This design comes from an exercise in tuning for a short achievable clock period and few clock cycles on the open sky130 flow, not from production work. Where RTL was checked, it was by simulation tests only, not by an equivalence proof against the original. Not every run is shown, and edits may drop behaviour that the tests do not exercise. For runs 2 to 4, only the layout was checked, not whether the RTL still works. Power and IR drop assume default switching activity.

`design/flow/design.v`:
```
module CPU (
    input  wire        clk,
    input  wire        rst,
    output wire [31:0] imem_addr,
    input  wire [31:0] imem_rdata,
    output wire [31:0] dmem_addr,
    output wire        dmem_we,
    output wire [ 3:0] dmem_wmask,
    output wire [31:0] dmem_wdata,
    input  wire [31:0] dmem_rdata,
    output wire        diffen,
    output wire [31:0] diffPC,
    output wire [31:0] diffInstr,
    output wire [31:0] nextPC
);
localparam [31:0] RESET_PC = 32'h80000000;
reg  [31:0] pc_f;
reg         valid_d;
reg  [31:0] pc_d, ins_d;
reg         pred_d;
reg         valid_x;
reg  [31:0] pc_x, ins_x;
reg  [31:0] a_x, b_x;           
reg         fa_x, fb_x;         
reg  [9:0]  aluop_x;            
reg         sel_alu_x, sel_ld_x, sel_dv_x;
reg  [31:0] dval_x;             
reg         br_x, jmp_x, predx_x, p8_x;
reg  [2:0]  f3_x;
reg  [31:0] tgt_x, pc4_x, alt_x;
reg         we_x;               
reg  [4:0]  rd_x;
reg         st_x;               
reg  [3:0]  wmask_x;
reg  [31:0] addr_x;
reg         csrw_x, csrs_x, ecall_x, ebreak_x;
reg  [3:0]  csrsel_x;           
reg         valid_w;
reg  [31:0] pc_w, ins_w, npc_w, res_w;
reg         halted;
reg  [31:0] rf [1:31];
reg  [31:0] mstatus, mtvec, mepc, mcause;
wire [31:0] ins_f = imem_rdata;
wire        f_jal = ins_f[6:0] == 7'b1101111;
wire        f_bb  = (ins_f[6:0] == 7'b1100011) & ins_f[31];
wire        pred_f = f_jal | f_bb;
wire [31:0] immJ_f = {{12{ins_f[31]}}, ins_f[19:12], ins_f[20], ins_f[30:21], 1'b0};
wire [31:0] immB_f = {{20{ins_f[31]}}, ins_f[7], ins_f[30:25], ins_f[11:8], 1'b0};
wire [31:0] tgtJ_f = pc_f + immJ_f;
wire [31:0] tgtB_f = pc_f + immB_f;
wire [31:0] tgt_f  = ins_f[3] ? tgtJ_f : tgtB_f;
assign imem_addr = pc_f;
wire [6:0] op  = ins_d[6:0];
wire [2:0] f3  = ins_d[14:12];
wire [4:0] rs1 = ins_d[19:15];
wire [4:0] rs2 = ins_d[24:20];
wire [4:0] rd  = ins_d[11:7];
wire d_lui   = op == 7'b0110111;
wire d_auipc = op == 7'b0010111;
wire d_jal   = op == 7'b1101111;
wire d_jalr  = op == 7'b1100111;
wire d_br    = op == 7'b1100011;
wire d_ld    = op == 7'b0000011;
wire d_st    = op == 7'b0100011;
wire d_opi   = op == 7'b0010011;
wire d_op    = op == 7'b0110011;
wire d_sys   = op == 7'b1110011;
wire d_csrrw = d_sys & (f3 == 3'b001);
wire d_csrrs = d_sys & (f3 == 3'b010);
wire d_csr   = d_csrrw | d_csrrs;
wire d_ecall = ins_d == 32'h00000073;
wire d_mret  = ins_d == 32'h30200073;
wire d_ebrk  = ins_d == 32'h00100073;
wire [31:0] immI = {{20{ins_d[31]}}, ins_d[31:20]};
wire [31:0] immS = {{20{ins_d[31]}}, ins_d[31:25], ins_d[11:7]};
wire [31:0] immB = {{20{ins_d[31]}}, ins_d[7], ins_d[30:25], ins_d[11:8], 1'b0};
wire [31:0] immU = {ins_d[31:12], 12'b0};
wire [31:0] immJ = {{12{ins_d[31]}}, ins_d[19:12], ins_d[20], ins_d[30:21], 1'b0};
wire [31:0] rv1 = (rs1 == 5'd0) ? 32'd0 : rf[rs1];
wire [31:0] rv2 = (rs2 == 5'd0) ? 32'd0 : rf[rs2];
wire [31:0] agu   = rv1 + (d_st ? immS : immI);
wire [31:0] pcimm = pc_d + (d_jal ? immJ : d_br ? immB : immU);
wire [31:0] pc4_d = pc_d + 32'd4;
wire [11:0] csra = ins_d[31:20];
wire [31:0] csr_old = (csra == 12'h341 | d_mret) ? mepc :
                      (csra == 12'h342)          ? mcause :
                      (csra == 12'h300)          ? mstatus :
                      (csra == 12'h305 | d_ecall) ? mtvec : 32'd0;
wire d_we = (d_lui | d_auipc | d_jal | d_jalr | d_ld | d_opi | d_op | d_csr) & (rd != 5'd0);
wire d_agi = (d_ld | d_st | d_jalr) & valid_x & we_x & (rd_x == rs1);
wire x_taken;
wire x_mispred;
wire x_p8kill;
wire kill_fd = valid_x & (x_mispred | ebreak_x);    
wire dkill   = kill_fd | x_p8kill;                   
wire stall   = valid_d & d_agi & ~dkill;
wire d_jump  = d_jalr | d_ecall | d_mret;           
wire redir_d = valid_d & d_jump & ~stall & ~dkill;
wire [31:0] tgt_d = d_jalr ? agu : (d_ecall | d_mret) ? csr_old : pcimm;
wire        predx_d = pred_d | d_jump;
wire [31:0] alt_d = predx_d ? pc4_d : tgt_d;
wire        vx_next = valid_d & ~stall & ~dkill;
wire rr  = d_op;
wire ri  = d_opi;
wire alu_add  = (ri & f3 == 3'b000) | (rr & f3 == 3'b000 & ~ins_d[30]);
wire alu_sub  = rr & f3 == 3'b000 & ins_d[30];
wire alu_sll  = (ri | rr) & f3 == 3'b001;
wire alu_slt  = (ri | rr) & f3 == 3'b010;
wire alu_sltu = (ri | rr) & f3 == 3'b011;
wire alu_xor  = (ri | rr) & f3 == 3'b100;
wire alu_srl  = (ri | rr) & f3 == 3'b101 & ~ins_d[30];
wire alu_sra  = (ri | rr) & f3 == 3'b101 & ins_d[30];
wire alu_or   = (ri | rr) & f3 == 3'b110;
wire alu_and  = (ri | rr) & f3 == 3'b111;
wire [31:0] dval_d = d_lui ? immU : d_auipc ? pcimm : d_csr ? csr_old : pc4_d;
wire fa_d = valid_x & we_x & (rd_x == rs1);
wire fb_d = valid_x & we_x & (rd_x == rs2) & ~d_opi;
wire [31:0] A = fa_x ? res_w : a_x;
wire [31:0] B = fb_x ? res_w : b_x;
wire [31:0] x_add = A + B;
wire [31:0] x_sub = A - B;
wire        x_eq  = A == B;
wire        x_lt  = $signed(A) < $signed(B);
wire        x_ltu = A < B;
wire [31:0] x_sll = A << B[4:0];
wire [31:0] x_srl = A >> B[4:0];
wire [31:0] x_sra = $signed(A) >>> B[4:0];
wire [31:0] alu =
      ({32{aluop_x[0]}} & x_add)
    | ({32{aluop_x[1]}} & x_sub)
    | ({32{aluop_x[2]}} & x_sll)
    | ({32{aluop_x[3]}} & {31'd0, x_lt})
    | ({32{aluop_x[4]}} & {31'd0, x_ltu})
    | ({32{aluop_x[5]}} & (A ^ B))
    | ({32{aluop_x[6]}} & x_srl)
    | ({32{aluop_x[7]}} & x_sra)
    | ({32{aluop_x[8]}} & (A | B))
    | ({32{aluop_x[9]}} & (A & B));
reg x_cond;
always @(*) begin
    case (f3_x)
        3'b000:  x_cond = x_eq;
        3'b001:  x_cond = ~x_eq;
        3'b100:  x_cond = x_lt;
        3'b101:  x_cond = ~x_lt;
        3'b110:  x_cond = x_ltu;
        3'b111:  x_cond = ~x_ltu;
        default: x_cond = 1'b0;
    endcase
end
assign x_taken   = br_x ? x_cond : jmp_x;
assign x_mispred = (x_taken ^ predx_x) & ~x_p8kill;
assign x_p8kill  = valid_x & br_x & x_cond & ~predx_x & p8_x & valid_d & ~pred_d;
reg [31:0] ld;
always @(*) begin
    case (f3_x)
        3'b000:  ld = {{24{dmem_rdata[7]}}, dmem_rdata[7:0]};
        3'b001:  ld = {{16{dmem_rdata[15]}}, dmem_rdata[15:0]};
        3'b100:  ld = {24'd0, dmem_rdata[7:0]};
        3'b101:  ld = {16'd0, dmem_rdata[15:0]};
        default: ld = dmem_rdata;
    endcase
end
wire [31:0] res_x = ({32{sel_alu_x}} & alu) | ({32{sel_ld_x}} & ld) | ({32{sel_dv_x}} & dval_x);
assign dmem_addr  = addr_x;
assign dmem_we    = st_x & ~rst;
assign dmem_wmask = wmask_x;
assign dmem_wdata = B;
wire [31:0] csr_new = csrs_x ? (dval_x | A) : A;
assign diffen    = valid_w;
assign diffPC    = pc_w;
assign diffInstr = ins_w;
assign nextPC    = npc_w;
always @(posedge clk) begin
    if (rst)
        pc_f <= RESET_PC;
    else if (kill_fd)
        pc_f <= alt_x;
    else if (redir_d)
        pc_f <= tgt_d;
    else if (!stall)
        pc_f <= pred_f ? tgt_f : pc_f + 32'd4;
end
always @(posedge clk) begin
    if (rst)
        valid_d <= 1'b0;
    else if (!stall)
        valid_d <= ~kill_fd & ~redir_d & ~halted;
    if (!stall) begin
        pc_d   <= pc_f;
        ins_d  <= ins_f;
        pred_d <= pred_f;
    end
end
always @(posedge clk) begin
    if (rst) begin
        valid_x <= 1'b0;
        we_x    <= 1'b0;
        st_x    <= 1'b0;
        csrw_x  <= 1'b0;
        ecall_x <= 1'b0;
        ebreak_x <= 1'b0;
        br_x    <= 1'b0;
        jmp_x   <= 1'b0;
        predx_x <= 1'b0;
    end else begin
        valid_x <= vx_next;
        we_x    <= vx_next & d_we;
        st_x    <= vx_next & d_st;
        csrw_x  <= vx_next & d_csr;
        ecall_x <= vx_next & d_ecall;
        ebreak_x <= vx_next & d_ebrk;
        br_x    <= vx_next & d_br;
        jmp_x   <= vx_next & (d_jal | d_jump);
        predx_x <= vx_next & predx_d;
    end
    pc_x    <= pc_d;
    ins_x   <= ins_d;
    a_x     <= rv1;
    b_x     <= d_opi ? immI : rv2;
    fa_x    <= fa_d;
    fb_x    <= fb_d;
    aluop_x <= {alu_and, alu_or, alu_sra, alu_srl, alu_xor, alu_sltu, alu_slt, alu_sll, alu_sub, alu_add};
    sel_alu_x <= d_op | d_opi;
    sel_ld_x  <= d_ld;
    sel_dv_x  <= ~(d_op | d_opi | d_ld);
    dval_x  <= dval_d;
    p8_x    <= immB == 32'd8;
    f3_x    <= f3;
    tgt_x   <= tgt_d;
    pc4_x   <= pc4_d;
    alt_x   <= alt_d;
    rd_x    <= rd;
    wmask_x <= (f3[1:0] == 2'b00) ? 4'b0001 : (f3[1:0] == 2'b01) ? 4'b0011 : 4'b1111;
    addr_x  <= agu;
    csrs_x  <= d_csrrs;
    csrsel_x <= {csra == 12'h342, csra == 12'h341, csra == 12'h305, csra == 12'h300};
end
always @(posedge clk) begin
    if (valid_x & we_x)
        rf[rd_x] <= res_x;
end
always @(posedge clk) begin
    if (rst) begin
        mstatus <= 32'h1800;
        mtvec   <= 32'd0;
        mepc    <= 32'd0;
        mcause  <= 32'd0;
    end else if (csrw_x) begin
        if (csrsel_x[0]) mstatus <= csr_new;
        if (csrsel_x[1]) mtvec   <= csr_new;
        if (csrsel_x[2]) mepc    <= csr_new;
        if (csrsel_x[3]) mcause  <= csr_new;
    end else if (ecall_x) begin
        mepc   <= pc_x;
        mcause <= 32'd11;
    end
end
always @(posedge clk) begin
    if (rst)
        halted <= 1'b0;
    else if (ebreak_x)
        halted <= 1'b1;
end
always @(posedge clk) begin
    if (rst)
        valid_w <= 1'b0;
    else
        valid_w <= valid_x;
    pc_w  <= pc_x;
    ins_w <= ins_x;
    npc_w <= x_taken ? tgt_x : pc4_x;
    res_w <= res_x;
end
endmodule
```
`design/flow/run.sh`:
```
#!/bin/bash
# synth_recipe.tcl (not shown) runs the flow's synth.tcl, then flattens the netlist and writes it again
# the make line also repeats each setting of config.mk as NAME=value (left out here)
make -C /OpenROAD-flow-scripts/flow DESIGN_CONFIG=/design/flow/config.mk WORK_HOME=/design/flow/orfs CLKGATE_MAP_FILE= SYNTH_SCRIPT=/design/flow/synth_recipe.tcl finish
```
`design/flow/config.mk`:
```
export PLATFORM = sky130hd
export DESIGN_NAME = CPU
export DESIGN_NICKNAME = CPU
export VERILOG_FILES = /design/flow/design.v
export SDC_FILE = /design/flow/constraint.sdc
export NUM_CORES = 4
export LEC_CHECK = 0
export CAP_MARGIN = 20
export CORE_MARGIN = 2
export CORE_UTILIZATION = 40
export PLACE_DENSITY = 0.6
export SETUP_SLACK_MARGIN = 5
export SLEW_MARGIN = 20
```
`design/flow/constraint.sdc`:
```
create_clock -name core_clock -period 11.0 [get_ports {clk}]
set_input_delay 2.2000 -clock core_clock [delete_from_list [all_inputs] [get_ports {clk}]]
set_output_delay 2.2000 -clock core_clock [all_outputs]
set_load 0.01 [all_outputs]
```
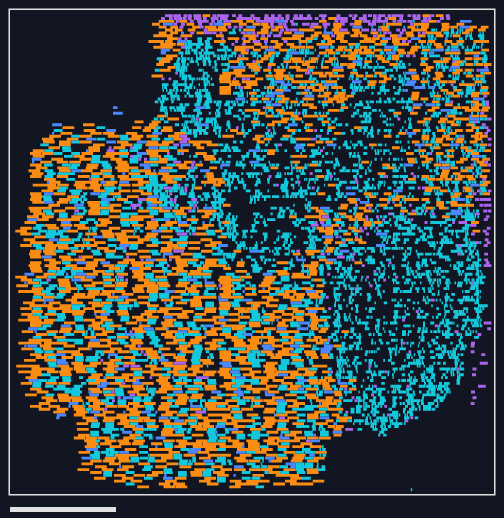
*Placed cells, one color a class, run 1*
Scale bar: 100 um.
[blue] clock drivers and dummy loads | cells: 314
[purple] remaining buffers and delay cells | cells: 456
[cyan] remaining logic cells | cells: 4284
[orange] registers | cells: 1676
FP Rows: 166
Core Area: 205000 sq um
Finished Cell Area: 95200 sq um
sequential cell area share: 46.4%

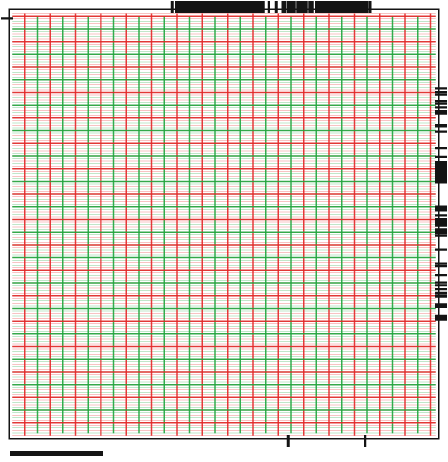
*Power grid, run 1*
Scale bar: 100 um. Pins as bars on the die edge.
[green] VDD
[red] VSS
met1 rails: 167
signal pins: 264
met5 straps: 33
rows: 166

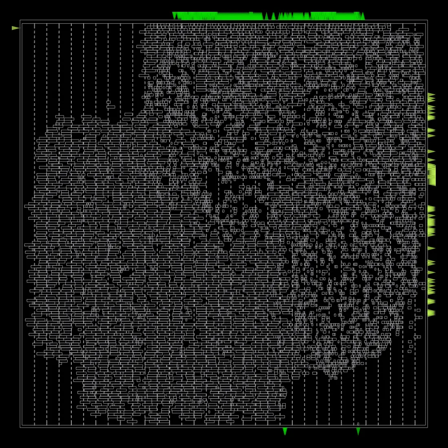
*Placed standard cells, run 1*
sequential cell count: 1676
fillers: 18100
Non-Filler Instances: 9433
tap cells: 2688

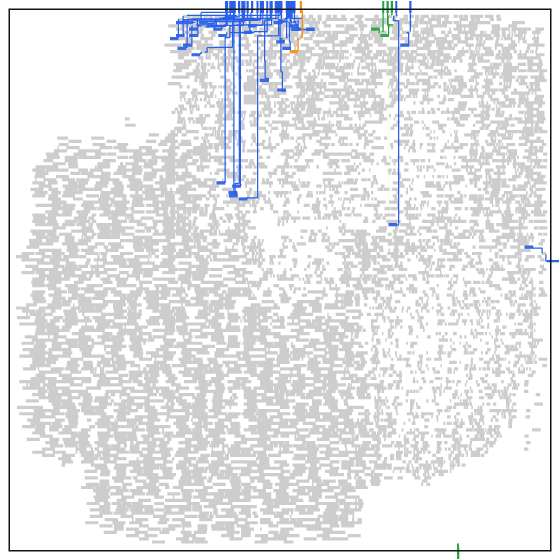
*I/O nets highlighted, run 1*
[blue] diffInstr | bits: 32 | direction: output | edge: 31 top, 1 right | end cells: 32 | buffers: 32 | wire: 2230 um
[green] dmem_wmask | bits: 4 | direction: output | edge: 3 top, 1 bottom | end cells: 3 | buffers: 3 | wire: 62.9 um
[orange] diffen | bits: 1 | direction: output | edge: top | end cells: 1 | buffers: 1 | wire: 36.8 um
Port Buffers: 262
num ports: 264

==> results.py, run 1 <==
metrics = {
    "status": {
        "status": "timing/DRC/antenna clean",
    },
    "placement": {
        "postPlaceCellArea_sq_um": 88600,
        "pre_cts_ws_ps": 4060,
        "place_inst": 9081,
    },
    "synthesis": {
        "synth-main-ff-cell": "edfxtp_1",
        "synth_fa_ha_area_share_pct": 3.00,
        "ys_ff_latch": 1676,
        "yosysTopAreaCell": "edfxtp_1",
        "ys_warn_count": 1,
        "synth.top_cell.area_share_pct": 38.5,
        "synth_compound_area_share_pct": 11.5,
        "synth_top_family_by_area": "multiplexers",
        "synth-xor-area-share_pct": 1.76,
        "synth_area_sq_um": 82500,
        "synthSimpleGateAreaFrac_pct": 7.58,
    },
    "setup_path": {
        "regToRegSetupSlack_ps": 5010,
        "end_kind": "register",
        "worst_path_largest_cell_delay_ps": 590,
        "critPathBufInv": 2,
        "slowest_stage": "edfxtp_1",
        "crit_fanout": 18,
        "cp.depth": 19,
        "startpoint_type": "register",
        "cp.arrival_ps": 6760,
        "crit_path_start": "ins_d[4]$_DFFE_PN_",
    },
    "sta": {
        "setup_slack_ps": 5010,
        "tns_ps": 0,
        "worst_slew_pin_slew_ps": 1380,
        "finalSetupViolations": 0,
        "rsz0062_at_grt": "yes",
        "fin_crit_sh_pct": 54.4,
        "finalClockSkew_ps": 98.8,
    },
    "power": {
        "pwr-share-clk_pct": 39.4,
        "pg_seq_w": 0.00694,
        "p_clk_w": 0.00604,
        "irDropWorstVdd_v": 0.000166,
        "internal_power_w": 0.0110,
        "p_leak_nw": 33.5,
    },
    "finish": {
        "clk_share_pct": 6.12,
        "final_common_cell": "edfxtp_1",
        "n_all_inverters": 182,
        "utilization_pct": 46.5,
        "regMostFlops": "rf",
        "multi_input_cells": 4102,
        "largestClassByArea": "registers",
        "fin_nets": 6855,
        "multi_input_area_sq_um": 36700,
        "final-nonclk-buf-share_pct": 4.64,
        "largest_reg_flops": 992,
    },
    "detailed_routing": {
        "viasPerCell": 6.44,
        "first_pass_iters": 9,
        "drc": 0,
        "drt-total-wl_mm": 339,
        "wl_met3_mm": 34.1,
        "num_vias": 60700,
        "wl_per_cell_um": 35.9,
        "ant_nets": 0,
    },
    "grt": {
        "grt_max_degree": 150,
        "grt_pass1_wl_mm": 465,
        "grt_pass1_vias": 58400,
        "grt.busiest_layer": "met2",
        "grt_use_met3_pct": 6.76,
    },
    "clock_network": {
        "cts_setup_buffers": 11,
        "cts_hold_buffers": 0,
        "cts_tree": "built",
        "cts_made_buffers": 176,
        "htree_num_levels": 4,
    },
    "die": {
        "die_y_um": 458,
        "die_x_um": 458,
    },
    "worst_hold_path": {
        "min_delay_path_depth": 0,
        "worstHoldStart": "ins_x[22]$_DFF_P_",
    },
}
Testbench counts for the RTL of run 1, summed over its fixed seeds: cycles 47,886.
==> run 2: changes to the inputs <==
--- a/design/flow/design.v
+++ b/design/flow/design.v
@@ -18,10 +18,10 @@
 reg         valid_d;
 reg  [31:0] pc_d, ins_d;
 reg         pred_d;
+reg  [31:0] rv1_d, rv2_d;       
 reg         valid_x;
 reg  [31:0] pc_x, ins_x;
 reg  [31:0] a_x, b_x;           
-reg         fa_x, fb_x;         
 reg  [9:0]  aluop_x;            
 reg         sel_alu_x, sel_ld_x, sel_dv_x;
 reg  [31:0] dval_x;             
@@ -37,6 +37,8 @@
 reg  [3:0]  csrsel_x;           
 reg         valid_w;
 reg  [31:0] pc_w, ins_w, npc_w, res_w;
+reg         we_w;
+reg  [4:0]  rd_w;
 reg         halted;
 reg  [31:0] rf [1:31];
 reg  [31:0] mstatus, mtvec, mepc, mcause;
@@ -50,6 +52,10 @@
 wire [31:0] tgtB_f = pc_f + immB_f;
 wire [31:0] tgt_f  = ins_f[3] ? tgtJ_f : tgtB_f;
 assign imem_addr = pc_f;
+wire [4:0]  rs1_f = ins_f[19:15];
+wire [4:0]  rs2_f = ins_f[24:20];
+wire [31:0] rf1_f = (rs1_f == 5'd0) ? 32'd0 : (we_w & (rd_w == rs1_f)) ? res_w : rf[rs1_f];
+wire [31:0] rf2_f = (rs2_f == 5'd0) ? 32'd0 : (we_w & (rd_w == rs2_f)) ? res_w : rf[rs2_f];
 wire [6:0] op  = ins_d[6:0];
 wire [2:0] f3  = ins_d[14:12];
 wire [4:0] rs1 = ins_d[19:15];
@@ -76,8 +82,8 @@
 wire [31:0] immB = {{20{ins_d[31]}}, ins_d[7], ins_d[30:25], ins_d[11:8], 1'b0};
 wire [31:0] immU = {ins_d[31:12], 12'b0};
 wire [31:0] immJ = {{12{ins_d[31]}}, ins_d[19:12], ins_d[20], ins_d[30:21], 1'b0};
-wire [31:0] rv1 = (rs1 == 5'd0) ? 32'd0 : rf[rs1];
-wire [31:0] rv2 = (rs2 == 5'd0) ? 32'd0 : rf[rs2];
+wire [31:0] rv1 = (we_w & (rd_w == rs1)) ? res_w : rv1_d;
+wire [31:0] rv2 = (we_w & (rd_w == rs2)) ? res_w : rv2_d;
 wire [31:0] agu   = rv1 + (d_st ? immS : immI);
 wire [31:0] pcimm = pc_d + (d_jal ? immJ : d_br ? immB : immU);
 wire [31:0] pc4_d = pc_d + 32'd4;
@@ -87,7 +93,7 @@
                       (csra == 12'h300)          ? mstatus :
                       (csra == 12'h305 | d_ecall) ? mtvec : 32'd0;
 wire d_we = (d_lui | d_auipc | d_jal | d_jalr | d_ld | d_opi | d_op | d_csr) & (rd != 5'd0);
-wire d_agi = (d_ld | d_st | d_jalr) & valid_x & we_x & (rd_x == rs1);
+wire d_agi = (d_ld | d_st | d_jalr) & we_x & (rd_x == rs1);
 wire x_taken;
 wire x_mispred;
 wire x_p8kill;
@@ -113,10 +119,10 @@
 wire alu_or   = (ri | rr) & f3 == 3'b110;
 wire alu_and  = (ri | rr) & f3 == 3'b111;
 wire [31:0] dval_d = d_lui ? immU : d_auipc ? pcimm : d_csr ? csr_old : pc4_d;
-wire fa_d = valid_x & we_x & (rd_x == rs1);
-wire fb_d = valid_x & we_x & (rd_x == rs2) & ~d_opi;
-wire [31:0] A = fa_x ? res_w : a_x;
-wire [31:0] B = fb_x ? res_w : b_x;
+wire fa_d = we_x & (rd_x == rs1);
+wire fb_d = we_x & (rd_x == rs2);
+wire [31:0] A = a_x;
+wire [31:0] B = b_x;
 wire [31:0] x_add = A + B;
 wire [31:0] x_sub = A - B;
 wire        x_eq  = A == B;
@@ -190,6 +196,11 @@
         pc_d   <= pc_f;
         ins_d  <= ins_f;
         pred_d <= pred_f;
+        rv1_d  <= rf1_f;
+        rv2_d  <= rf2_f;
+    end else begin
+        rv1_d  <= rv1;
+        rv2_d  <= rv2;
     end
 end
 always @(posedge clk) begin
@@ -216,10 +227,8 @@
     end
     pc_x    <= pc_d;
     ins_x   <= ins_d;
-    a_x     <= rv1;
-    b_x     <= d_opi ? immI : rv2;
-    fa_x    <= fa_d;
-    fb_x    <= fb_d;
+    a_x     <= fa_d ? res_x : rv1;
+    b_x     <= d_opi ? immI : fb_d ? res_x : rv2;
     aluop_x <= {alu_and, alu_or, alu_sra, alu_srl, alu_xor, alu_sltu, alu_slt, alu_sll, alu_sub, alu_add};
     sel_alu_x <= d_op | d_opi;
     sel_ld_x  <= d_ld;
@@ -237,8 +246,8 @@
     csrsel_x <= {csra == 12'h342, csra == 12'h341, csra == 12'h305, csra == 12'h300};
 end
 always @(posedge clk) begin
-    if (valid_x & we_x)
-        rf[rd_x] <= res_x;
+    if (we_w)
+        rf[rd_w] <= res_w;
 end
 always @(posedge clk) begin
     if (rst) begin
@@ -263,10 +272,14 @@
         halted <= 1'b1;
 end
 always @(posedge clk) begin
-    if (rst)
+    if (rst) begin
         valid_w <= 1'b0;
-    else
+        we_w    <= 1'b0;
+    end else begin
         valid_w <= valid_x;
+        we_w    <= we_x;
+    end
+    rd_w  <= rd_x;
     pc_w  <= pc_x;
     ins_w <= ins_x;
     npc_w <= x_taken ? tgt_x : pc4_x;
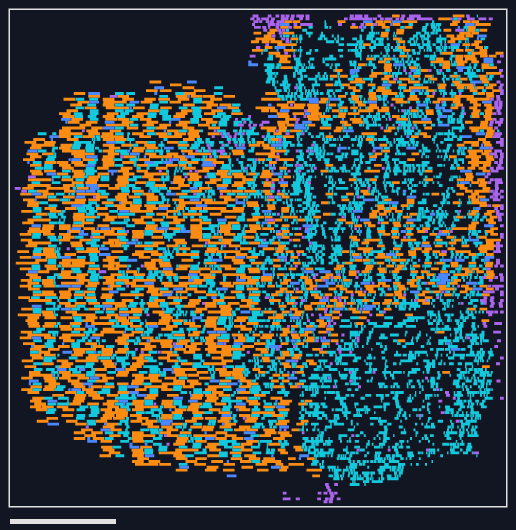
*Placed cells, one color a class, run 2*
Scale bar: 100 um.
[purple] remaining buffers and delay cells | cells: 494
[orange] registers | cells: 1729
[blue] clock drivers and dummy loads | cells: 340
[cyan] remaining logic cells | cells: 4835

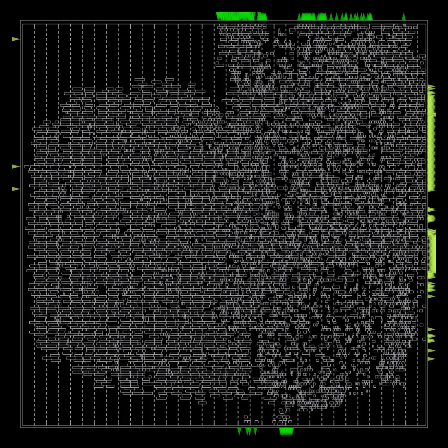
*Placed standard cells, run 2*
fillers: 19100
Final Util: 46.2%
Core Area: 215000 sq um

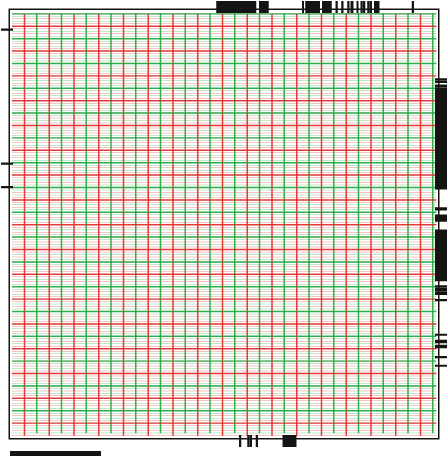
*Power grid, run 2*
Scale bar: 100 um. Pins as bars on the die edge.
[red] VSS
[green] VDD
met1 rails: 171
met4 straps: 34
met5 straps: 34
signal pins: 264
die height: 469 um
VDD IR max: 0.000153 V

==> run 2 against run 1 <==
  * Combinational power shrank 3%
  * Area after synthesis rose by 5.0%
  * Count of clock-buffer cells in the layout up 11
  * Cell count up 8.6%
  * Power up 2.7%
  * Core utilization decreased by 0.28 points
  * Critical endpoint is now pc_f[28]$_SDFFE_PP0P_
  * Design area rose by 4.4%
  * Worst hold slack got worse by 53 ps
  * Sequential cell count up 53
  * Synthesized cell count grew 10%
  * Via count is 8.6% higher
==> results.py, run 2 <==
metrics = {
    "placement": {
        "pre_cts_ws_ps": 4000,
        "postPlaceCellArea_sq_um": 92900,
        "gp_congestion": 0.994,
        "place_inst": 9882,
        "io_buffers": 262,
        "hpwlAfterDp_mm": 228,
    },
    "setup_path": {
        "cp.arrival_ps": 6650,
        "crit_path_start": "ins_d[19]$_DFFE_PN_",
        "critPathBufInv": 2,
        "crit_fanout": 15,
        "regToRegSetupSlack_ps": 5120,
        "rr_worst_depth": 18,
        "setup.worst_path.class": "register to register",
        "end_kind": "register",
        "slowest_stage": "o31ai_1",
        "endpoint": "pc_f[28]$_SDFFE_PP0P_",
        "cp.depth": 18,
        "worst_path_largest_cell_delay_ps": 750,
        "path_cells": "xor2_1 -> nor4_1 -> and3_2 -> buf_6 -> mux2i_1 -> inv_1 -> ha_1 -> nand2_1 -> a211oi_1 -> a21oi_2 -> o21a_1 -> o31ai_1 -> o311a_1 -> nor4_1 -> o21a_1 -> a211oi_2 -> a21oi_1 -> a32oi_1",
        "path_delay_family": "compound AO/OA/AOI/OAI gates",
        "critPathRequiredTime_ps": 11770,
        "regToRegStartpoint": "ins_d[19]$_DFFE_PN_",
        "startpoint_type": "register",
        "rr_endpoint": "pc_f[28]$_SDFFE_PP0P_",
    },
    "finish": {
        "buffers": 494,
        "largest_reg_flops": 992,
        "n_all_inverters": 232,
        "stdcell_area_sq_um": 99300,
        "clk_share_pct": 6.17,
        "fin_nets": 7503,
        "drive_gt1_share_pct": 17.2,
        "final-nonclk-buf-share_pct": 4.48,
        "clock_buffers": 244,
        "regMostFlops": "rf",
        "seq-cell-share_pct": 45.5,
        "n_antenna_cell": 8,
        "multi_input_area_sq_um": 39100,
        "final_cells": 10200,
        "register_area_sq_um": 45200,
        "mostFrequentLayoutCells": "edfxtp_1 (1057), nor2_1 (656), dfxtp_1 (652)",
        "syn2layout_area_growth_pct": 14.6,
        "multi_input_cells": 4603,
        "seq_cell_count": 1729,
        "multi_input_area_share_pct": 39.3,
        "final_common_cell": "edfxtp_1",
        "largestClassByArea": "registers",
    },
    "synthesis": {
        "synth_compound_area_share_pct": 13.1,
        "ys_top_cells_by_count": "edfxtp_1 (1057), nor2_1 (694), dfxtp_1 (672)",
        "synth.top_cell.area_share_pct": 36.6,
        "synth-main-ff-cell": "edfxtp_1",
        "seq_area_frac_synth_pct": 52.2,
        "synth_edf_count": 1057,
        "synth_top_family_by_area": "multiplexers",
        "netlist_top_cells_area": "edfxtp_1 (37%), dfxtp_1 (16%), mux4_2 (14%)",
        "yosysUniqueCellTypes": 99,
        "synth_async_sr_flop_share_pct": 0,
        "synth-xor-area-share_pct": 1.77,
        "synth_area_sq_um": 86600,
        "synth_fa_ha_area_share_pct": 2.86,
        "yosysTopAreaCell": "edfxtp_1",
        "synth_area_per_cell_sq_um": 12.3,
        "yosysMostFrequentCell": "edfxtp_1",
        "ys_ff_latch": 1729,
        "synthesis.nets": 7329,
        "synthCells": 7068,
        "ys_warn_count": 1,
        "synthMuxAreaShare_pct": 19.1,
        "synthSimpleGateAreaFrac_pct": 7.67,
    },
    "clock_network": {
        "clk_pin_slew_worst_paths_ps": 70,
        "insertion_delay_ps": 870,
        "htree_num_levels": 4,
        "cts_hold_buffers": 0,
        "cts.sinks": 1729,
        "cts_setup_buffers": 0,
        "cts-root-buf": "clkbuf_16",
        "cts_tree": "built",
        "cts_max_path_buffers": 3,
        "cts_made_buffers": 182,
        "cts.repair.resized": 13,
    },
    "power": {
        "pwr-share-clk_pct": 40.1,
        "p_sw_w": 0.00436,
        "p_leak_nw": 34.9,
        "p_total_w": 0.0158,
        "p_comb_w": 0.00229,
        "switching_share_pct": 27.7,
        "seqPwrFrac_pct": 45.4,
        "power-per-cell-area_nw_per_um2": 159,
        "p_clk_w": 0.00632,
        "power.group.top": "sequential cells",
        "internal_power_w": 0.0114,
        "combPwrFrac_pct": 14.5,
        "pg_seq_w": 0.00715,
    },
    "grt": {
        "globalRouteMet2Util_pct": 46.8,
        "track_usage_pct": 29.9,
        "grt_pass1_wl_mm": 476,
        "grt_antenna_before_repair": 30,
        "overflow": 0,
        "grt.busiest_layer": "met2",
        "gr-usage-met1_pct": 40.4,
        "grt_max_degree": 127,
        "grt_use_met3_pct": 5.79,
        "grt_pass1_vias": 62900,
    },
    "die": {
        "io_pins": 264,
        "start_util_pct": 40.3,
        "num_rows": 170,
        "dieArea_sq_um": 220000,
        "die_x_um": 469,
        "taps": 2838,
    },
    "worst_hold_path": {
        "min_delay_path_depth": 0,
        "worstHoldStart": "ins_x[20]$_DFF_P_",
        "hold_class": "register to register",
        "hold_end": "ins_w[20]$_DFF_P_",
    },
    "sta": {
        "finalMaxSlewViolations": 0,
        "hold_viol": 0,
        "max_slew_margin_pct": 10.5,
        "worst_slew_pin_slew_ps": 1330,
        "fin_hold_ws_ps": 271,
        "tns_ps": 0,
        "finalSetupViolations": 0,
        "min_period_ps": 5880,
        "fin_crit_sh_pct": 53.5,
        "finalClockSkew_ps": 76.9,
        "rsz0062_at_grt": "no",
        "fmaxAchievable_ghz": 0.170,
        "setup_slack_ps": 5120,
    },
    "detailed_routing": {
        "drtIter0Drc": 9269,
        "wl_met1_mm": 133,
        "viasPerCell": 6.44,
        "top_layer": "met5",
        "met2WireLength_mm": 155,
        "drc": 0,
        "first_pass_iters": 9,
        "ant_nets": 0,
        "wl_met3_mm": 35.0,
        "wl_per_cell_um": 33.3,
        "num_vias": 65900,
        "drt-total-wl_mm": 341,
    },
    "run": {
        "max-cap-violations": 0,
    },
    "status": {
        "status": "timing/DRC/antenna clean",
    },
}
### I/O nets highlighted, run 2

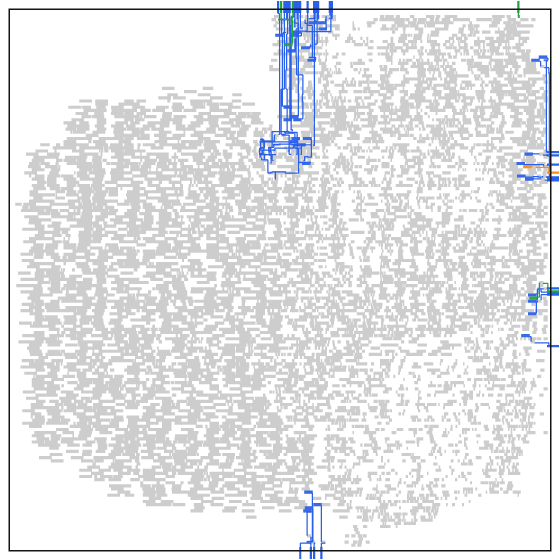

==> run 3: changes to the inputs <==
--- a/design/flow/design.v
+++ b/design/flow/design.v
@@ -18,7 +18,8 @@
 reg         valid_d;
 reg  [31:0] pc_d, ins_d;
 reg         pred_d;
-reg  [31:0] rv1_d, rv2_d;       
+reg  [31:0] oh1_d, oh2_d;       
+reg         byp1_d, byp2_d;     
 reg         valid_x;
 reg  [31:0] pc_x, ins_x;
 reg  [31:0] a_x, b_x;           
@@ -54,8 +55,8 @@
 assign imem_addr = pc_f;
 wire [4:0]  rs1_f = ins_f[19:15];
 wire [4:0]  rs2_f = ins_f[24:20];
-wire [31:0] rf1_f = (rs1_f == 5'd0) ? 32'd0 : (we_w & (rd_w == rs1_f)) ? res_w : rf[rs1_f];
-wire [31:0] rf2_f = (rs2_f == 5'd0) ? 32'd0 : (we_w & (rd_w == rs2_f)) ? res_w : rf[rs2_f];
+wire [31:0] oh1_f = (32'd1 << rs1_f) & ~32'd1;
+wire [31:0] oh2_f = (32'd1 << rs2_f) & ~32'd1;
 wire [6:0] op  = ins_d[6:0];
 wire [2:0] f3  = ins_d[14:12];
 wire [4:0] rs1 = ins_d[19:15];
@@ -82,8 +83,18 @@
 wire [31:0] immB = {{20{ins_d[31]}}, ins_d[7], ins_d[30:25], ins_d[11:8], 1'b0};
 wire [31:0] immU = {ins_d[31:12], 12'b0};
 wire [31:0] immJ = {{12{ins_d[31]}}, ins_d[19:12], ins_d[20], ins_d[30:21], 1'b0};
-wire [31:0] rv1 = (we_w & (rd_w == rs1)) ? res_w : rv1_d;
-wire [31:0] rv2 = (we_w & (rd_w == rs2)) ? res_w : rv2_d;
+reg  [31:0] rfr1, rfr2;
+integer k;
+always @(*) begin
+    rfr1 = 32'd0;
+    rfr2 = 32'd0;
+    for (k = 1; k < 32; k = k + 1) begin
+        rfr1 = rfr1 | ({32{oh1_d[k]}} & rf[k]);
+        rfr2 = rfr2 | ({32{oh2_d[k]}} & rf[k]);
+    end
+end
+wire [31:0] rv1 = byp1_d ? res_w : rfr1;
+wire [31:0] rv2 = byp2_d ? res_w : rfr2;
 wire [31:0] agu   = rv1 + (d_st ? immS : immI);
 wire [31:0] pcimm = pc_d + (d_jal ? immJ : d_br ? immB : immU);
 wire [31:0] pc4_d = pc_d + 32'd4;
@@ -99,7 +110,7 @@
 wire x_p8kill;
 wire kill_fd = valid_x & (x_mispred | ebreak_x);    
 wire dkill   = kill_fd | x_p8kill;                   
-wire stall   = valid_d & d_agi & ~dkill;
+wire stall   = valid_d & d_agi;
 wire d_jump  = d_jalr | d_ecall | d_mret;           
 wire redir_d = valid_d & d_jump & ~stall & ~dkill;
 wire [31:0] tgt_d = d_jalr ? agu : (d_ecall | d_mret) ? csr_old : pcimm;
@@ -188,7 +199,7 @@
         pc_f <= pred_f ? tgt_f : pc_f + 32'd4;
 end
 always @(posedge clk) begin
-    if (rst)
+    if (rst | kill_fd)
         valid_d <= 1'b0;
     else if (!stall)
         valid_d <= ~kill_fd & ~redir_d & ~halted;
@@ -196,11 +207,13 @@
         pc_d   <= pc_f;
         ins_d  <= ins_f;
         pred_d <= pred_f;
-        rv1_d  <= rf1_f;
-        rv2_d  <= rf2_f;
+        oh1_d  <= oh1_f;
+        oh2_d  <= oh2_f;
+        byp1_d <= we_x & (rd_x == rs1_f);
+        byp2_d <= we_x & (rd_x == rs2_f);
     end else begin
-        rv1_d  <= rv1;
-        rv2_d  <= rv2;
+        byp1_d <= we_x & (rd_x == rs1);
+        byp2_d <= we_x & (rd_x == rs2);
     end
 end
 always @(posedge clk) begin
==> design/flow/flow/run.sh (new file) <==
#!/bin/bash
set -euo pipefail
bash standard.sh finish SETUP_SLACK_MARGIN=6 > standard.log 2>&1
==> design/flow/standard.sh (new file) <==
#!/bin/bash
# synth_recipe.tcl (not shown) runs the flow's synth.tcl, then flattens the netlist and writes it again
# the make line also repeats each setting of config.mk as NAME=value (left out here)
make -C /OpenROAD-flow-scripts/flow DESIGN_CONFIG=/design/flow/config.mk WORK_HOME=/design/flow/orfs CLKGATE_MAP_FILE= SYNTH_SCRIPT=/design/flow/synth_recipe.tcl "${@:-finish}"
--- a/design/flow/config.mk
+++ b/design/flow/config.mk
@@ -9,5 +9,4 @@
 export CORE_MARGIN = 2
 export CORE_UTILIZATION = 40
 export PLACE_DENSITY = 0.6
-export SETUP_SLACK_MARGIN = 5
 export SLEW_MARGIN = 20
removed: design/flow/run.sh
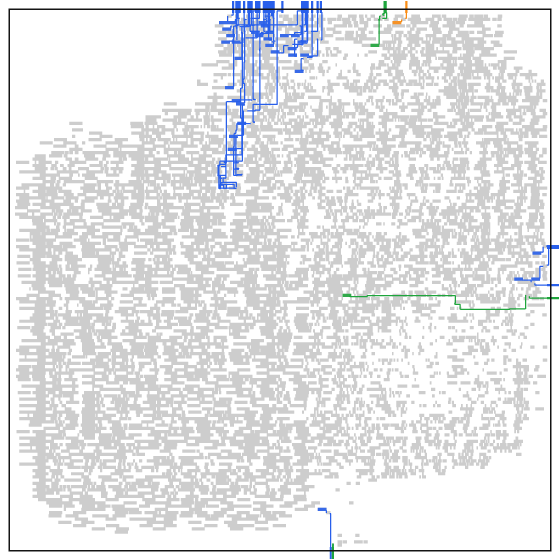
*I/O nets highlighted, run 3*

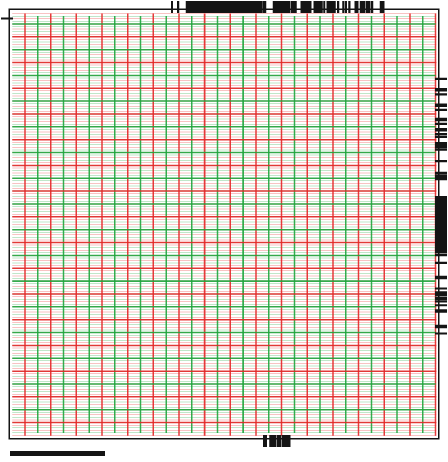
*Power grid, run 3*
Scale bar: 100 um. Pins as bars on the die edge.
[red] VSS
[green] VDD
met4 straps: 33
rows: 164

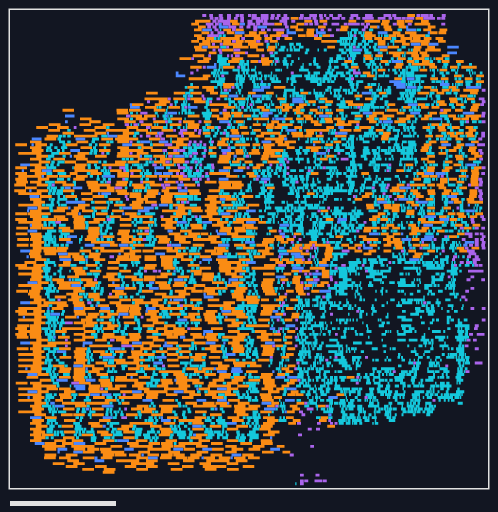
*Placed cells, one color a class, run 3*
Scale bar: 100 um.
[purple] remaining buffers and delay cells | cells: 551
[orange] registers | cells: 1729
[cyan] remaining logic cells | cells: 4826
[blue] clock drivers and dummy loads | cells: 333

==> run 3 against run 2 <==
  * Still clean on timing, DRC and antenna
  * Sequential share of layout area increased by 3.1 points
  * Non-clock buffer count increased by 57
  * Register-to-register slack improved by 760 ps
==> results.py, run 3 <==
metrics = {
    "status": {
        "status": "timing/DRC/antenna clean",
    },
    "power": {
        "p_sw_w": 0.00458,
        "p_clk_w": 0.00630,
        "irDropWorstVdd_v": 0.000174,
        "combPwrFrac_pct": 15.6,
        "pg_seq_w": 0.00723,
        "power-per-cell-area_nw_per_um2": 170,
        "switching_share_pct": 28.6,
        "power.group.top": "sequential cells",
        "p_leak_nw": 33.3,
        "internal_power_w": 0.0115,
        "p_total_w": 0.0160,
        "p_comb_w": 0.00251,
        "pwr-share-clk_pct": 39.3,
    },
    "placement": {
        "place_inst": 9728,
        "hpwlAfterDp_mm": 249,
        "gp_congestion": 1.02,
        "postPlaceCellArea_sq_um": 86800,
    },
    "grt": {
        "grt_use_met3_pct": 15.8,
        "gr-usage-met1_pct": 46.7,
        "track_usage_pct": 38.2,
        "grt_pass1_wl_mm": 547,
        "grt_max_degree": 90,
    },
    "finish": {
        "seq_cell_count": 1729,
        "final-nonclk-buf-share_pct": 5.36,
        "n_all_inverters": 179,
        "utilization_pct": 47.2,
        "register_area_sq_um": 45800,
        "n_antenna_cell": 12,
        "buffers": 551,
        "regMostFlops": "rf",
        "final_cells": 10100,
        "clk_share_pct": 6.45,
    },
    "synthesis": {
        "synth_async_sr_flop_share_pct": 0,
        "synthCells": 7049,
        "seq_area_frac_synth_pct": 56.9,
        "synthesis.nets": 7310,
        "synthMuxAreaShare_pct": 3.28,
        "yosysMostFrequentCell": "edfxtp_1",
        "synth_compound_area_share_pct": 21.5,
        "synthSimpleGateAreaFrac_pct": 10.1,
        "netlist_top_cells_area": "edfxtp_1 (42%), dfxtp_1 (15%), a22oi_1 (4.1%)",
        "synth_area_per_cell_sq_um": 11.4,
        "yosysTopAreaCell": "edfxtp_1",
        "ys_warn_count": 1,
        "synth_fa_ha_area_share_pct": 3.08,
        "synth-xor-area-share_pct": 1.83,
        "synth_area_sq_um": 80500,
        "synth_edf_count": 1119,
    },
    "sta": {
        "min_period_ps": 5120,
        "fin_hold_ws_ps": 326,
        "finalClockSkew_ps": 100,
        "finalMaxSlewViolations": 0,
        "fmaxAchievable_ghz": 0.195,
        "hold_viol": 0,
        "max_slew_margin_pct": 14.9,
        "fin_crit_sh_pct": 46.5,
    },
    "setup_path": {
        "crit_fanout": 26,
        "cp.depth": 18,
        "path_delay_family": "compound AO/OA/AOI/OAI gates",
        "worst_path_largest_cell_delay_ps": 610,
        "rr_endpoint": "pc_f[16]$_SDFFE_PP0P_",
        "endpoint": "pc_f[16]$_SDFFE_PP0P_",
        "rr_worst_depth": 18,
        "path_cells": "buf_6 -> inv_1 -> buf_12 -> o32a_1 -> ha_1 -> inv_1 -> fa_1 -> nor2b_2 -> o31ai_4 -> a211o_1 -> and2_2 -> o21ai_0 -> a21oi_1 -> xnor2_2 -> o221ai_1 -> inv_1 -> a21oi_1 -> o21ai_1",
        "setup.worst_path.class": "register to register",
        "crit_path_start": "byp1_d$_DFF_P_",
        "regToRegStartpoint": "byp1_d$_DFF_P_",
        "slowest_stage": "o221ai_1",
    },
    "worst_hold_path": {
        "worstHoldStart": "ins_x[17]$_DFF_P_",
        "hold_end": "ins_w[17]$_DFF_P_",
    },
    "clock_network": {
        "clk_pin_slew_worst_paths_ps": 60,
        "insertion_delay_ps": 890,
        "cts_setup_buffers": 19,
        "htree_num_levels": 4,
        "cts_hold_buffers": 0,
        "cts_tree": "built",
        "cts_max_path_buffers": 3,
        "cts_made_buffers": 178,
    },
    "die": {
        "num_rows": 164,
        "taps": 2656,
        "io_pins": 264,
        "dieArea_sq_um": 205000,
    },
    "detailed_routing": {
        "ant_nets": 0,
        "drc": 0,
        "first_pass_iters": 9,
        "drt-total-wl_mm": 408,
        "wl_met1_mm": 142,
        "wl_per_cell_um": 40.3,
        "wl_met3_mm": 63.1,
        "top_layer": "met5",
        "num_vias": 72700,
    },
}
### Placed standard cells, run 3

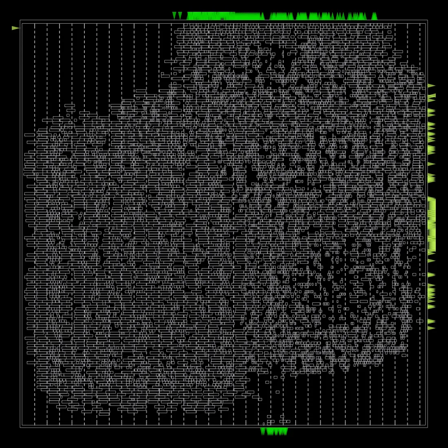

==> run 4: changes to the inputs <==
--- a/design/flow/design.v
+++ b/design/flow/design.v
@@ -18,6 +18,9 @@
 reg         valid_d;
 reg  [31:0] pc_d, ins_d;
 reg         pred_d;
+reg  [31:0] tgtf_d;             
+reg  [31:0] auipc_d;            
+reg  [31:0] pc4_d;
 reg  [31:0] oh1_d, oh2_d;       
 reg         byp1_d, byp2_d;     
 reg         valid_x;
@@ -52,6 +55,8 @@
 wire [31:0] tgtJ_f = pc_f + immJ_f;
 wire [31:0] tgtB_f = pc_f + immB_f;
 wire [31:0] tgt_f  = ins_f[3] ? tgtJ_f : tgtB_f;
+wire [31:0] tgtU_f = pc_f + {ins_f[31:12], 12'b0};
+wire [31:0] pc4_f  = pc_f + 32'd4;
 assign imem_addr = pc_f;
 wire [4:0]  rs1_f = ins_f[19:15];
 wire [4:0]  rs2_f = ins_f[24:20];
@@ -96,8 +101,6 @@
 wire [31:0] rv1 = byp1_d ? res_w : rfr1;
 wire [31:0] rv2 = byp2_d ? res_w : rfr2;
 wire [31:0] agu   = rv1 + (d_st ? immS : immI);
-wire [31:0] pcimm = pc_d + (d_jal ? immJ : d_br ? immB : immU);
-wire [31:0] pc4_d = pc_d + 32'd4;
 wire [11:0] csra = ins_d[31:20];
 wire [31:0] csr_old = (csra == 12'h341 | d_mret) ? mepc :
                       (csra == 12'h342)          ? mcause :
@@ -111,10 +114,8 @@
 wire kill_fd = valid_x & (x_mispred | ebreak_x);    
 wire dkill   = kill_fd | x_p8kill;                   
 wire stall   = valid_d & d_agi;
-wire d_jump  = d_jalr | d_ecall | d_mret;           
-wire redir_d = valid_d & d_jump & ~stall & ~dkill;
-wire [31:0] tgt_d = d_jalr ? agu : (d_ecall | d_mret) ? csr_old : pcimm;
-wire        predx_d = pred_d | d_jump;
+wire [31:0] tgt_d = d_jalr ? agu : (d_ecall | d_mret) ? csr_old : tgtf_d;
+wire        predx_d = pred_d;
 wire [31:0] alt_d = predx_d ? pc4_d : tgt_d;
 wire        vx_next = valid_d & ~stall & ~dkill;
 wire rr  = d_op;
@@ -129,7 +130,7 @@
 wire alu_sra  = (ri | rr) & f3 == 3'b101 & ins_d[30];
 wire alu_or   = (ri | rr) & f3 == 3'b110;
 wire alu_and  = (ri | rr) & f3 == 3'b111;
-wire [31:0] dval_d = d_lui ? immU : d_auipc ? pcimm : d_csr ? csr_old : pc4_d;
+wire [31:0] dval_d = d_lui ? immU : d_auipc ? auipc_d : d_csr ? csr_old : pc4_d;
 wire fa_d = we_x & (rd_x == rs1);
 wire fb_d = we_x & (rd_x == rs2);
 wire [31:0] A = a_x;
@@ -193,20 +194,21 @@
         pc_f <= RESET_PC;
     else if (kill_fd)
         pc_f <= alt_x;
-    else if (redir_d)
-        pc_f <= tgt_d;
     else if (!stall)
-        pc_f <= pred_f ? tgt_f : pc_f + 32'd4;
+        pc_f <= pred_f ? tgt_f : pc4_f;
 end
 always @(posedge clk) begin
     if (rst | kill_fd)
         valid_d <= 1'b0;
     else if (!stall)
-        valid_d <= ~kill_fd & ~redir_d & ~halted;
+        valid_d <= ~halted;
     if (!stall) begin
         pc_d   <= pc_f;
         ins_d  <= ins_f;
         pred_d <= pred_f;
+        tgtf_d <= tgt_f;
+        auipc_d <= tgtU_f;
+        pc4_d  <= pc4_f;
         oh1_d  <= oh1_f;
         oh2_d  <= oh2_f;
         byp1_d <= we_x & (rd_x == rs1_f);
@@ -235,7 +237,7 @@
         ecall_x <= vx_next & d_ecall;
         ebreak_x <= vx_next & d_ebrk;
         br_x    <= vx_next & d_br;
-        jmp_x   <= vx_next & (d_jal | d_jump);
+        jmp_x   <= vx_next & (d_jal | d_jalr | d_ecall | d_mret);
         predx_x <= vx_next & predx_d;
     end
     pc_x    <= pc_d;
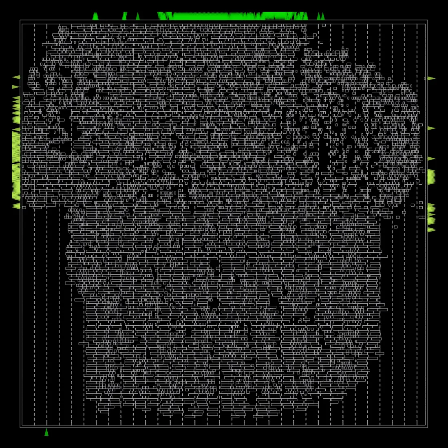
*Placed standard cells, run 4*
sequential cell count: 1810
Non-Filler Instances: 10000
FP Rows: 165
sequential cell area share: 50.8%

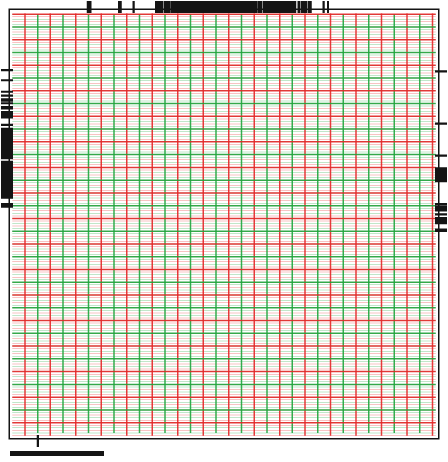
*Power grid, run 4*
Scale bar: 100 um. Pins as bars on the die edge.
DIE WIDTH: 456 um
die height: 456 um
Core Area: 203000 sq um
VDD IR max: 0.000174 V

==> run 4 against run 3 <==
  * Critical path type unchanged
  * Sequential power grew 5.5%
  * Clock skew shrank 39 ps
  * Area after synthesis grew 1.5%
  * Largest power group unchanged
  * First-iteration DRC count grew 4.5%
  * Core utilization shrank 0.22 points
==> results.py, run 4 <==
metrics = {
    "power": {
        "seqPwrFrac_pct": 45.4,
        "internal_power_w": 0.0120,
        "p_comb_w": 0.00256,
        "p_total_w": 0.0168,
        "p_clk_w": 0.00663,
        "combPwrFrac_pct": 15.2,
        "p_sw_w": 0.00477,
        "power-per-cell-area_nw_per_um2": 177,
        "p_leak_nw": 33.8,
        "pg_seq_w": 0.00763,
        "switching_share_pct": 28.4,
        "pwr-share-clk_pct": 39.4,
        "power.group.top": "sequential cells",
    },
    "setup_path": {
        "end_kind": "register",
        "rr_endpoint": "alt_x[25]$_DFF_P_",
        "crit_path_start": "oh1_d[12]$_SDFFCE_PP0N_",
        "worst_path_largest_cell_delay_ps": 630,
        "slowest_stage": "buf_4",
        "cp.depth": 18,
        "path_delay_family": "compound AO/OA/AOI/OAI gates",
        "critPathBufInv": 1,
        "startpoint_type": "register",
        "endpoint": "alt_x[25]$_DFF_P_",
        "rr_worst_depth": 18,
        "setup.worst_path.class": "register to register",
        "critPathRequiredTime_ps": 11770,
        "crit_fanout": 23,
        "regToRegStartpoint": "oh1_d[12]$_SDFFCE_PP0N_",
        "path_cells": "buf_4 -> a22o_1 -> a221oi_1 -> nand4_1 -> nor3_1 -> a21oi_1 -> ha_1 -> a21o_1 -> a21o_1 -> a21o_1 -> a21o_1 -> a21oi_1 -> o31ai_4 -> or2_1 -> a31oi_4 -> o21ai_2 -> or4b_1 -> nand3_1",
    },
    "clock_network": {
        "cts_tree": "built",
        "cts-root-buf": "clkbuf_16",
        "htree_num_levels": 4,
        "cts_hold_buffers": 0,
        "cts.sinks": 1810,
        "cts_max_path_buffers": 3,
        "cts_setup_buffers": 14,
        "insertion_delay_ps": 880,
        "cts.repair.resized": 66,
        "cts_made_buffers": 180,
        "clk_pin_slew_worst_paths_ps": 60,
    },
    "synthesis": {
        "yosysTopAreaCell": "edfxtp_1",
        "synth-main-ff-cell": "edfxtp_1",
        "synthCells": 6948,
        "synth.top_cell.area_share_pct": 44.1,
        "synthSimpleGateAreaFrac_pct": 9.32,
        "synthesis.nets": 7197,
        "seq_area_frac_synth_pct": 59.0,
        "synth_edf_count": 1200,
        "yosysMostFrequentCell": "edfxtp_1",
        "ys_warn_count": 1,
        "synth-xor-area-share_pct": 1.44,
        "ys_top_cells_by_count": "edfxtp_1 (1200), dfxtp_1 (610), nor2_1 (587)",
        "synth_area_sq_um": 81700,
        "synth_fa_ha_area_share_pct": 2.85,
        "synth_area_per_cell_sq_um": 11.8,
        "synth_compound_area_share_pct": 19.9,
        "ys_ff_latch": 1810,
        "synth_async_sr_flop_share_pct": 0,
        "netlist_top_cells_area": "edfxtp_1 (44%), dfxtp_1 (15%), a221oi_1 (3.8%)",
        "synthMuxAreaShare_pct": 4.22,
    },
    "worst_hold_path": {
        "hold_class": "register to register",
        "worstHoldStart": "ins_x[25]$_DFF_P_",
        "min_delay_path_depth": 0,
        "hold_end": "ins_w[25]$_DFF_P_",
    },
    "finish": {
        "clock_buffers": 223,
        "buffers": 522,
        "clk_share_pct": 6.65,
        "regMostFlops": "rf",
        "mostFrequentLayoutCells": "edfxtp_1 (1200), dfxtp_1 (600), nor2_1 (549)",
        "syn2layout_area_growth_pct": 16.4,
        "multi_input_cells": 4447,
        "register_area_sq_um": 48300,
        "n_antenna_cell": 10,
        "multi_input_area_sq_um": 31500,
        "final-nonclk-buf-share_pct": 5.07,
        "final_common_cell": "edfxtp_1",
        "largestClassByArea": "registers",
        "utilization_pct": 47.0,
        "fillers": 18100,
        "n_all_inverters": 203,
        "drive_gt1_share_pct": 12.4,
        "multi_input_area_share_pct": 33.2,
        "largest_reg_flops": 992,
    },
    "die": {
        "taps": 2672,
        "start_util_pct": 40.4,
        "io_pins": 264,
        "dieArea_sq_um": 208000,
    },
    "detailed_routing": {
        "top_layer": "met5",
        "ant_nets": 0,
        "drtIter0Drc": 15500,
        "viasPerCell": 7.14,
        "first_pass_iters": 7,
        "drt-total-wl_mm": 403,
        "wl_met3_mm": 65.8,
        "wl_per_cell_um": 40.3,
        "drc": 0,
        "num_vias": 71400,
        "wl_met1_mm": 150,
    },
    "sta": {
        "max_slew_margin_pct": 7.55,
        "rsz0062_at_grt": "yes",
        "hold_viol": 0,
        "finalMaxSlewViolations": 0,
        "finalSetupViolations": 0,
        "fin_crit_sh_pct": 47.3,
        "finalClockSkew_ps": 61.1,
        "worst_slew_pin_slew_ps": 1380,
        "fmaxAchievable_ghz": 0.192,
        "min_period_ps": 5200,
        "fin_hold_ws_ps": 327,
    },
    "placement": {
        "postPlaceCellArea_sq_um": 87900,
        "pre_cts_ws_ps": 4570,
        "hpwlAfterDp_mm": 247,
        "io_buffers": 262,
        "place_inst": 9635,
        "gp_congestion": 0.983,
    },
    "grt": {
        "globalRouteMet2Util_pct": 50.4,
        "gr-usage-met1_pct": 50.6,
        "grt_max_degree": 105,
        "grt_pass1_wl_mm": 543,
        "overflow": 0,
        "track_usage_pct": 37.3,
        "grt_use_met3_pct": 14.2,
    },
    "status": {
        "status": "timing/DRC/antenna clean",
    },
}
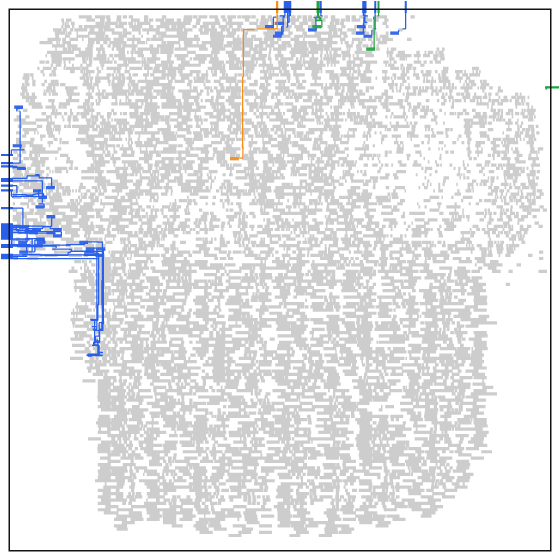
*I/O nets highlighted, run 4*
[blue] diffInstr | bits: 32 | direction: output | edge: 23 left, 9 top | end cells: 32 | buffers: 32 | wire: 1870 um
[green] dmem_wmask | bits: 4 | direction: output | edge: 3 top, 1 right | end cells: 3 | buffers: 3 | wire: 71.0 um
[orange] diffen | bits: 1 | direction: output | edge: top | end cells: 1 | buffers: 1 | wire: 154 um

### Placed cells, one color a class, run 4

Scale bar: 100 um.
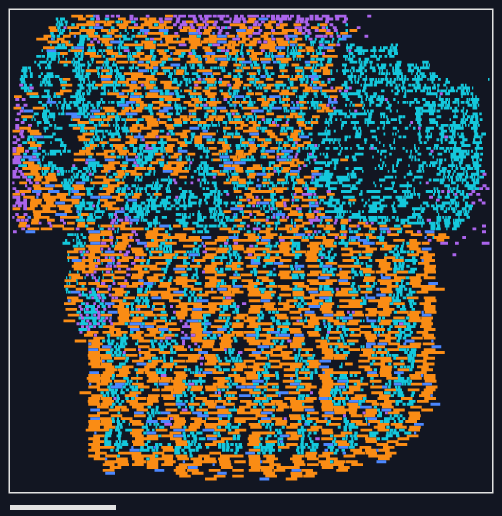

==> run 5: changes to the inputs <==
--- a/design/flow/design.v
+++ b/design/flow/design.v
@@ -32,6 +32,9 @@
 reg         br_x, jmp_x, predx_x, p8_x;
 reg  [2:0]  f3_x;
 reg  [31:0] tgt_x, pc4_x, alt_x;
+reg         jalr_x;             
+reg  [31:0] sha_x;              
+reg  [4:0]  shamt_x;            
 reg         we_x;               
 reg  [4:0]  rd_x;
 reg         st_x;               
@@ -114,7 +117,7 @@
 wire kill_fd = valid_x & (x_mispred | ebreak_x);    
 wire dkill   = kill_fd | x_p8kill;                   
 wire stall   = valid_d & d_agi;
-wire [31:0] tgt_d = d_jalr ? agu : (d_ecall | d_mret) ? csr_old : tgtf_d;
+wire [31:0] tgt_d = (d_ecall | d_mret) ? csr_old : tgtf_d;    
 wire        predx_d = pred_d;
 wire [31:0] alt_d = predx_d ? pc4_d : tgt_d;
 wire        vx_next = valid_d & ~stall & ~dkill;
@@ -130,6 +133,7 @@
 wire alu_sra  = (ri | rr) & f3 == 3'b101 & ins_d[30];
 wire alu_or   = (ri | rr) & f3 == 3'b110;
 wire alu_and  = (ri | rr) & f3 == 3'b111;
+wire d_shift  = alu_sll | alu_srl | alu_sra;
 wire [31:0] dval_d = d_lui ? immU : d_auipc ? auipc_d : d_csr ? csr_old : pc4_d;
 wire fa_d = we_x & (rd_x == rs1);
 wire fb_d = we_x & (rd_x == rs2);
@@ -140,9 +144,9 @@
 wire        x_eq  = A == B;
 wire        x_lt  = $signed(A) < $signed(B);
 wire        x_ltu = A < B;
-wire [31:0] x_sll = A << B[4:0];
-wire [31:0] x_srl = A >> B[4:0];
-wire [31:0] x_sra = $signed(A) >>> B[4:0];
+wire [31:0] x_sll = sha_x << shamt_x;
+wire [31:0] x_srl = sha_x >> shamt_x;
+wire [31:0] x_sra = $signed(sha_x) >>> shamt_x;
 wire [31:0] alu =
       ({32{aluop_x[0]}} & x_add)
     | ({32{aluop_x[1]}} & x_sub)
@@ -193,7 +197,7 @@
     if (rst)
         pc_f <= RESET_PC;
     else if (kill_fd)
-        pc_f <= alt_x;
+        pc_f <= jalr_x ? addr_x : alt_x;
     else if (!stall)
         pc_f <= pred_f ? tgt_f : pc4_f;
 end
@@ -252,6 +256,9 @@
     p8_x    <= immB == 32'd8;
     f3_x    <= f3;
     tgt_x   <= tgt_d;
+    jalr_x  <= d_jalr;
+    sha_x   <= d_shift ? (fa_d ? res_x : rv1) : 32'd0;
+    shamt_x <= d_shift ? (d_opi ? immI[4:0] : fb_d ? res_x[4:0] : rv2[4:0]) : 5'd0;
     pc4_x   <= pc4_d;
     alt_x   <= alt_d;
     rd_x    <= rd;
@@ -297,7 +304,7 @@
     rd_w  <= rd_x;
     pc_w  <= pc_x;
     ins_w <= ins_x;
-    npc_w <= x_taken ? tgt_x : pc4_x;
+    npc_w <= x_taken ? (jalr_x ? addr_x : tgt_x) : pc4_x;
     res_w <= res_x;
 end
 endmodule
==> design/flow/flow/run.sh (replaced) <==
#!/bin/bash
set -euo pipefail
bash standard.sh finish SETUP_SLACK_MARGIN=6.3 > standard.log 2>&1
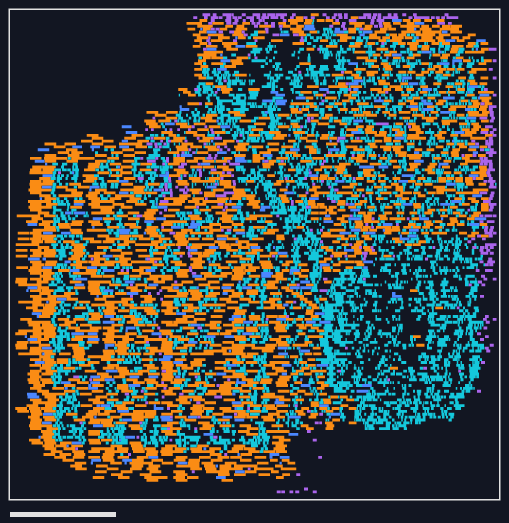
*Placed cells, one color a class, run 5*
Scale bar: 100 um.
[cyan] remaining logic cells | cells: 4875
[orange] registers | cells: 1848
[purple] remaining buffers and delay cells | cells: 523
[blue] clock drivers and dummy loads | cells: 354

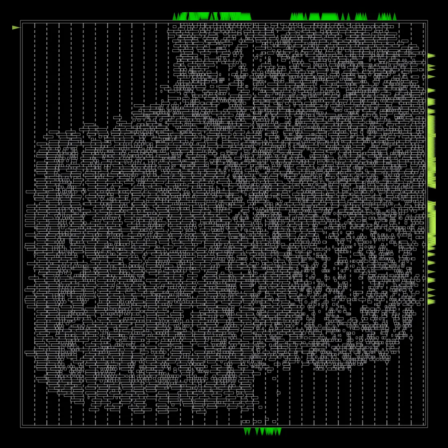
*Placed standard cells, run 5*
FP Rows: 168
sequential cell count: 1848

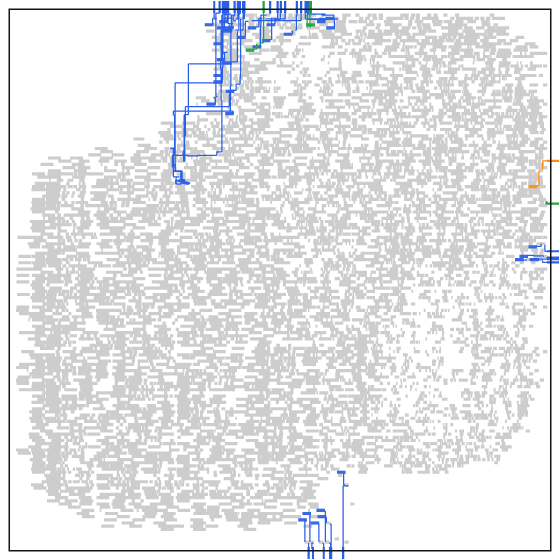
*I/O nets highlighted, run 5*
[green] dmem_wmask | bits: 4 | direction: output | edge: 3 top, 1 right | end cells: 3 | buffers: 3 | wire: 77.6 um
[orange] diffen | bits: 1 | direction: output | edge: right | end cells: 1 | buffers: 1 | wire: 27.8 um
[blue] diffInstr | bits: 32 | direction: output | edge: 22 top, 6 bottom, 4 right | end cells: 32 | buffers: 32 | wire: 1890 um

==> run 5 against run 4 <==
  * Largest power group unchanged
  * Still clean
  * Sequential share of layout area is 0.76 points lower
  * Register-to-register slack better by 400 ps
  * Power is 0.21% lower
  * Clock power is 4.2% higher
  * Non-clock buffer count is 1 higher
  * Area after synthesis is 3.0% higher
  * Critical endpoint is now addr_x[29]$_DFF_P_
==> results.py, run 5 <==
metrics = {
    "synthesis": {
        "synth_fa_ha_area_share_pct": 2.75,
        "synth_async_sr_flop_share_pct": 0,
        "yosysMostFrequentCell": "edfxtp_1",
        "synth_edf_count": 1200,
        "netlist_top_cells_area": "edfxtp_1 (43%), dfxtp_1 (15%), a22oi_1 (3.7%)",
        "ys_warn_count": 1,
        "yosysUniqueCellTypes": 102,
        "synth_compound_area_share_pct": 20.7,
        "synth_area_per_cell_sq_um": 11.6,
        "synth_area_sq_um": 84200,
        "synthMuxAreaShare_pct": 3.99,
        "synth-xor-area-share_pct": 1.31,
        "seq_area_frac_synth_pct": 58.2,
        "synthesis.nets": 7482,
        "ys_top_cells_by_count": "edfxtp_1 (1200), dfxtp_1 (648), nor2_1 (521)",
        "synth_top_family_by_area": "compound AO/OA/AOI/OAI gates",
        "yosysTopAreaCell": "edfxtp_1",
        "synthSimpleGateAreaFrac_pct": 9.58,
        "synth-main-ff-cell": "edfxtp_1",
        "synthCells": 7234,
        "synth.top_cell.area_share_pct": 42.8,
        "ys_ff_latch": 1848,
    },
    "worst_hold_path": {
        "worstHoldStart": "ins_x[5]$_DFF_P_",
        "hold_class": "register to register",
        "hold_end": "ins_w[5]$_DFF_P_",
        "min_delay_path_depth": 0,
    },
    "power": {
        "irDropWorstVdd_v": 0.000180,
        "power-per-cell-area_nw_per_um2": 171,
        "pg_seq_w": 0.00795,
        "p_sw_w": 0.00458,
        "pwr-share-clk_pct": 41.2,
        "p_total_w": 0.0168,
        "p_leak_nw": 34.0,
        "p_clk_w": 0.00691,
        "switching_share_pct": 27.3,
        "internal_power_w": 0.0122,
        "seqPwrFrac_pct": 47.3,
        "p_comb_w": 0.00193,
        "power.group.top": "sequential cells",
        "combPwrFrac_pct": 11.5,
    },
    "grt": {
        "track_usage_pct": 36.3,
        "grt.busiest_layer": "met2",
        "globalRouteMet2Util_pct": 52.0,
        "grt_use_met3_pct": 14.5,
        "overflow": 0,
        "grt_max_degree": 108,
        "gr-usage-met1_pct": 46.1,
        "grt_pass1_vias": 67600,
        "grt_antenna_before_repair": 31,
        "grt_pass1_wl_mm": 550,
    },
    "detailed_routing": {
        "wl_met3_mm": 64.3,
        "wl_per_cell_um": 38.9,
        "viasPerCell": 7.03,
        "wl_met1_mm": 144,
        "drt-total-wl_mm": 406,
        "num_vias": 73200,
        "first_pass_iters": 10,
        "drc": 0,
        "top_layer": "met5",
        "met2WireLength_mm": 166,
        "drtIter0Drc": 15200,
        "ant_nets": 0,
    },
    "setup_path": {
        "cp.depth": 15,
        "critPathBufInv": 2,
        "path_cells": "buf_4 -> buf_4 -> a22o_1 -> a221oi_1 -> nand4_1 -> nor3_1 -> a21oi_1 -> ha_2 -> and3_1 -> a311o_1 -> a31oi_4 -> o311a_1 -> o31ai_4 -> or4_1 -> nand4_1",
        "startpoint_type": "register",
        "path_delay_family": "compound AO/OA/AOI/OAI gates",
        "endpoint": "addr_x[29]$_DFF_P_",
        "setup.worst_path.class": "register to register",
        "rr_endpoint": "addr_x[29]$_DFF_P_",
        "cp.arrival_ps": 5570,
        "slowest_stage": "a21oi_1",
        "worst_path_largest_cell_delay_ps": 570,
        "rr_worst_depth": 15,
        "critPathRequiredTime_ps": 11770,
        "regToRegSetupSlack_ps": 6200,
        "crit_path_start": "oh1_d[17]$_SDFFCE_PN0N_",
        "end_kind": "register",
        "crit_fanout": 18,
        "regToRegStartpoint": "oh1_d[17]$_SDFFCE_PN0N_",
    },
    "finish": {
        "buffers": 523,
        "n_antenna_cell": 14,
        "largest_reg_flops": 992,
        "largestClassByArea": "registers",
        "seq-cell-share_pct": 50.0,
        "syn2layout_area_growth_pct": 16.6,
        "final_cells": 10400,
        "drive_gt1_share_pct": 12.7,
        "multi_input_cells": 4661,
        "stdcell_area_sq_um": 98100,
        "clk_share_pct": 6.76,
        "fillers": 18900,
        "multi_input_area_sq_um": 33300,
        "multi_input_area_share_pct": 33.9,
        "regMostFlops": "rf",
        "final-nonclk-buf-share_pct": 4.91,
        "register_area_sq_um": 49100,
        "final_common_cell": "edfxtp_1",
        "utilization_pct": 46.9,
        "clock_buffers": 247,
        "fin_nets": 7686,
        "mostFrequentLayoutCells": "edfxtp_1 (1200), dfxtp_1 (612), nor2_1 (487)",
        "n_all_inverters": 214,
    },
    "die": {
        "dieArea_sq_um": 214000,
        "coreArea_sq_um": 209000,
        "taps": 2805,
        "die_x_um": 463,
        "die_y_um": 463,
        "io_pins": 264,
        "start_util_pct": 40.2,
    },
    "sta": {
        "setup_slack_ps": 6200,
        "min_period_ps": 4800,
        "rsz0062_at_grt": "yes",
        "fin_hold_ws_ps": 320,
        "finalMaxSlewViolations": 0,
        "worst_slew_pin_slew_ps": 1340,
        "tns_ps": 0,
        "max_slew_margin_pct": 9.90,
        "hold_viol": 0,
        "finalClockSkew_ps": 78.2,
        "fin_crit_sh_pct": 43.7,
        "fmaxAchievable_ghz": 0.208,
        "finalSetupViolations": 0,
    },
    "clock_network": {
        "cts.repair.resized": 84,
        "cts_setup_buffers": 9,
        "cts.sinks": 1848,
        "insertion_delay_ps": 880,
        "htree_num_levels": 4,
        "cts_max_path_buffers": 3,
        "cts_made_buffers": 190,
        "clk_pin_slew_worst_paths_ps": 60,
        "cts_tree": "built",
        "cts_hold_buffers": 0,
        "cts-root-buf": "clkbuf_16",
    },
    "run": {
        "max-cap-violations": 0,
    },
    "placement": {
        "pre_cts_ws_ps": 4730,
        "hpwlAfterDp_mm": 257,
        "postPlaceCellArea_sq_um": 90600,
        "gp_congestion": 1.02,
        "place_inst": 10000,
        "io_buffers": 262,
    },
    "status": {
        "status": "timing/DRC/antenna clean",
    },
}
Testbench counts for the RTL of run 5, summed over its fixed seeds: cycles 48,006.
### Power grid, run 5

Scale bar: 100 um. Pins as bars on the die edge.
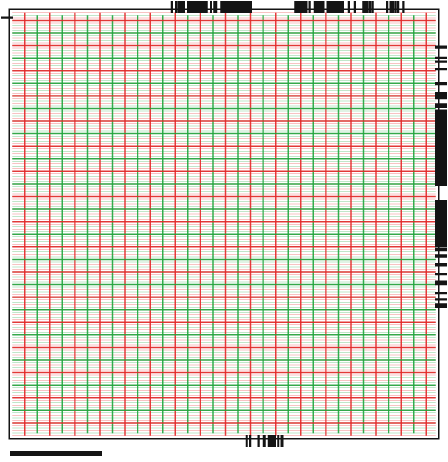

==> run 6: changes to the inputs <==
==> design/flow/flow/run.sh (replaced) <==
#!/bin/bash
set -euo pipefail
bash standard.sh finish SETUP_SLACK_MARGIN=6.6 > standard.log 2>&1
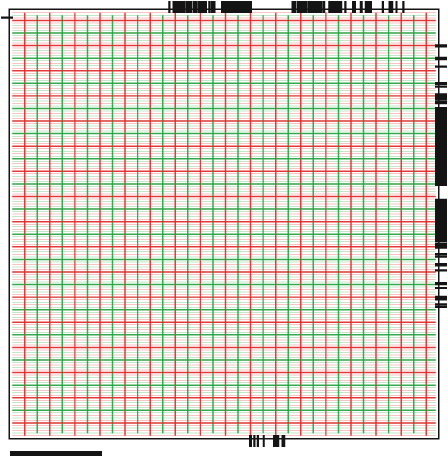
*Power grid, run 6*
Scale bar: 100 um. Pins as bars on the die edge.
[red] VSS
[green] VDD
met4 straps: 33
rows: 168
met5 straps: 33
Core Area: 209000 sq um
die height: 463 um
VDD IR max: 0.000188 V
DIE WIDTH: 463 um

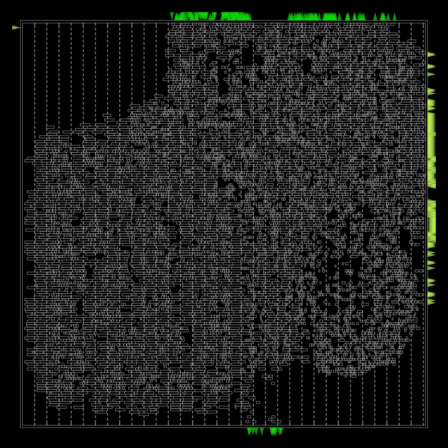
*Placed standard cells, run 6*
tap cells: 2805
fillers: 18800

==> run 6 against run 5 <==
  * Still clean on timing, DRC and antenna
  * Global-route usage hardly changed
  * Sequential cell count stayed put
  * Design area up 0.64%
  * Die area unchanged
  * Fmax increased by 2.2%
==> results.py, run 6 <==
metrics = {
    "sta": {
        "finalClockSkew_ps": 87.3,
        "fin_crit_sh_pct": 42.7,
        "rsz0062_at_grt": "yes",
        "max_slew_margin_pct": 7.36,
        "setup_slack_ps": 6300,
        "hold_viol": 0,
        "min_period_ps": 4700,
        "finalMaxSlewViolations": 0,
        "finalSetupViolations": 0,
        "fmaxAchievable_ghz": 0.213,
        "fin_hold_ws_ps": 324,
        "tns_ps": 0,
        "worst_slew_pin_slew_ps": 1380,
    },
    "finish": {
        "multi_input_area_share_pct": 34.0,
        "clk_share_pct": 6.71,
        "largest_reg_flops": 992,
        "multi_input_cells": 4661,
        "final_common_cell": "edfxtp_1",
        "n_antenna_cell": 13,
        "syn2layout_area_growth_pct": 17.3,
        "regMostFlops": "rf",
        "final-nonclk-buf-share_pct": 5.11,
        "clock_buffers": 253,
        "register_area_sq_um": 49100,
        "multi_input_area_sq_um": 33600,
        "seq_cell_count": 1848,
        "drive_gt1_share_pct": 14.0,
        "fin_nets": 7699,
        "final_cells": 10400,
        "mostFrequentLayoutCells": "edfxtp_1 (1200), dfxtp_1 (581), nor2_1 (487)",
        "n_all_inverters": 214,
        "buffers": 533,
        "largestClassByArea": "registers",
    },
    "clock_network": {
        "cts-root-buf": "clkbuf_16",
        "cts_setup_buffers": 20,
        "cts_made_buffers": 193,
        "cts.repair.resized": 234,
        "cts.sinks": 1848,
        "htree_num_levels": 4,
        "cts_max_path_buffers": 3,
        "insertion_delay_ps": 890,
        "cts_tree": "built",
        "clk_pin_slew_worst_paths_ps": 60,
        "cts_hold_buffers": 0,
    },
    "setup_path": {
        "crit_path_start": "rst",
        "rr_endpoint": "dval_x[21]$_DFF_P_",
        "path_delay_family": "buffers and inverters",
        "end_kind": "output port",
        "setup.worst_path.class": "primary input to output port",
        "critPathRequiredTime_ps": 8800,
        "slowest_stage": "buf_16",
        "crit_fanout": 3,
        "path_cells": "buf_16 -> nor2b_4 -> buf_6",
        "rr_worst_depth": 10,
        "cp.arrival_ps": 2500,
        "endpoint": "dmem_we",
        "cp.depth": 3,
        "startpoint_type": "primary input",
        "regToRegSetupSlack_ps": 6510,
        "worst_path_largest_cell_delay_ps": 100,
        "critPathBufInv": 2,
        "regToRegStartpoint": "ins_d[5]$_DFFE_PN_",
    },
    "worst_hold_path": {
        "worstHoldStart": "ins_x[28]$_DFF_P_",
        "min_delay_path_depth": 0,
        "hold_class": "register to register",
        "hold_end": "ins_w[28]$_DFF_P_",
    },
    "grt": {
        "globalRouteMet2Util_pct": 52.5,
        "grt_use_met3_pct": 13.9,
        "grt_pass1_vias": 67000,
        "grt_pass1_wl_mm": 549,
        "gr-usage-met1_pct": 46.0,
        "track_usage_pct": 36.3,
        "grt_antenna_before_repair": 18,
        "overflow": 0,
        "grt.busiest_layer": "met2",
        "grt_max_degree": 110,
    },
    "power": {
        "p_sw_w": 0.00458,
        "p_clk_w": 0.00687,
        "pg_seq_w": 0.00795,
        "internal_power_w": 0.0122,
        "combPwrFrac_pct": 11.7,
        "p_comb_w": 0.00196,
        "pwr-share-clk_pct": 40.9,
        "p_total_w": 0.0168,
        "power-per-cell-area_nw_per_um2": 170,
        "p_leak_nw": 34.2,
        "power.group.top": "sequential cells",
        "seqPwrFrac_pct": 47.4,
        "switching_share_pct": 27.3,
    },
    "placement": {
        "place_inst": 10000,
        "io_buffers": 262,
        "hpwlAfterDp_mm": 257,
        "postPlaceCellArea_sq_um": 90500,
        "pre_cts_ws_ps": 4590,
        "gp_congestion": 1.01,
    },
    "synthesis": {
        "synth_edf_count": 1200,
        "synthMuxAreaShare_pct": 3.99,
        "synth-xor-area-share_pct": 1.31,
        "synth_fa_ha_area_share_pct": 2.75,
        "yosysMostFrequentCell": "edfxtp_1",
        "synth-main-ff-cell": "edfxtp_1",
        "synth_async_sr_flop_share_pct": 0,
        "synth.top_cell.area_share_pct": 42.8,
        "netlist_top_cells_area": "edfxtp_1 (43%), dfxtp_1 (15%), a22oi_1 (3.7%)",
        "ys_ff_latch": 1848,
        "synth_area_sq_um": 84200,
        "seq_area_frac_synth_pct": 58.2,
        "synthCells": 7234,
        "synth_area_per_cell_sq_um": 11.6,
        "synthesis.nets": 7482,
        "ys_warn_count": 1,
        "synth_top_family_by_area": "compound AO/OA/AOI/OAI gates",
        "yosysUniqueCellTypes": 102,
        "synth_compound_area_share_pct": 20.7,
        "synthSimpleGateAreaFrac_pct": 9.58,
        "yosysTopAreaCell": "edfxtp_1",
        "ys_top_cells_by_count": "edfxtp_1 (1200), dfxtp_1 (648), nor2_1 (521)",
    },
    "detailed_routing": {
        "drc": 0,
        "met2WireLength_mm": 168,
        "wl_per_cell_um": 39.0,
        "drtIter0Drc": 14900,
        "wl_met3_mm": 61.8,
        "ant_nets": 0,
        "drt-total-wl_mm": 407,
        "wl_met1_mm": 146,
        "first_pass_iters": 8,
        "num_vias": 72500,
        "viasPerCell": 6.95,
    },
    "die": {
        "num_rows": 168,
        "io_pins": 264,
        "dieArea_sq_um": 214000,
        "start_util_pct": 40.2,
    },
    "status": {
        "status": "timing/DRC/antenna clean",
    },
    "run": {
        "max-cap-violations": 0,
    },
}
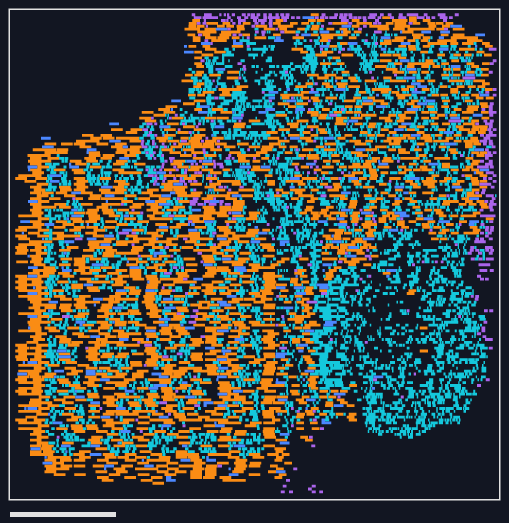
*Placed cells, one color a class, run 6*
Scale bar: 100 um.
Final Util: 47.2%
sequential cell area share: 49.7%
Finished Cell Area: 98800 sq um

### I/O nets highlighted, run 6

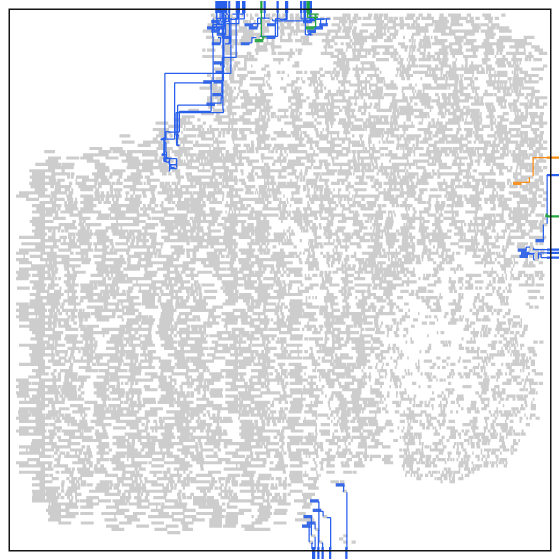

==> run 7: changes to the inputs <==
--- a/design/flow/config.mk
+++ b/design/flow/config.mk
@@ -7,6 +7,6 @@
 export LEC_CHECK = 0
 export CAP_MARGIN = 20
 export CORE_MARGIN = 2
-export CORE_UTILIZATION = 40
-export PLACE_DENSITY = 0.6
+export CORE_UTILIZATION = 50
+export PLACE_DENSITY = 0.65
 export SLEW_MARGIN = 20
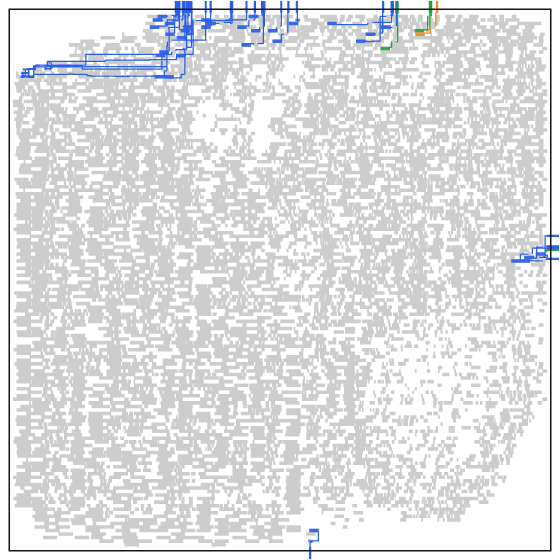
*I/O nets highlighted, run 7*
[green] dmem_wmask | bits: 4 | direction: output | edge: 3 top, 1 right | end cells: 3 | buffers: 3 | wire: 68.5 um
[blue] diffInstr | bits: 32 | direction: output | edge: 27 top, 4 right, 1 bottom | end cells: 32 | buffers: 32 | wire: 1540 um
[orange] diffen | bits: 1 | direction: output | edge: top | end cells: 1 | buffers: 1 | wire: 22.9 um

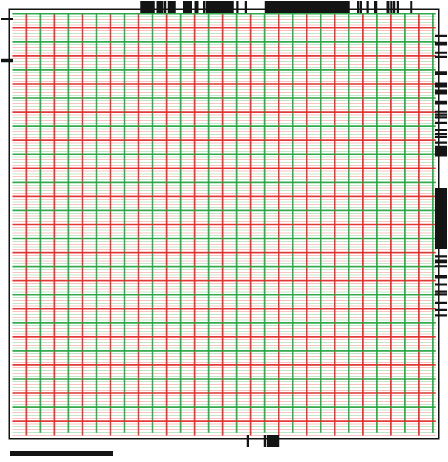
*Power grid, run 7*
Scale bar: 100 um. Pins as bars on the die edge.
[red] VSS
[green] VDD
met4 straps: 30
met5 straps: 30

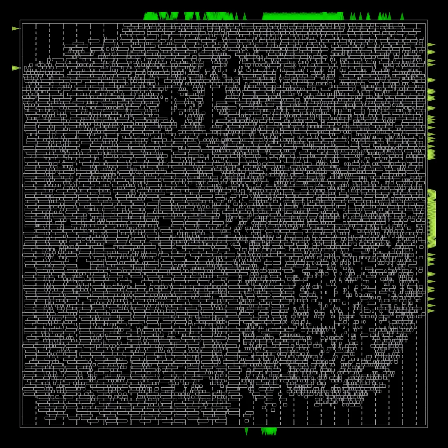
*Placed standard cells, run 7*
sequential cell area share: 50.3%
fillers: 13600
Core Area: 167000 sq um
Final Util: 58.3%
FP Rows: 150

==> run 7 against run 6 <==
  * Still clean on timing, DRC and antenna
  * Sequential cell count unchanged
  * Setup slack got worse by 19 ps
  * Clock skew decreased by 22 ps
  * Fmax decreased by 0.41%
  * Largest cell class unchanged
==> results.py, run 7 <==
metrics = {
    "synthesis": {
        "synthesis.nets": 7482,
        "synth_top_family_by_area": "compound AO/OA/AOI/OAI gates",
        "yosysUniqueCellTypes": 102,
        "synth_async_sr_flop_share_pct": 0,
        "ys_top_cells_by_count": "edfxtp_1 (1200), dfxtp_1 (648), nor2_1 (521)",
        "synth-main-ff-cell": "edfxtp_1",
        "netlist_top_cells_area": "edfxtp_1 (43%), dfxtp_1 (15%), a22oi_1 (3.7%)",
        "yosysTopAreaCell": "edfxtp_1",
        "synthSimpleGateAreaFrac_pct": 9.58,
        "ys_ff_latch": 1848,
        "synth_area_sq_um": 84200,
        "ys_warn_count": 1,
        "synth_edf_count": 1200,
        "synthCells": 7234,
        "synth_area_per_cell_sq_um": 11.6,
        "synth.top_cell.area_share_pct": 42.8,
        "synth-xor-area-share_pct": 1.31,
        "seq_area_frac_synth_pct": 58.2,
        "yosysMostFrequentCell": "edfxtp_1",
        "synth_compound_area_share_pct": 20.7,
        "synthMuxAreaShare_pct": 3.99,
        "synth_fa_ha_area_share_pct": 2.75,
    },
    "setup_path": {
        "rr_endpoint": "b_x[7]$_DFF_P_",
        "end_kind": "output port",
        "critPathRequiredTime_ps": 8800,
        "endpoint": "dmem_we",
        "regToRegStartpoint": "aluop_x[7]$_DFF_P_",
        "crit_path_start": "rst",
        "path_delay_family": "buffers and inverters",
        "crit_fanout": 2,
        "worst_path_largest_cell_delay_ps": 110,
        "rr_worst_depth": 10,
        "setup.worst_path.class": "primary input to output port",
        "critPathBufInv": 2,
        "cp.arrival_ps": 2520,
        "path_cells": "buf_16 -> nor2b_4 -> buf_6",
        "slowest_stage": "buf_16",
        "regToRegSetupSlack_ps": 6430,
        "startpoint_type": "primary input",
        "cp.depth": 3,
    },
    "power": {
        "irDropWorstVdd_v": 0.000182,
        "combPwrFrac_pct": 12.2,
        "internal_power_w": 0.0119,
        "power-per-cell-area_nw_per_um2": 168,
        "pg_seq_w": 0.00789,
        "p_leak_nw": 33.9,
        "p_comb_w": 0.00200,
        "p_total_w": 0.0163,
        "seqPwrFrac_pct": 48.3,
        "p_clk_w": 0.00645,
        "pwr-share-clk_pct": 39.5,
        "power.group.top": "sequential cells",
        "p_sw_w": 0.00448,
        "switching_share_pct": 27.4,
    },
    "clock_network": {
        "cts.repair.resized": 201,
        "clk_pin_slew_worst_paths_ps": 60,
        "cts_hold_buffers": 0,
        "cts_made_buffers": 187,
        "cts_tree": "built",
        "htree_num_levels": 4,
        "cts_setup_buffers": 24,
        "insertion_delay_ps": 880,
        "cts-root-buf": "clkbuf_16",
        "cts.sinks": 1848,
        "cts_max_path_buffers": 3,
    },
    "sta": {
        "tns_ps": 0,
        "finalClockSkew_ps": 65.6,
        "fin_hold_ws_ps": 322,
        "fin_crit_sh_pct": 42.9,
        "fmaxAchievable_ghz": 0.212,
        "setup_slack_ps": 6280,
        "rsz0062_at_grt": "yes",
        "min_period_ps": 4720,
        "finalMaxSlewViolations": 0,
        "hold_viol": 0,
        "worst_slew_pin_slew_ps": 1340,
        "finalSetupViolations": 0,
        "max_slew_margin_pct": 9.83,
    },
    "grt": {
        "overflow": 0,
        "track_usage_pct": 44.6,
        "grt_max_degree": 112,
        "globalRouteMet2Util_pct": 63.1,
        "grt_antenna_before_repair": 28,
        "gr-usage-met1_pct": 56.9,
        "grt.busiest_layer": "met2",
        "grt_pass1_vias": 67100,
        "grt_pass1_wl_mm": 538,
        "grt_use_met3_pct": 16.0,
    },
    "run": {
        "max-cap-violations": 0,
    },
    "finish": {
        "seq_cell_count": 1848,
        "clk_share_pct": 6.29,
        "buffers": 531,
        "final_cells": 9825,
        "largest_reg_flops": 992,
        "stdcell_area_sq_um": 97500,
        "regMostFlops": "rf",
        "mostFrequentLayoutCells": "edfxtp_1 (1200), dfxtp_1 (592), nor2_1 (486)",
        "drive_gt1_share_pct": 13.7,
        "multi_input_area_share_pct": 34.5,
        "register_area_sq_um": 49100,
        "syn2layout_area_growth_pct": 15.8,
        "final_common_cell": "edfxtp_1",
        "clock_buffers": 242,
        "final-nonclk-buf-share_pct": 5.15,
        "fin_nets": 7693,
        "multi_input_cells": 4663,
        "n_antenna_cell": 20,
        "n_all_inverters": 214,
        "largestClassByArea": "registers",
        "multi_input_area_sq_um": 33700,
    },
    "placement": {
        "gp_congestion": 1.03,
        "io_buffers": 262,
        "hpwlAfterDp_mm": 248,
        "place_inst": 9403,
        "postPlaceCellArea_sq_um": 89700,
        "pre_cts_ws_ps": 4450,
    },
    "detailed_routing": {
        "first_pass_iters": 10,
        "drc": 0,
        "viasPerCell": 7.49,
        "met2WireLength_mm": 163,
        "num_vias": 73600,
        "wl_per_cell_um": 40.6,
        "drtIter0Drc": 16200,
        "wl_met3_mm": 62.4,
        "ant_nets": 0,
        "drt-total-wl_mm": 399,
        "top_layer": "met5",
        "wl_met1_mm": 137,
    },
    "worst_hold_path": {
        "worstHoldStart": "ins_x[18]$_DFF_P_",
        "hold_end": "ins_w[18]$_DFF_P_",
        "hold_class": "register to register",
        "min_delay_path_depth": 0,
    },
    "die": {
        "die_x_um": 414,
        "taps": 2204,
        "io_pins": 264,
        "die_y_um": 414,
        "dieArea_sq_um": 172000,
        "start_util_pct": 50.3,
    },
    "status": {
        "status": "timing/DRC/antenna clean",
    },
}
### Placed cells, one color a class, run 7

Scale bar: 100 um.
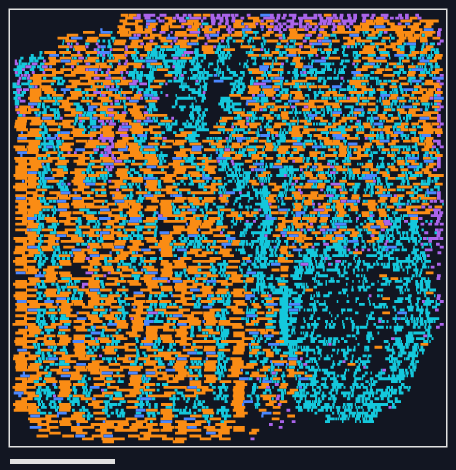

==> run 8: changes to the inputs <==
--- a/design/flow/design.v
+++ b/design/flow/design.v
@@ -21,6 +21,8 @@
 reg  [31:0] tgtf_d;             
 reg  [31:0] auipc_d;            
 reg  [31:0] pc4_d;
+reg         ecall_d, mret_d, ebrk_d;
+reg  [3:0]  cs_d;               
 reg  [31:0] oh1_d, oh2_d;       
 reg         byp1_d, byp2_d;     
 reg         valid_x;
@@ -47,19 +49,33 @@
 reg         we_w;
 reg  [4:0]  rd_w;
 reg         halted;
+reg         lp_ok;
+reg  [31:0] lp_pc;
+reg  [7:0]  lp_cnt, lp_trip;
+reg         jp_ok;
+reg  [31:0] jp_pc, jp_tgt;
 reg  [31:0] rf [1:31];
 reg  [31:0] mstatus, mtvec, mepc, mcause;
 wire [31:0] ins_f = imem_rdata;
 wire        f_jal = ins_f[6:0] == 7'b1101111;
 wire        f_bb  = (ins_f[6:0] == 7'b1100011) & ins_f[31];
-wire        pred_f = f_jal | f_bb;
+wire        lp_exit_f = lp_ok & (pc_f == lp_pc) & (lp_cnt == lp_trip);
+wire        f_jalr = ins_f[6:0] == 7'b1100111;
+wire        jp_hit_f = jp_ok & (pc_f == jp_pc);
+wire        pred_f = f_jal | (f_bb & ~lp_exit_f) | (f_jalr & jp_hit_f);
 wire [31:0] immJ_f = {{12{ins_f[31]}}, ins_f[19:12], ins_f[20], ins_f[30:21], 1'b0};
 wire [31:0] immB_f = {{20{ins_f[31]}}, ins_f[7], ins_f[30:25], ins_f[11:8], 1'b0};
 wire [31:0] tgtJ_f = pc_f + immJ_f;
 wire [31:0] tgtB_f = pc_f + immB_f;
-wire [31:0] tgt_f  = ins_f[3] ? tgtJ_f : tgtB_f;
+wire [31:0] tgt_f  = ins_f[3] ? tgtJ_f : ins_f[2] ? jp_tgt : tgtB_f;
 wire [31:0] tgtU_f = pc_f + {ins_f[31:12], 12'b0};
 wire [31:0] pc4_f  = pc_f + 32'd4;
+wire [11:0] csra_f  = ins_f[31:20];
+wire        ecall_f = ins_f == 32'h00000073;
+wire        mret_f  = ins_f == 32'h30200073;
+wire        ebrk_f  = ins_f == 32'h00100073;
+wire [3:0]  cs_f    = {csra_f == 12'h342, csra_f == 12'h341 | mret_f,
+                       csra_f == 12'h305 | ecall_f, csra_f == 12'h300};
 assign imem_addr = pc_f;
 wire [4:0]  rs1_f = ins_f[19:15];
 wire [4:0]  rs2_f = ins_f[24:20];
@@ -83,9 +99,9 @@
 wire d_csrrw = d_sys & (f3 == 3'b001);
 wire d_csrrs = d_sys & (f3 == 3'b010);
 wire d_csr   = d_csrrw | d_csrrs;
-wire d_ecall = ins_d == 32'h00000073;
-wire d_mret  = ins_d == 32'h30200073;
-wire d_ebrk  = ins_d == 32'h00100073;
+wire d_ecall = ecall_d;
+wire d_mret  = mret_d;
+wire d_ebrk  = ebrk_d;
 wire [31:0] immI = {{20{ins_d[31]}}, ins_d[31:20]};
 wire [31:0] immS = {{20{ins_d[31]}}, ins_d[31:25], ins_d[11:7]};
 wire [31:0] immB = {{20{ins_d[31]}}, ins_d[7], ins_d[30:25], ins_d[11:8], 1'b0};
@@ -104,11 +120,8 @@
 wire [31:0] rv1 = byp1_d ? res_w : rfr1;
 wire [31:0] rv2 = byp2_d ? res_w : rfr2;
 wire [31:0] agu   = rv1 + (d_st ? immS : immI);
-wire [11:0] csra = ins_d[31:20];
-wire [31:0] csr_old = (csra == 12'h341 | d_mret) ? mepc :
-                      (csra == 12'h342)          ? mcause :
-                      (csra == 12'h300)          ? mstatus :
-                      (csra == 12'h305 | d_ecall) ? mtvec : 32'd0;
+wire [31:0] csr_old = ({32{cs_d[2]}} & mepc) | ({32{cs_d[3]}} & mcause) |
+                      ({32{cs_d[0]}} & mstatus) | ({32{cs_d[1]}} & mtvec);
 wire d_we = (d_lui | d_auipc | d_jal | d_jalr | d_ld | d_opi | d_op | d_csr) & (rd != 5'd0);
 wire d_agi = (d_ld | d_st | d_jalr) & we_x & (rd_x == rs1);
 wire x_taken;
@@ -171,7 +184,7 @@
     endcase
 end
 assign x_taken   = br_x ? x_cond : jmp_x;
-assign x_mispred = (x_taken ^ predx_x) & ~x_p8kill;
+assign x_mispred = ((x_taken ^ predx_x) | (jalr_x & (addr_x != tgt_x))) & ~x_p8kill;
 assign x_p8kill  = valid_x & br_x & x_cond & ~predx_x & p8_x & valid_d & ~pred_d;
 reg [31:0] ld;
 always @(*) begin
@@ -213,6 +226,10 @@
         tgtf_d <= tgt_f;
         auipc_d <= tgtU_f;
         pc4_d  <= pc4_f;
+        ecall_d <= ecall_f;
+        mret_d <= mret_f;
+        ebrk_d <= ebrk_f;
+        cs_d   <= cs_f;
         oh1_d  <= oh1_f;
         oh2_d  <= oh2_f;
         byp1_d <= we_x & (rd_x == rs1_f);
@@ -265,7 +282,7 @@
     wmask_x <= (f3[1:0] == 2'b00) ? 4'b0001 : (f3[1:0] == 2'b01) ? 4'b0011 : 4'b1111;
     addr_x  <= agu;
     csrs_x  <= d_csrrs;
-    csrsel_x <= {csra == 12'h342, csra == 12'h341, csra == 12'h305, csra == 12'h300};
+    csrsel_x <= {cs_d[3], cs_d[2] & ~d_mret, cs_d[1] & ~d_ecall, cs_d[0]};
 end
 always @(posedge clk) begin
     if (we_w)
@@ -288,6 +305,40 @@
     end
 end
 always @(posedge clk) begin
+    if (rst) begin
+        jp_ok  <= 1'b0;
+        jp_pc  <= 32'd0;
+        jp_tgt <= 32'd0;
+    end else if (jalr_x & valid_x) begin
+        jp_ok  <= 1'b1;
+        jp_pc  <= pc_x;
+        jp_tgt <= addr_x;
+    end
+end
+wire x_back = br_x & ins_x[31];
+wire x_lp   = pc_x == lp_pc;
+always @(posedge clk) begin
+    if (rst) begin
+        lp_ok  <= 1'b0;
+        lp_pc  <= 32'd0;
+        lp_cnt <= 8'd0;
+        lp_trip <= 8'd0;
+    end else if (x_back) begin
+        if (x_cond) begin
+            if (x_lp)
+                lp_cnt <= lp_cnt + 8'd1;
+        end else if (x_lp) begin
+            lp_trip <= lp_cnt;
+            lp_cnt  <= 8'd0;
+            lp_ok   <= 1'b1;
+        end else begin
+            lp_pc   <= pc_x;
+            lp_cnt  <= 8'd0;
+            lp_ok   <= 1'b0;
+        end
+    end
+end
+always @(posedge clk) begin
     if (rst)
         halted <= 1'b0;
     else if (ebreak_x)
--- a/design/flow/config.mk
+++ b/design/flow/config.mk
@@ -7,6 +7,6 @@
 export LEC_CHECK = 0
 export CAP_MARGIN = 20
 export CORE_MARGIN = 2
-export CORE_UTILIZATION = 50
-export PLACE_DENSITY = 0.65
+export CORE_UTILIZATION = 40
+export PLACE_DENSITY = 0.6
 export SLEW_MARGIN = 20
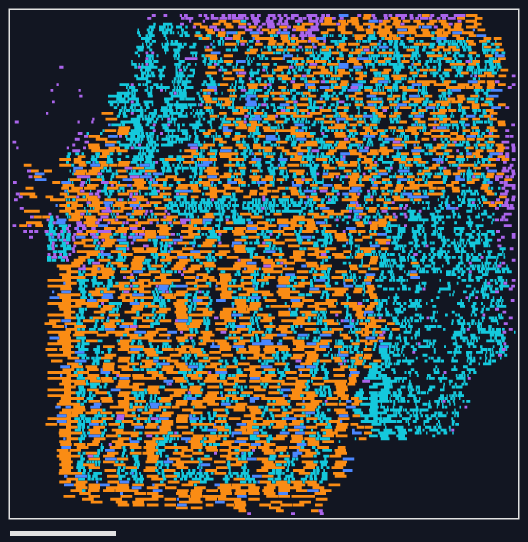
*Placed cells, one color a class, run 8*
Scale bar: 100 um.
[cyan] remaining logic cells | cells: 5495
[orange] registers | cells: 1970
[purple] remaining buffers and delay cells | cells: 570
[blue] clock drivers and dummy loads | cells: 383

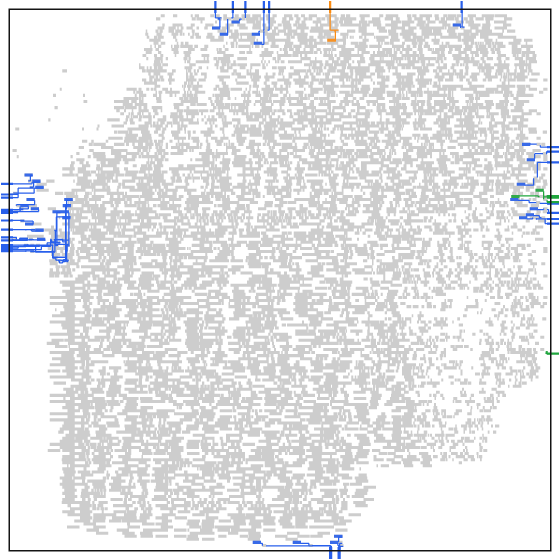
*I/O nets highlighted, run 8*
[orange] diffen | bits: 1 | direction: output | edge: top | end cells: 1 | buffers: 1 | wire: 34.3 um
[green] dmem_wmask | bits: 4 | direction: output | edge: right | end cells: 3 | buffers: 3 | wire: 42.0 um
[blue] diffInstr | bits: 32 | direction: output | edge: 15 left, 7 right, 6 top, 4 bottom | end cells: 32 | buffers: 32 | wire: 1310 um

==> run 8 against run 7 <==
  * Still clean
  * First-iteration DRC count increased by 3.8%
  * Global-route usage decreased by 6.4 points
  * Via count increased by 9.5%
  * Design area increased by 9.3%
  * Area after synthesis increased by 7.5%
  * Clock skew increased by 74 ps
  * Register-to-register slack got worse by 60 ps
  * Power increased by 9.4%
  * Combinational power increased by 7%
  * Sequential power increased by 7.4%
  * Critical path type unchanged
  * Critical endpoint unchanged
  * Highest routed layer unchanged
==> results.py, run 8 <==
metrics = {
    "detailed_routing": {
        "top_layer": "met5",
        "drtIter0Drc": 16800,
        "num_vias": 80600,
        "wl_met1_mm": 165,
        "ant_nets": 0,
        "wl_per_cell_um": 39.9,
        "drt-total-wl_mm": 457,
    },
    "sta": {
        "fmaxAchievable_ghz": 0.211,
        "setup_slack_ps": 6260,
        "fin_hold_ws_ps": 312,
        "finalSetupViolations": 0,
        "rsz0062_at_grt": "yes",
        "worst_slew_pin_slew_ps": 1330,
        "finalClockSkew_ps": 139,
        "fin_crit_sh_pct": 43.1,
        "min_period_ps": 4740,
    },
    "synthesis": {
        "ys_top_cells_by_count": "edfxtp_1 (1208), dfxtp_1 (762), nor2_1 (652)",
        "netlist_top_cells_area": "edfxtp_1 (40%), dfxtp_1 (17%), a22oi_1 (3.6%)",
        "synth_edf_count": 1208,
        "synth_area_sq_um": 90500,
        "synth.top_cell.area_share_pct": 40.1,
        "yosysTopAreaCell": "edfxtp_1",
        "ys_ff_latch": 1970,
        "synthesis.nets": 8292,
        "synth-main-ff-cell": "edfxtp_1",
        "synth_compound_area_share_pct": 20.2,
        "synth_fa_ha_area_share_pct": 2.66,
        "synthSimpleGateAreaFrac_pct": 10.3,
        "yosysUniqueCellTypes": 94,
        "ys_warn_count": 1,
        "synth_top_family_by_area": "compound AO/OA/AOI/OAI gates",
        "synth-xor-area-share_pct": 2.58,
        "synthMuxAreaShare_pct": 4.02,
    },
    "grt": {
        "overflow": 0,
        "grt_pass1_vias": 73900,
        "grt_max_degree": 164,
        "grt_use_met3_pct": 17.1,
        "grt_pass1_wl_mm": 612,
        "grt_antenna_before_repair": 48,
        "grt.busiest_layer": "met2",
        "gr-usage-met1_pct": 49.2,
    },
    "finish": {
        "buffers": 570,
        "mostFrequentLayoutCells": "edfxtp_1 (1208), dfxtp_1 (691), nor2_1 (612)",
        "drive_gt1_share_pct": 14.0,
        "clk_share_pct": 6.61,
        "final-nonclk-buf-share_pct": 5.19,
        "final_common_cell": "edfxtp_1",
        "fillers": 20200,
        "multi_input_cells": 5287,
        "n_antenna_cell": 30,
        "stdcell_area_sq_um": 107000,
        "seq-cell-share_pct": 48.4,
        "register_area_sq_um": 51700,
        "clock_buffers": 281,
        "seq_cell_count": 1970,
        "regMostFlops": "rf",
    },
    "clock_network": {
        "cts-root-buf": "clkbuf_16",
        "cts_setup_buffers": 14,
        "htree_num_levels": 4,
        "cts.repair.resized": 287,
        "cts_hold_buffers": 0,
        "insertion_delay_ps": 930,
        "clk_pin_slew_worst_paths_ps": 60,
        "cts_max_path_buffers": 3,
        "cts_made_buffers": 202,
    },
    "placement": {
        "io_buffers": 262,
        "postPlaceCellArea_sq_um": 97200,
    },
    "die": {
        "io_pins": 264,
        "die_y_um": 480,
        "taps": 2992,
        "dieArea_sq_um": 230000,
        "coreArea_sq_um": 225000,
    },
    "power": {
        "switching_share_pct": 28.0,
        "pg_seq_w": 0.00847,
        "seqPwrFrac_pct": 47.4,
        "p_leak_nw": 37.4,
        "p_clk_w": 0.00726,
        "power.group.top": "sequential cells",
        "p_comb_w": 0.00215,
        "combPwrFrac_pct": 12.0,
        "power-per-cell-area_nw_per_um2": 168,
        "irDropWorstVdd_v": 0.000164,
        "p_total_w": 0.0179,
        "p_sw_w": 0.00501,
        "pwr-share-clk_pct": 40.6,
    },
    "status": {
        "status": "timing/DRC/antenna clean",
    },
    "setup_path": {
        "endpoint": "dmem_we",
        "crit_path_start": "rst",
        "cp.depth": 3,
        "rr_endpoint": "addr_x[31]$_DFF_P_",
        "path_delay_family": "buffers and inverters",
        "startpoint_type": "primary input",
        "crit_fanout": 3,
        "regToRegStartpoint": "oh1_d[22]$_SDFFCE_PN0N_",
        "path_cells": "clkbuf_16 -> nor2b_4 -> buf_6",
        "worst_path_largest_cell_delay_ps": 130,
        "critPathRequiredTime_ps": 8800,
    },
    "worst_hold_path": {
        "worstHoldStart": "pc4_d[14]$_DFFE_PN_",
        "hold_end": "pc4_x[14]$_DFF_P_",
        "min_delay_path_depth": 0,
    },
}
Testbench counts for the RTL of run 8, summed over its fixed seeds: cycles 47,226.
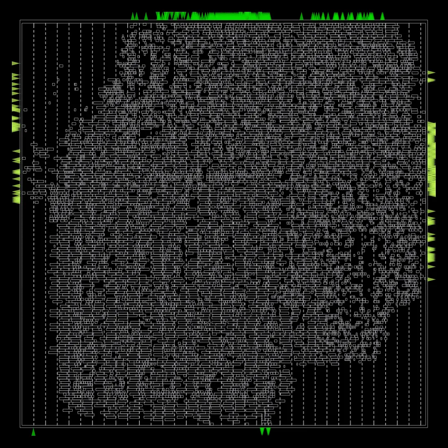
*Placed standard cells, run 8*
Final Util: 47.4%
Non-Filler Instances: 11400
FP Rows: 174

### Power grid, run 8

Scale bar: 100 um. Pins as bars on the die edge.
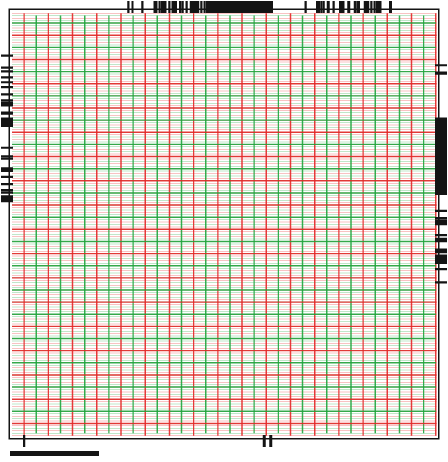

==> run 9: changes to the inputs <==
==> design/flow/flow/run.sh (replaced) <==
#!/bin/bash
set -euo pipefail
bash standard.sh finish SETUP_SLACK_MARGIN=6.8 > standard.log 2>&1
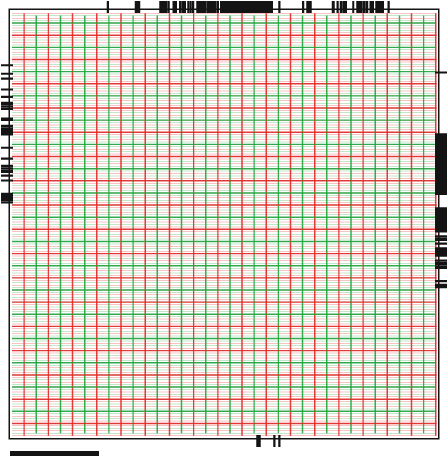
*Power grid, run 9*
Scale bar: 100 um. Pins as bars on the die edge.
[red] VSS
[green] VDD
rows: 174
signal pins: 264
Core Area: 225000 sq um
VDD IR max: 0.000128 V
die height: 480 um
DIE WIDTH: 480 um

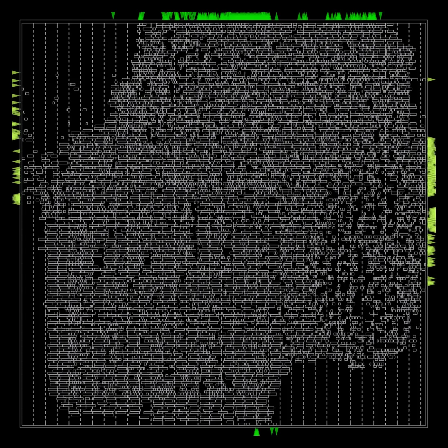
*Placed standard cells, run 9*
Non-Filler Instances: 11600
tap cells: 2992

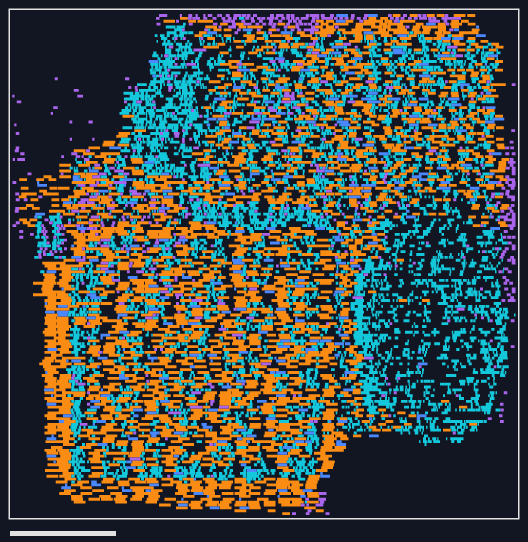
*Placed cells, one color a class, run 9*
Scale bar: 100 um.
[cyan] remaining logic cells | cells: 5495
[orange] registers | cells: 1970
[purple] remaining buffers and delay cells | cells: 693
[blue] clock drivers and dummy loads | cells: 374
Finished Cell Area: 109000 sq um
Final Util: 48.4%
sequential cell area share: 47.6%

==> run 9 against run 8 <==
  * Still clean on timing, DRC and antenna
  * Die area stayed put
  * Area after synthesis did not move
  * Sequential cell count is the same
  * Combinational power up 6%
  * Sequential power about the same
  * Largest cell class unchanged
==> results.py, run 9 <==
metrics = {
    "synthesis": {
        "synth-xor-area-share_pct": 2.58,
        "synthCells": 8037,
        "seq_area_frac_synth_pct": 56.9,
        "synthMuxAreaShare_pct": 4.02,
        "synth_edf_count": 1208,
        "synth_async_sr_flop_share_pct": 0,
        "netlist_top_cells_area": "edfxtp_1 (40%), dfxtp_1 (17%), a22oi_1 (3.6%)",
        "synth.top_cell.area_share_pct": 40.1,
        "synth_area_sq_um": 90500,
        "ys_ff_latch": 1970,
        "yosysTopAreaCell": "edfxtp_1",
        "yosysUniqueCellTypes": 94,
        "ys_warn_count": 1,
        "synthesis.nets": 8292,
        "synth-main-ff-cell": "edfxtp_1",
        "ys_top_cells_by_count": "edfxtp_1 (1208), dfxtp_1 (762), nor2_1 (652)",
        "synth_fa_ha_area_share_pct": 2.66,
        "synth_top_family_by_area": "compound AO/OA/AOI/OAI gates",
        "synth_compound_area_share_pct": 20.2,
        "synth_area_per_cell_sq_um": 11.3,
        "synthSimpleGateAreaFrac_pct": 10.3,
    },
    "setup_path": {
        "endpoint": "dmem_we",
        "worst_path_largest_cell_delay_ps": 130,
        "critPathBufInv": 2,
        "path_delay_family": "buffers and inverters",
        "cp.depth": 3,
        "regToRegSetupSlack_ps": 6630,
        "crit_path_start": "rst",
        "rr_endpoint": "addr_x[31]$_DFF_P_",
        "cp.arrival_ps": 2530,
        "end_kind": "output port",
        "startpoint_type": "primary input",
        "setup.worst_path.class": "primary input to output port",
        "path_cells": "clkbuf_16 -> nor2b_4 -> buf_6",
        "critPathRequiredTime_ps": 8800,
        "regToRegStartpoint": "oh1_d[23]$_SDFFCE_PN0N_",
        "crit_fanout": 4,
    },
    "detailed_routing": {
        "wl_met3_mm": 74.4,
        "top_layer": "met5",
        "num_vias": 82000,
        "drc": 0,
        "drt-total-wl_mm": 462,
        "wl_per_cell_um": 40.0,
        "wl_met1_mm": 169,
        "met2WireLength_mm": 182,
        "ant_nets": 0,
        "drtIter0Drc": 17000,
        "first_pass_iters": 11,
    },
    "die": {
        "io_pins": 264,
        "dieArea_sq_um": 230000,
        "start_util_pct": 40.3,
        "num_rows": 174,
    },
    "clock_network": {
        "cts_made_buffers": 199,
        "cts-root-buf": "clkbuf_16",
        "cts.repair.resized": 563,
        "clk_pin_slew_worst_paths_ps": 60,
        "htree_num_levels": 4,
        "cts_tree": "built",
        "cts.sinks": 1970,
        "cts_max_path_buffers": 3,
        "insertion_delay_ps": 910,
        "cts_setup_buffers": 78,
        "cts_hold_buffers": 0,
    },
    "sta": {
        "worst_slew_pin_slew_ps": 1310,
        "setup_slack_ps": 6270,
        "min_period_ps": 4730,
        "rsz0062_at_grt": "yes",
        "finalMaxSlewViolations": 0,
        "finalSetupViolations": 0,
        "fin_crit_sh_pct": 43.0,
        "max_slew_margin_pct": 12.5,
        "fmaxAchievable_ghz": 0.211,
        "tns_ps": 0,
        "finalClockSkew_ps": 81.1,
        "fin_hold_ws_ps": 309,
        "hold_viol": 0,
    },
    "grt": {
        "grt_antenna_before_repair": 47,
        "globalRouteMet2Util_pct": 52.3,
        "gr-usage-met1_pct": 50.2,
        "grt_max_degree": 108,
        "grt.busiest_layer": "met2",
        "track_usage_pct": 38.2,
        "grt_pass1_vias": 74000,
        "grt_use_met3_pct": 16.0,
        "grt_pass1_wl_mm": 613,
        "overflow": 0,
    },
    "power": {
        "power.group.top": "sequential cells",
        "internal_power_w": 0.0129,
        "p_sw_w": 0.00498,
        "p_total_w": 0.0179,
        "seqPwrFrac_pct": 47.4,
        "pwr-share-clk_pct": 39.9,
        "power-per-cell-area_nw_per_um2": 164,
        "combPwrFrac_pct": 12.7,
        "pg_seq_w": 0.00848,
        "switching_share_pct": 27.9,
        "p_leak_nw": 38.3,
        "p_comb_w": 0.00227,
        "p_clk_w": 0.00714,
    },
    "status": {
        "status": "timing/DRC/antenna clean",
    },
    "placement": {
        "postPlaceCellArea_sq_um": 97600,
        "io_buffers": 262,
        "place_inst": 11000,
        "pre_cts_ws_ps": 5010,
        "hpwlAfterDp_mm": 287,
        "gp_congestion": 0.995,
    },
    "finish": {
        "multi_input_area_share_pct": 35.3,
        "final_common_cell": "edfxtp_1",
        "multi_input_area_sq_um": 38400,
        "syn2layout_area_growth_pct": 20.2,
        "clk_share_pct": 6.28,
        "largestClassByArea": "registers",
        "clock_buffers": 281,
        "fin_nets": 8614,
        "final-nonclk-buf-share_pct": 6.55,
        "regMostFlops": "rf",
        "fillers": 19900,
        "drive_gt1_share_pct": 16.7,
        "multi_input_cells": 5287,
        "mostFrequentLayoutCells": "edfxtp_1 (1208), dfxtp_1 (649), nor2_1 (608)",
        "n_antenna_cell": 37,
        "register_area_sq_um": 51800,
        "buffers": 693,
        "seq_cell_count": 1970,
        "n_all_inverters": 208,
    },
    "run": {
        "max-cap-violations": 0,
    },
    "worst_hold_path": {
        "hold_end": "ins_w[15]$_DFF_P_",
        "min_delay_path_depth": 0,
        "worstHoldStart": "ins_x[15]$_DFF_P_",
        "hold_class": "register to register",
    },
}

[what the ideal ports hide]
The results above use ideal ports. As a check the final layouts listed here were re-extracted and re-timed, cells and wires unchanged.
Step 1, drivers: a clkbuf_16 drives clk and a buf_2 each remaining input, both assumed.
Step 2, shift: input delay + t, output delay - t, t = (earliest + latest rising clock arrival at the registers) / 2. This alone moves slack from input paths to output paths.
a / b / c = no drivers / after step 1 / after step 2; a / b = the first two.
run	shift t [ns]	setup WS [ns]	hold WS [ns]	worst setup path at the end	worst register clock-pin slew, ns
run 1	0.904	5.013 / 5.013 / 4.421	0.324 / 0.324 / 0.324	input to register	0.08 / 0.08
run 2	0.912	5.120 / 5.120 / 4.415	0.271 / 0.271 / 0.271	input to register	0.08 / 0.08
run 3	0.925	5.881 / 5.881 / 5.103	0.326 / 0.326 / 0.326	input to register	0.07 / 0.07
run 4	0.935	5.800 / 5.800 / 5.330	0.327 / 0.327 / 0.327	input to register	0.07 / 0.07
run 5	0.938	6.195 / 6.147 / 5.454	0.320 / 0.320 / 0.320	input to register	0.08 / 0.08
run 6	0.934	6.300 / 6.175 / 5.729	0.324 / 0.324 / 0.324	input to register	0.07 / 0.07
run 7	0.932	6.280 / 6.128 / 5.686	0.322 / 0.322 / 0.322	input to register	0.08 / 0.08
run 8	0.952	6.264 / 6.117 / 5.698	0.312 / 0.312 / 0.312	input to register	0.07 / 0.07
run 9	0.970	6.270 / 6.106 / 5.795	0.309 / 0.309 / 0.309	input to register	0.07 / 0.07
After both steps every run listed still meets setup and hold. For run 3, which loses most, drivers alone change the setup slack by 0.000 ns; drivers and shift together by -0.778 ns.
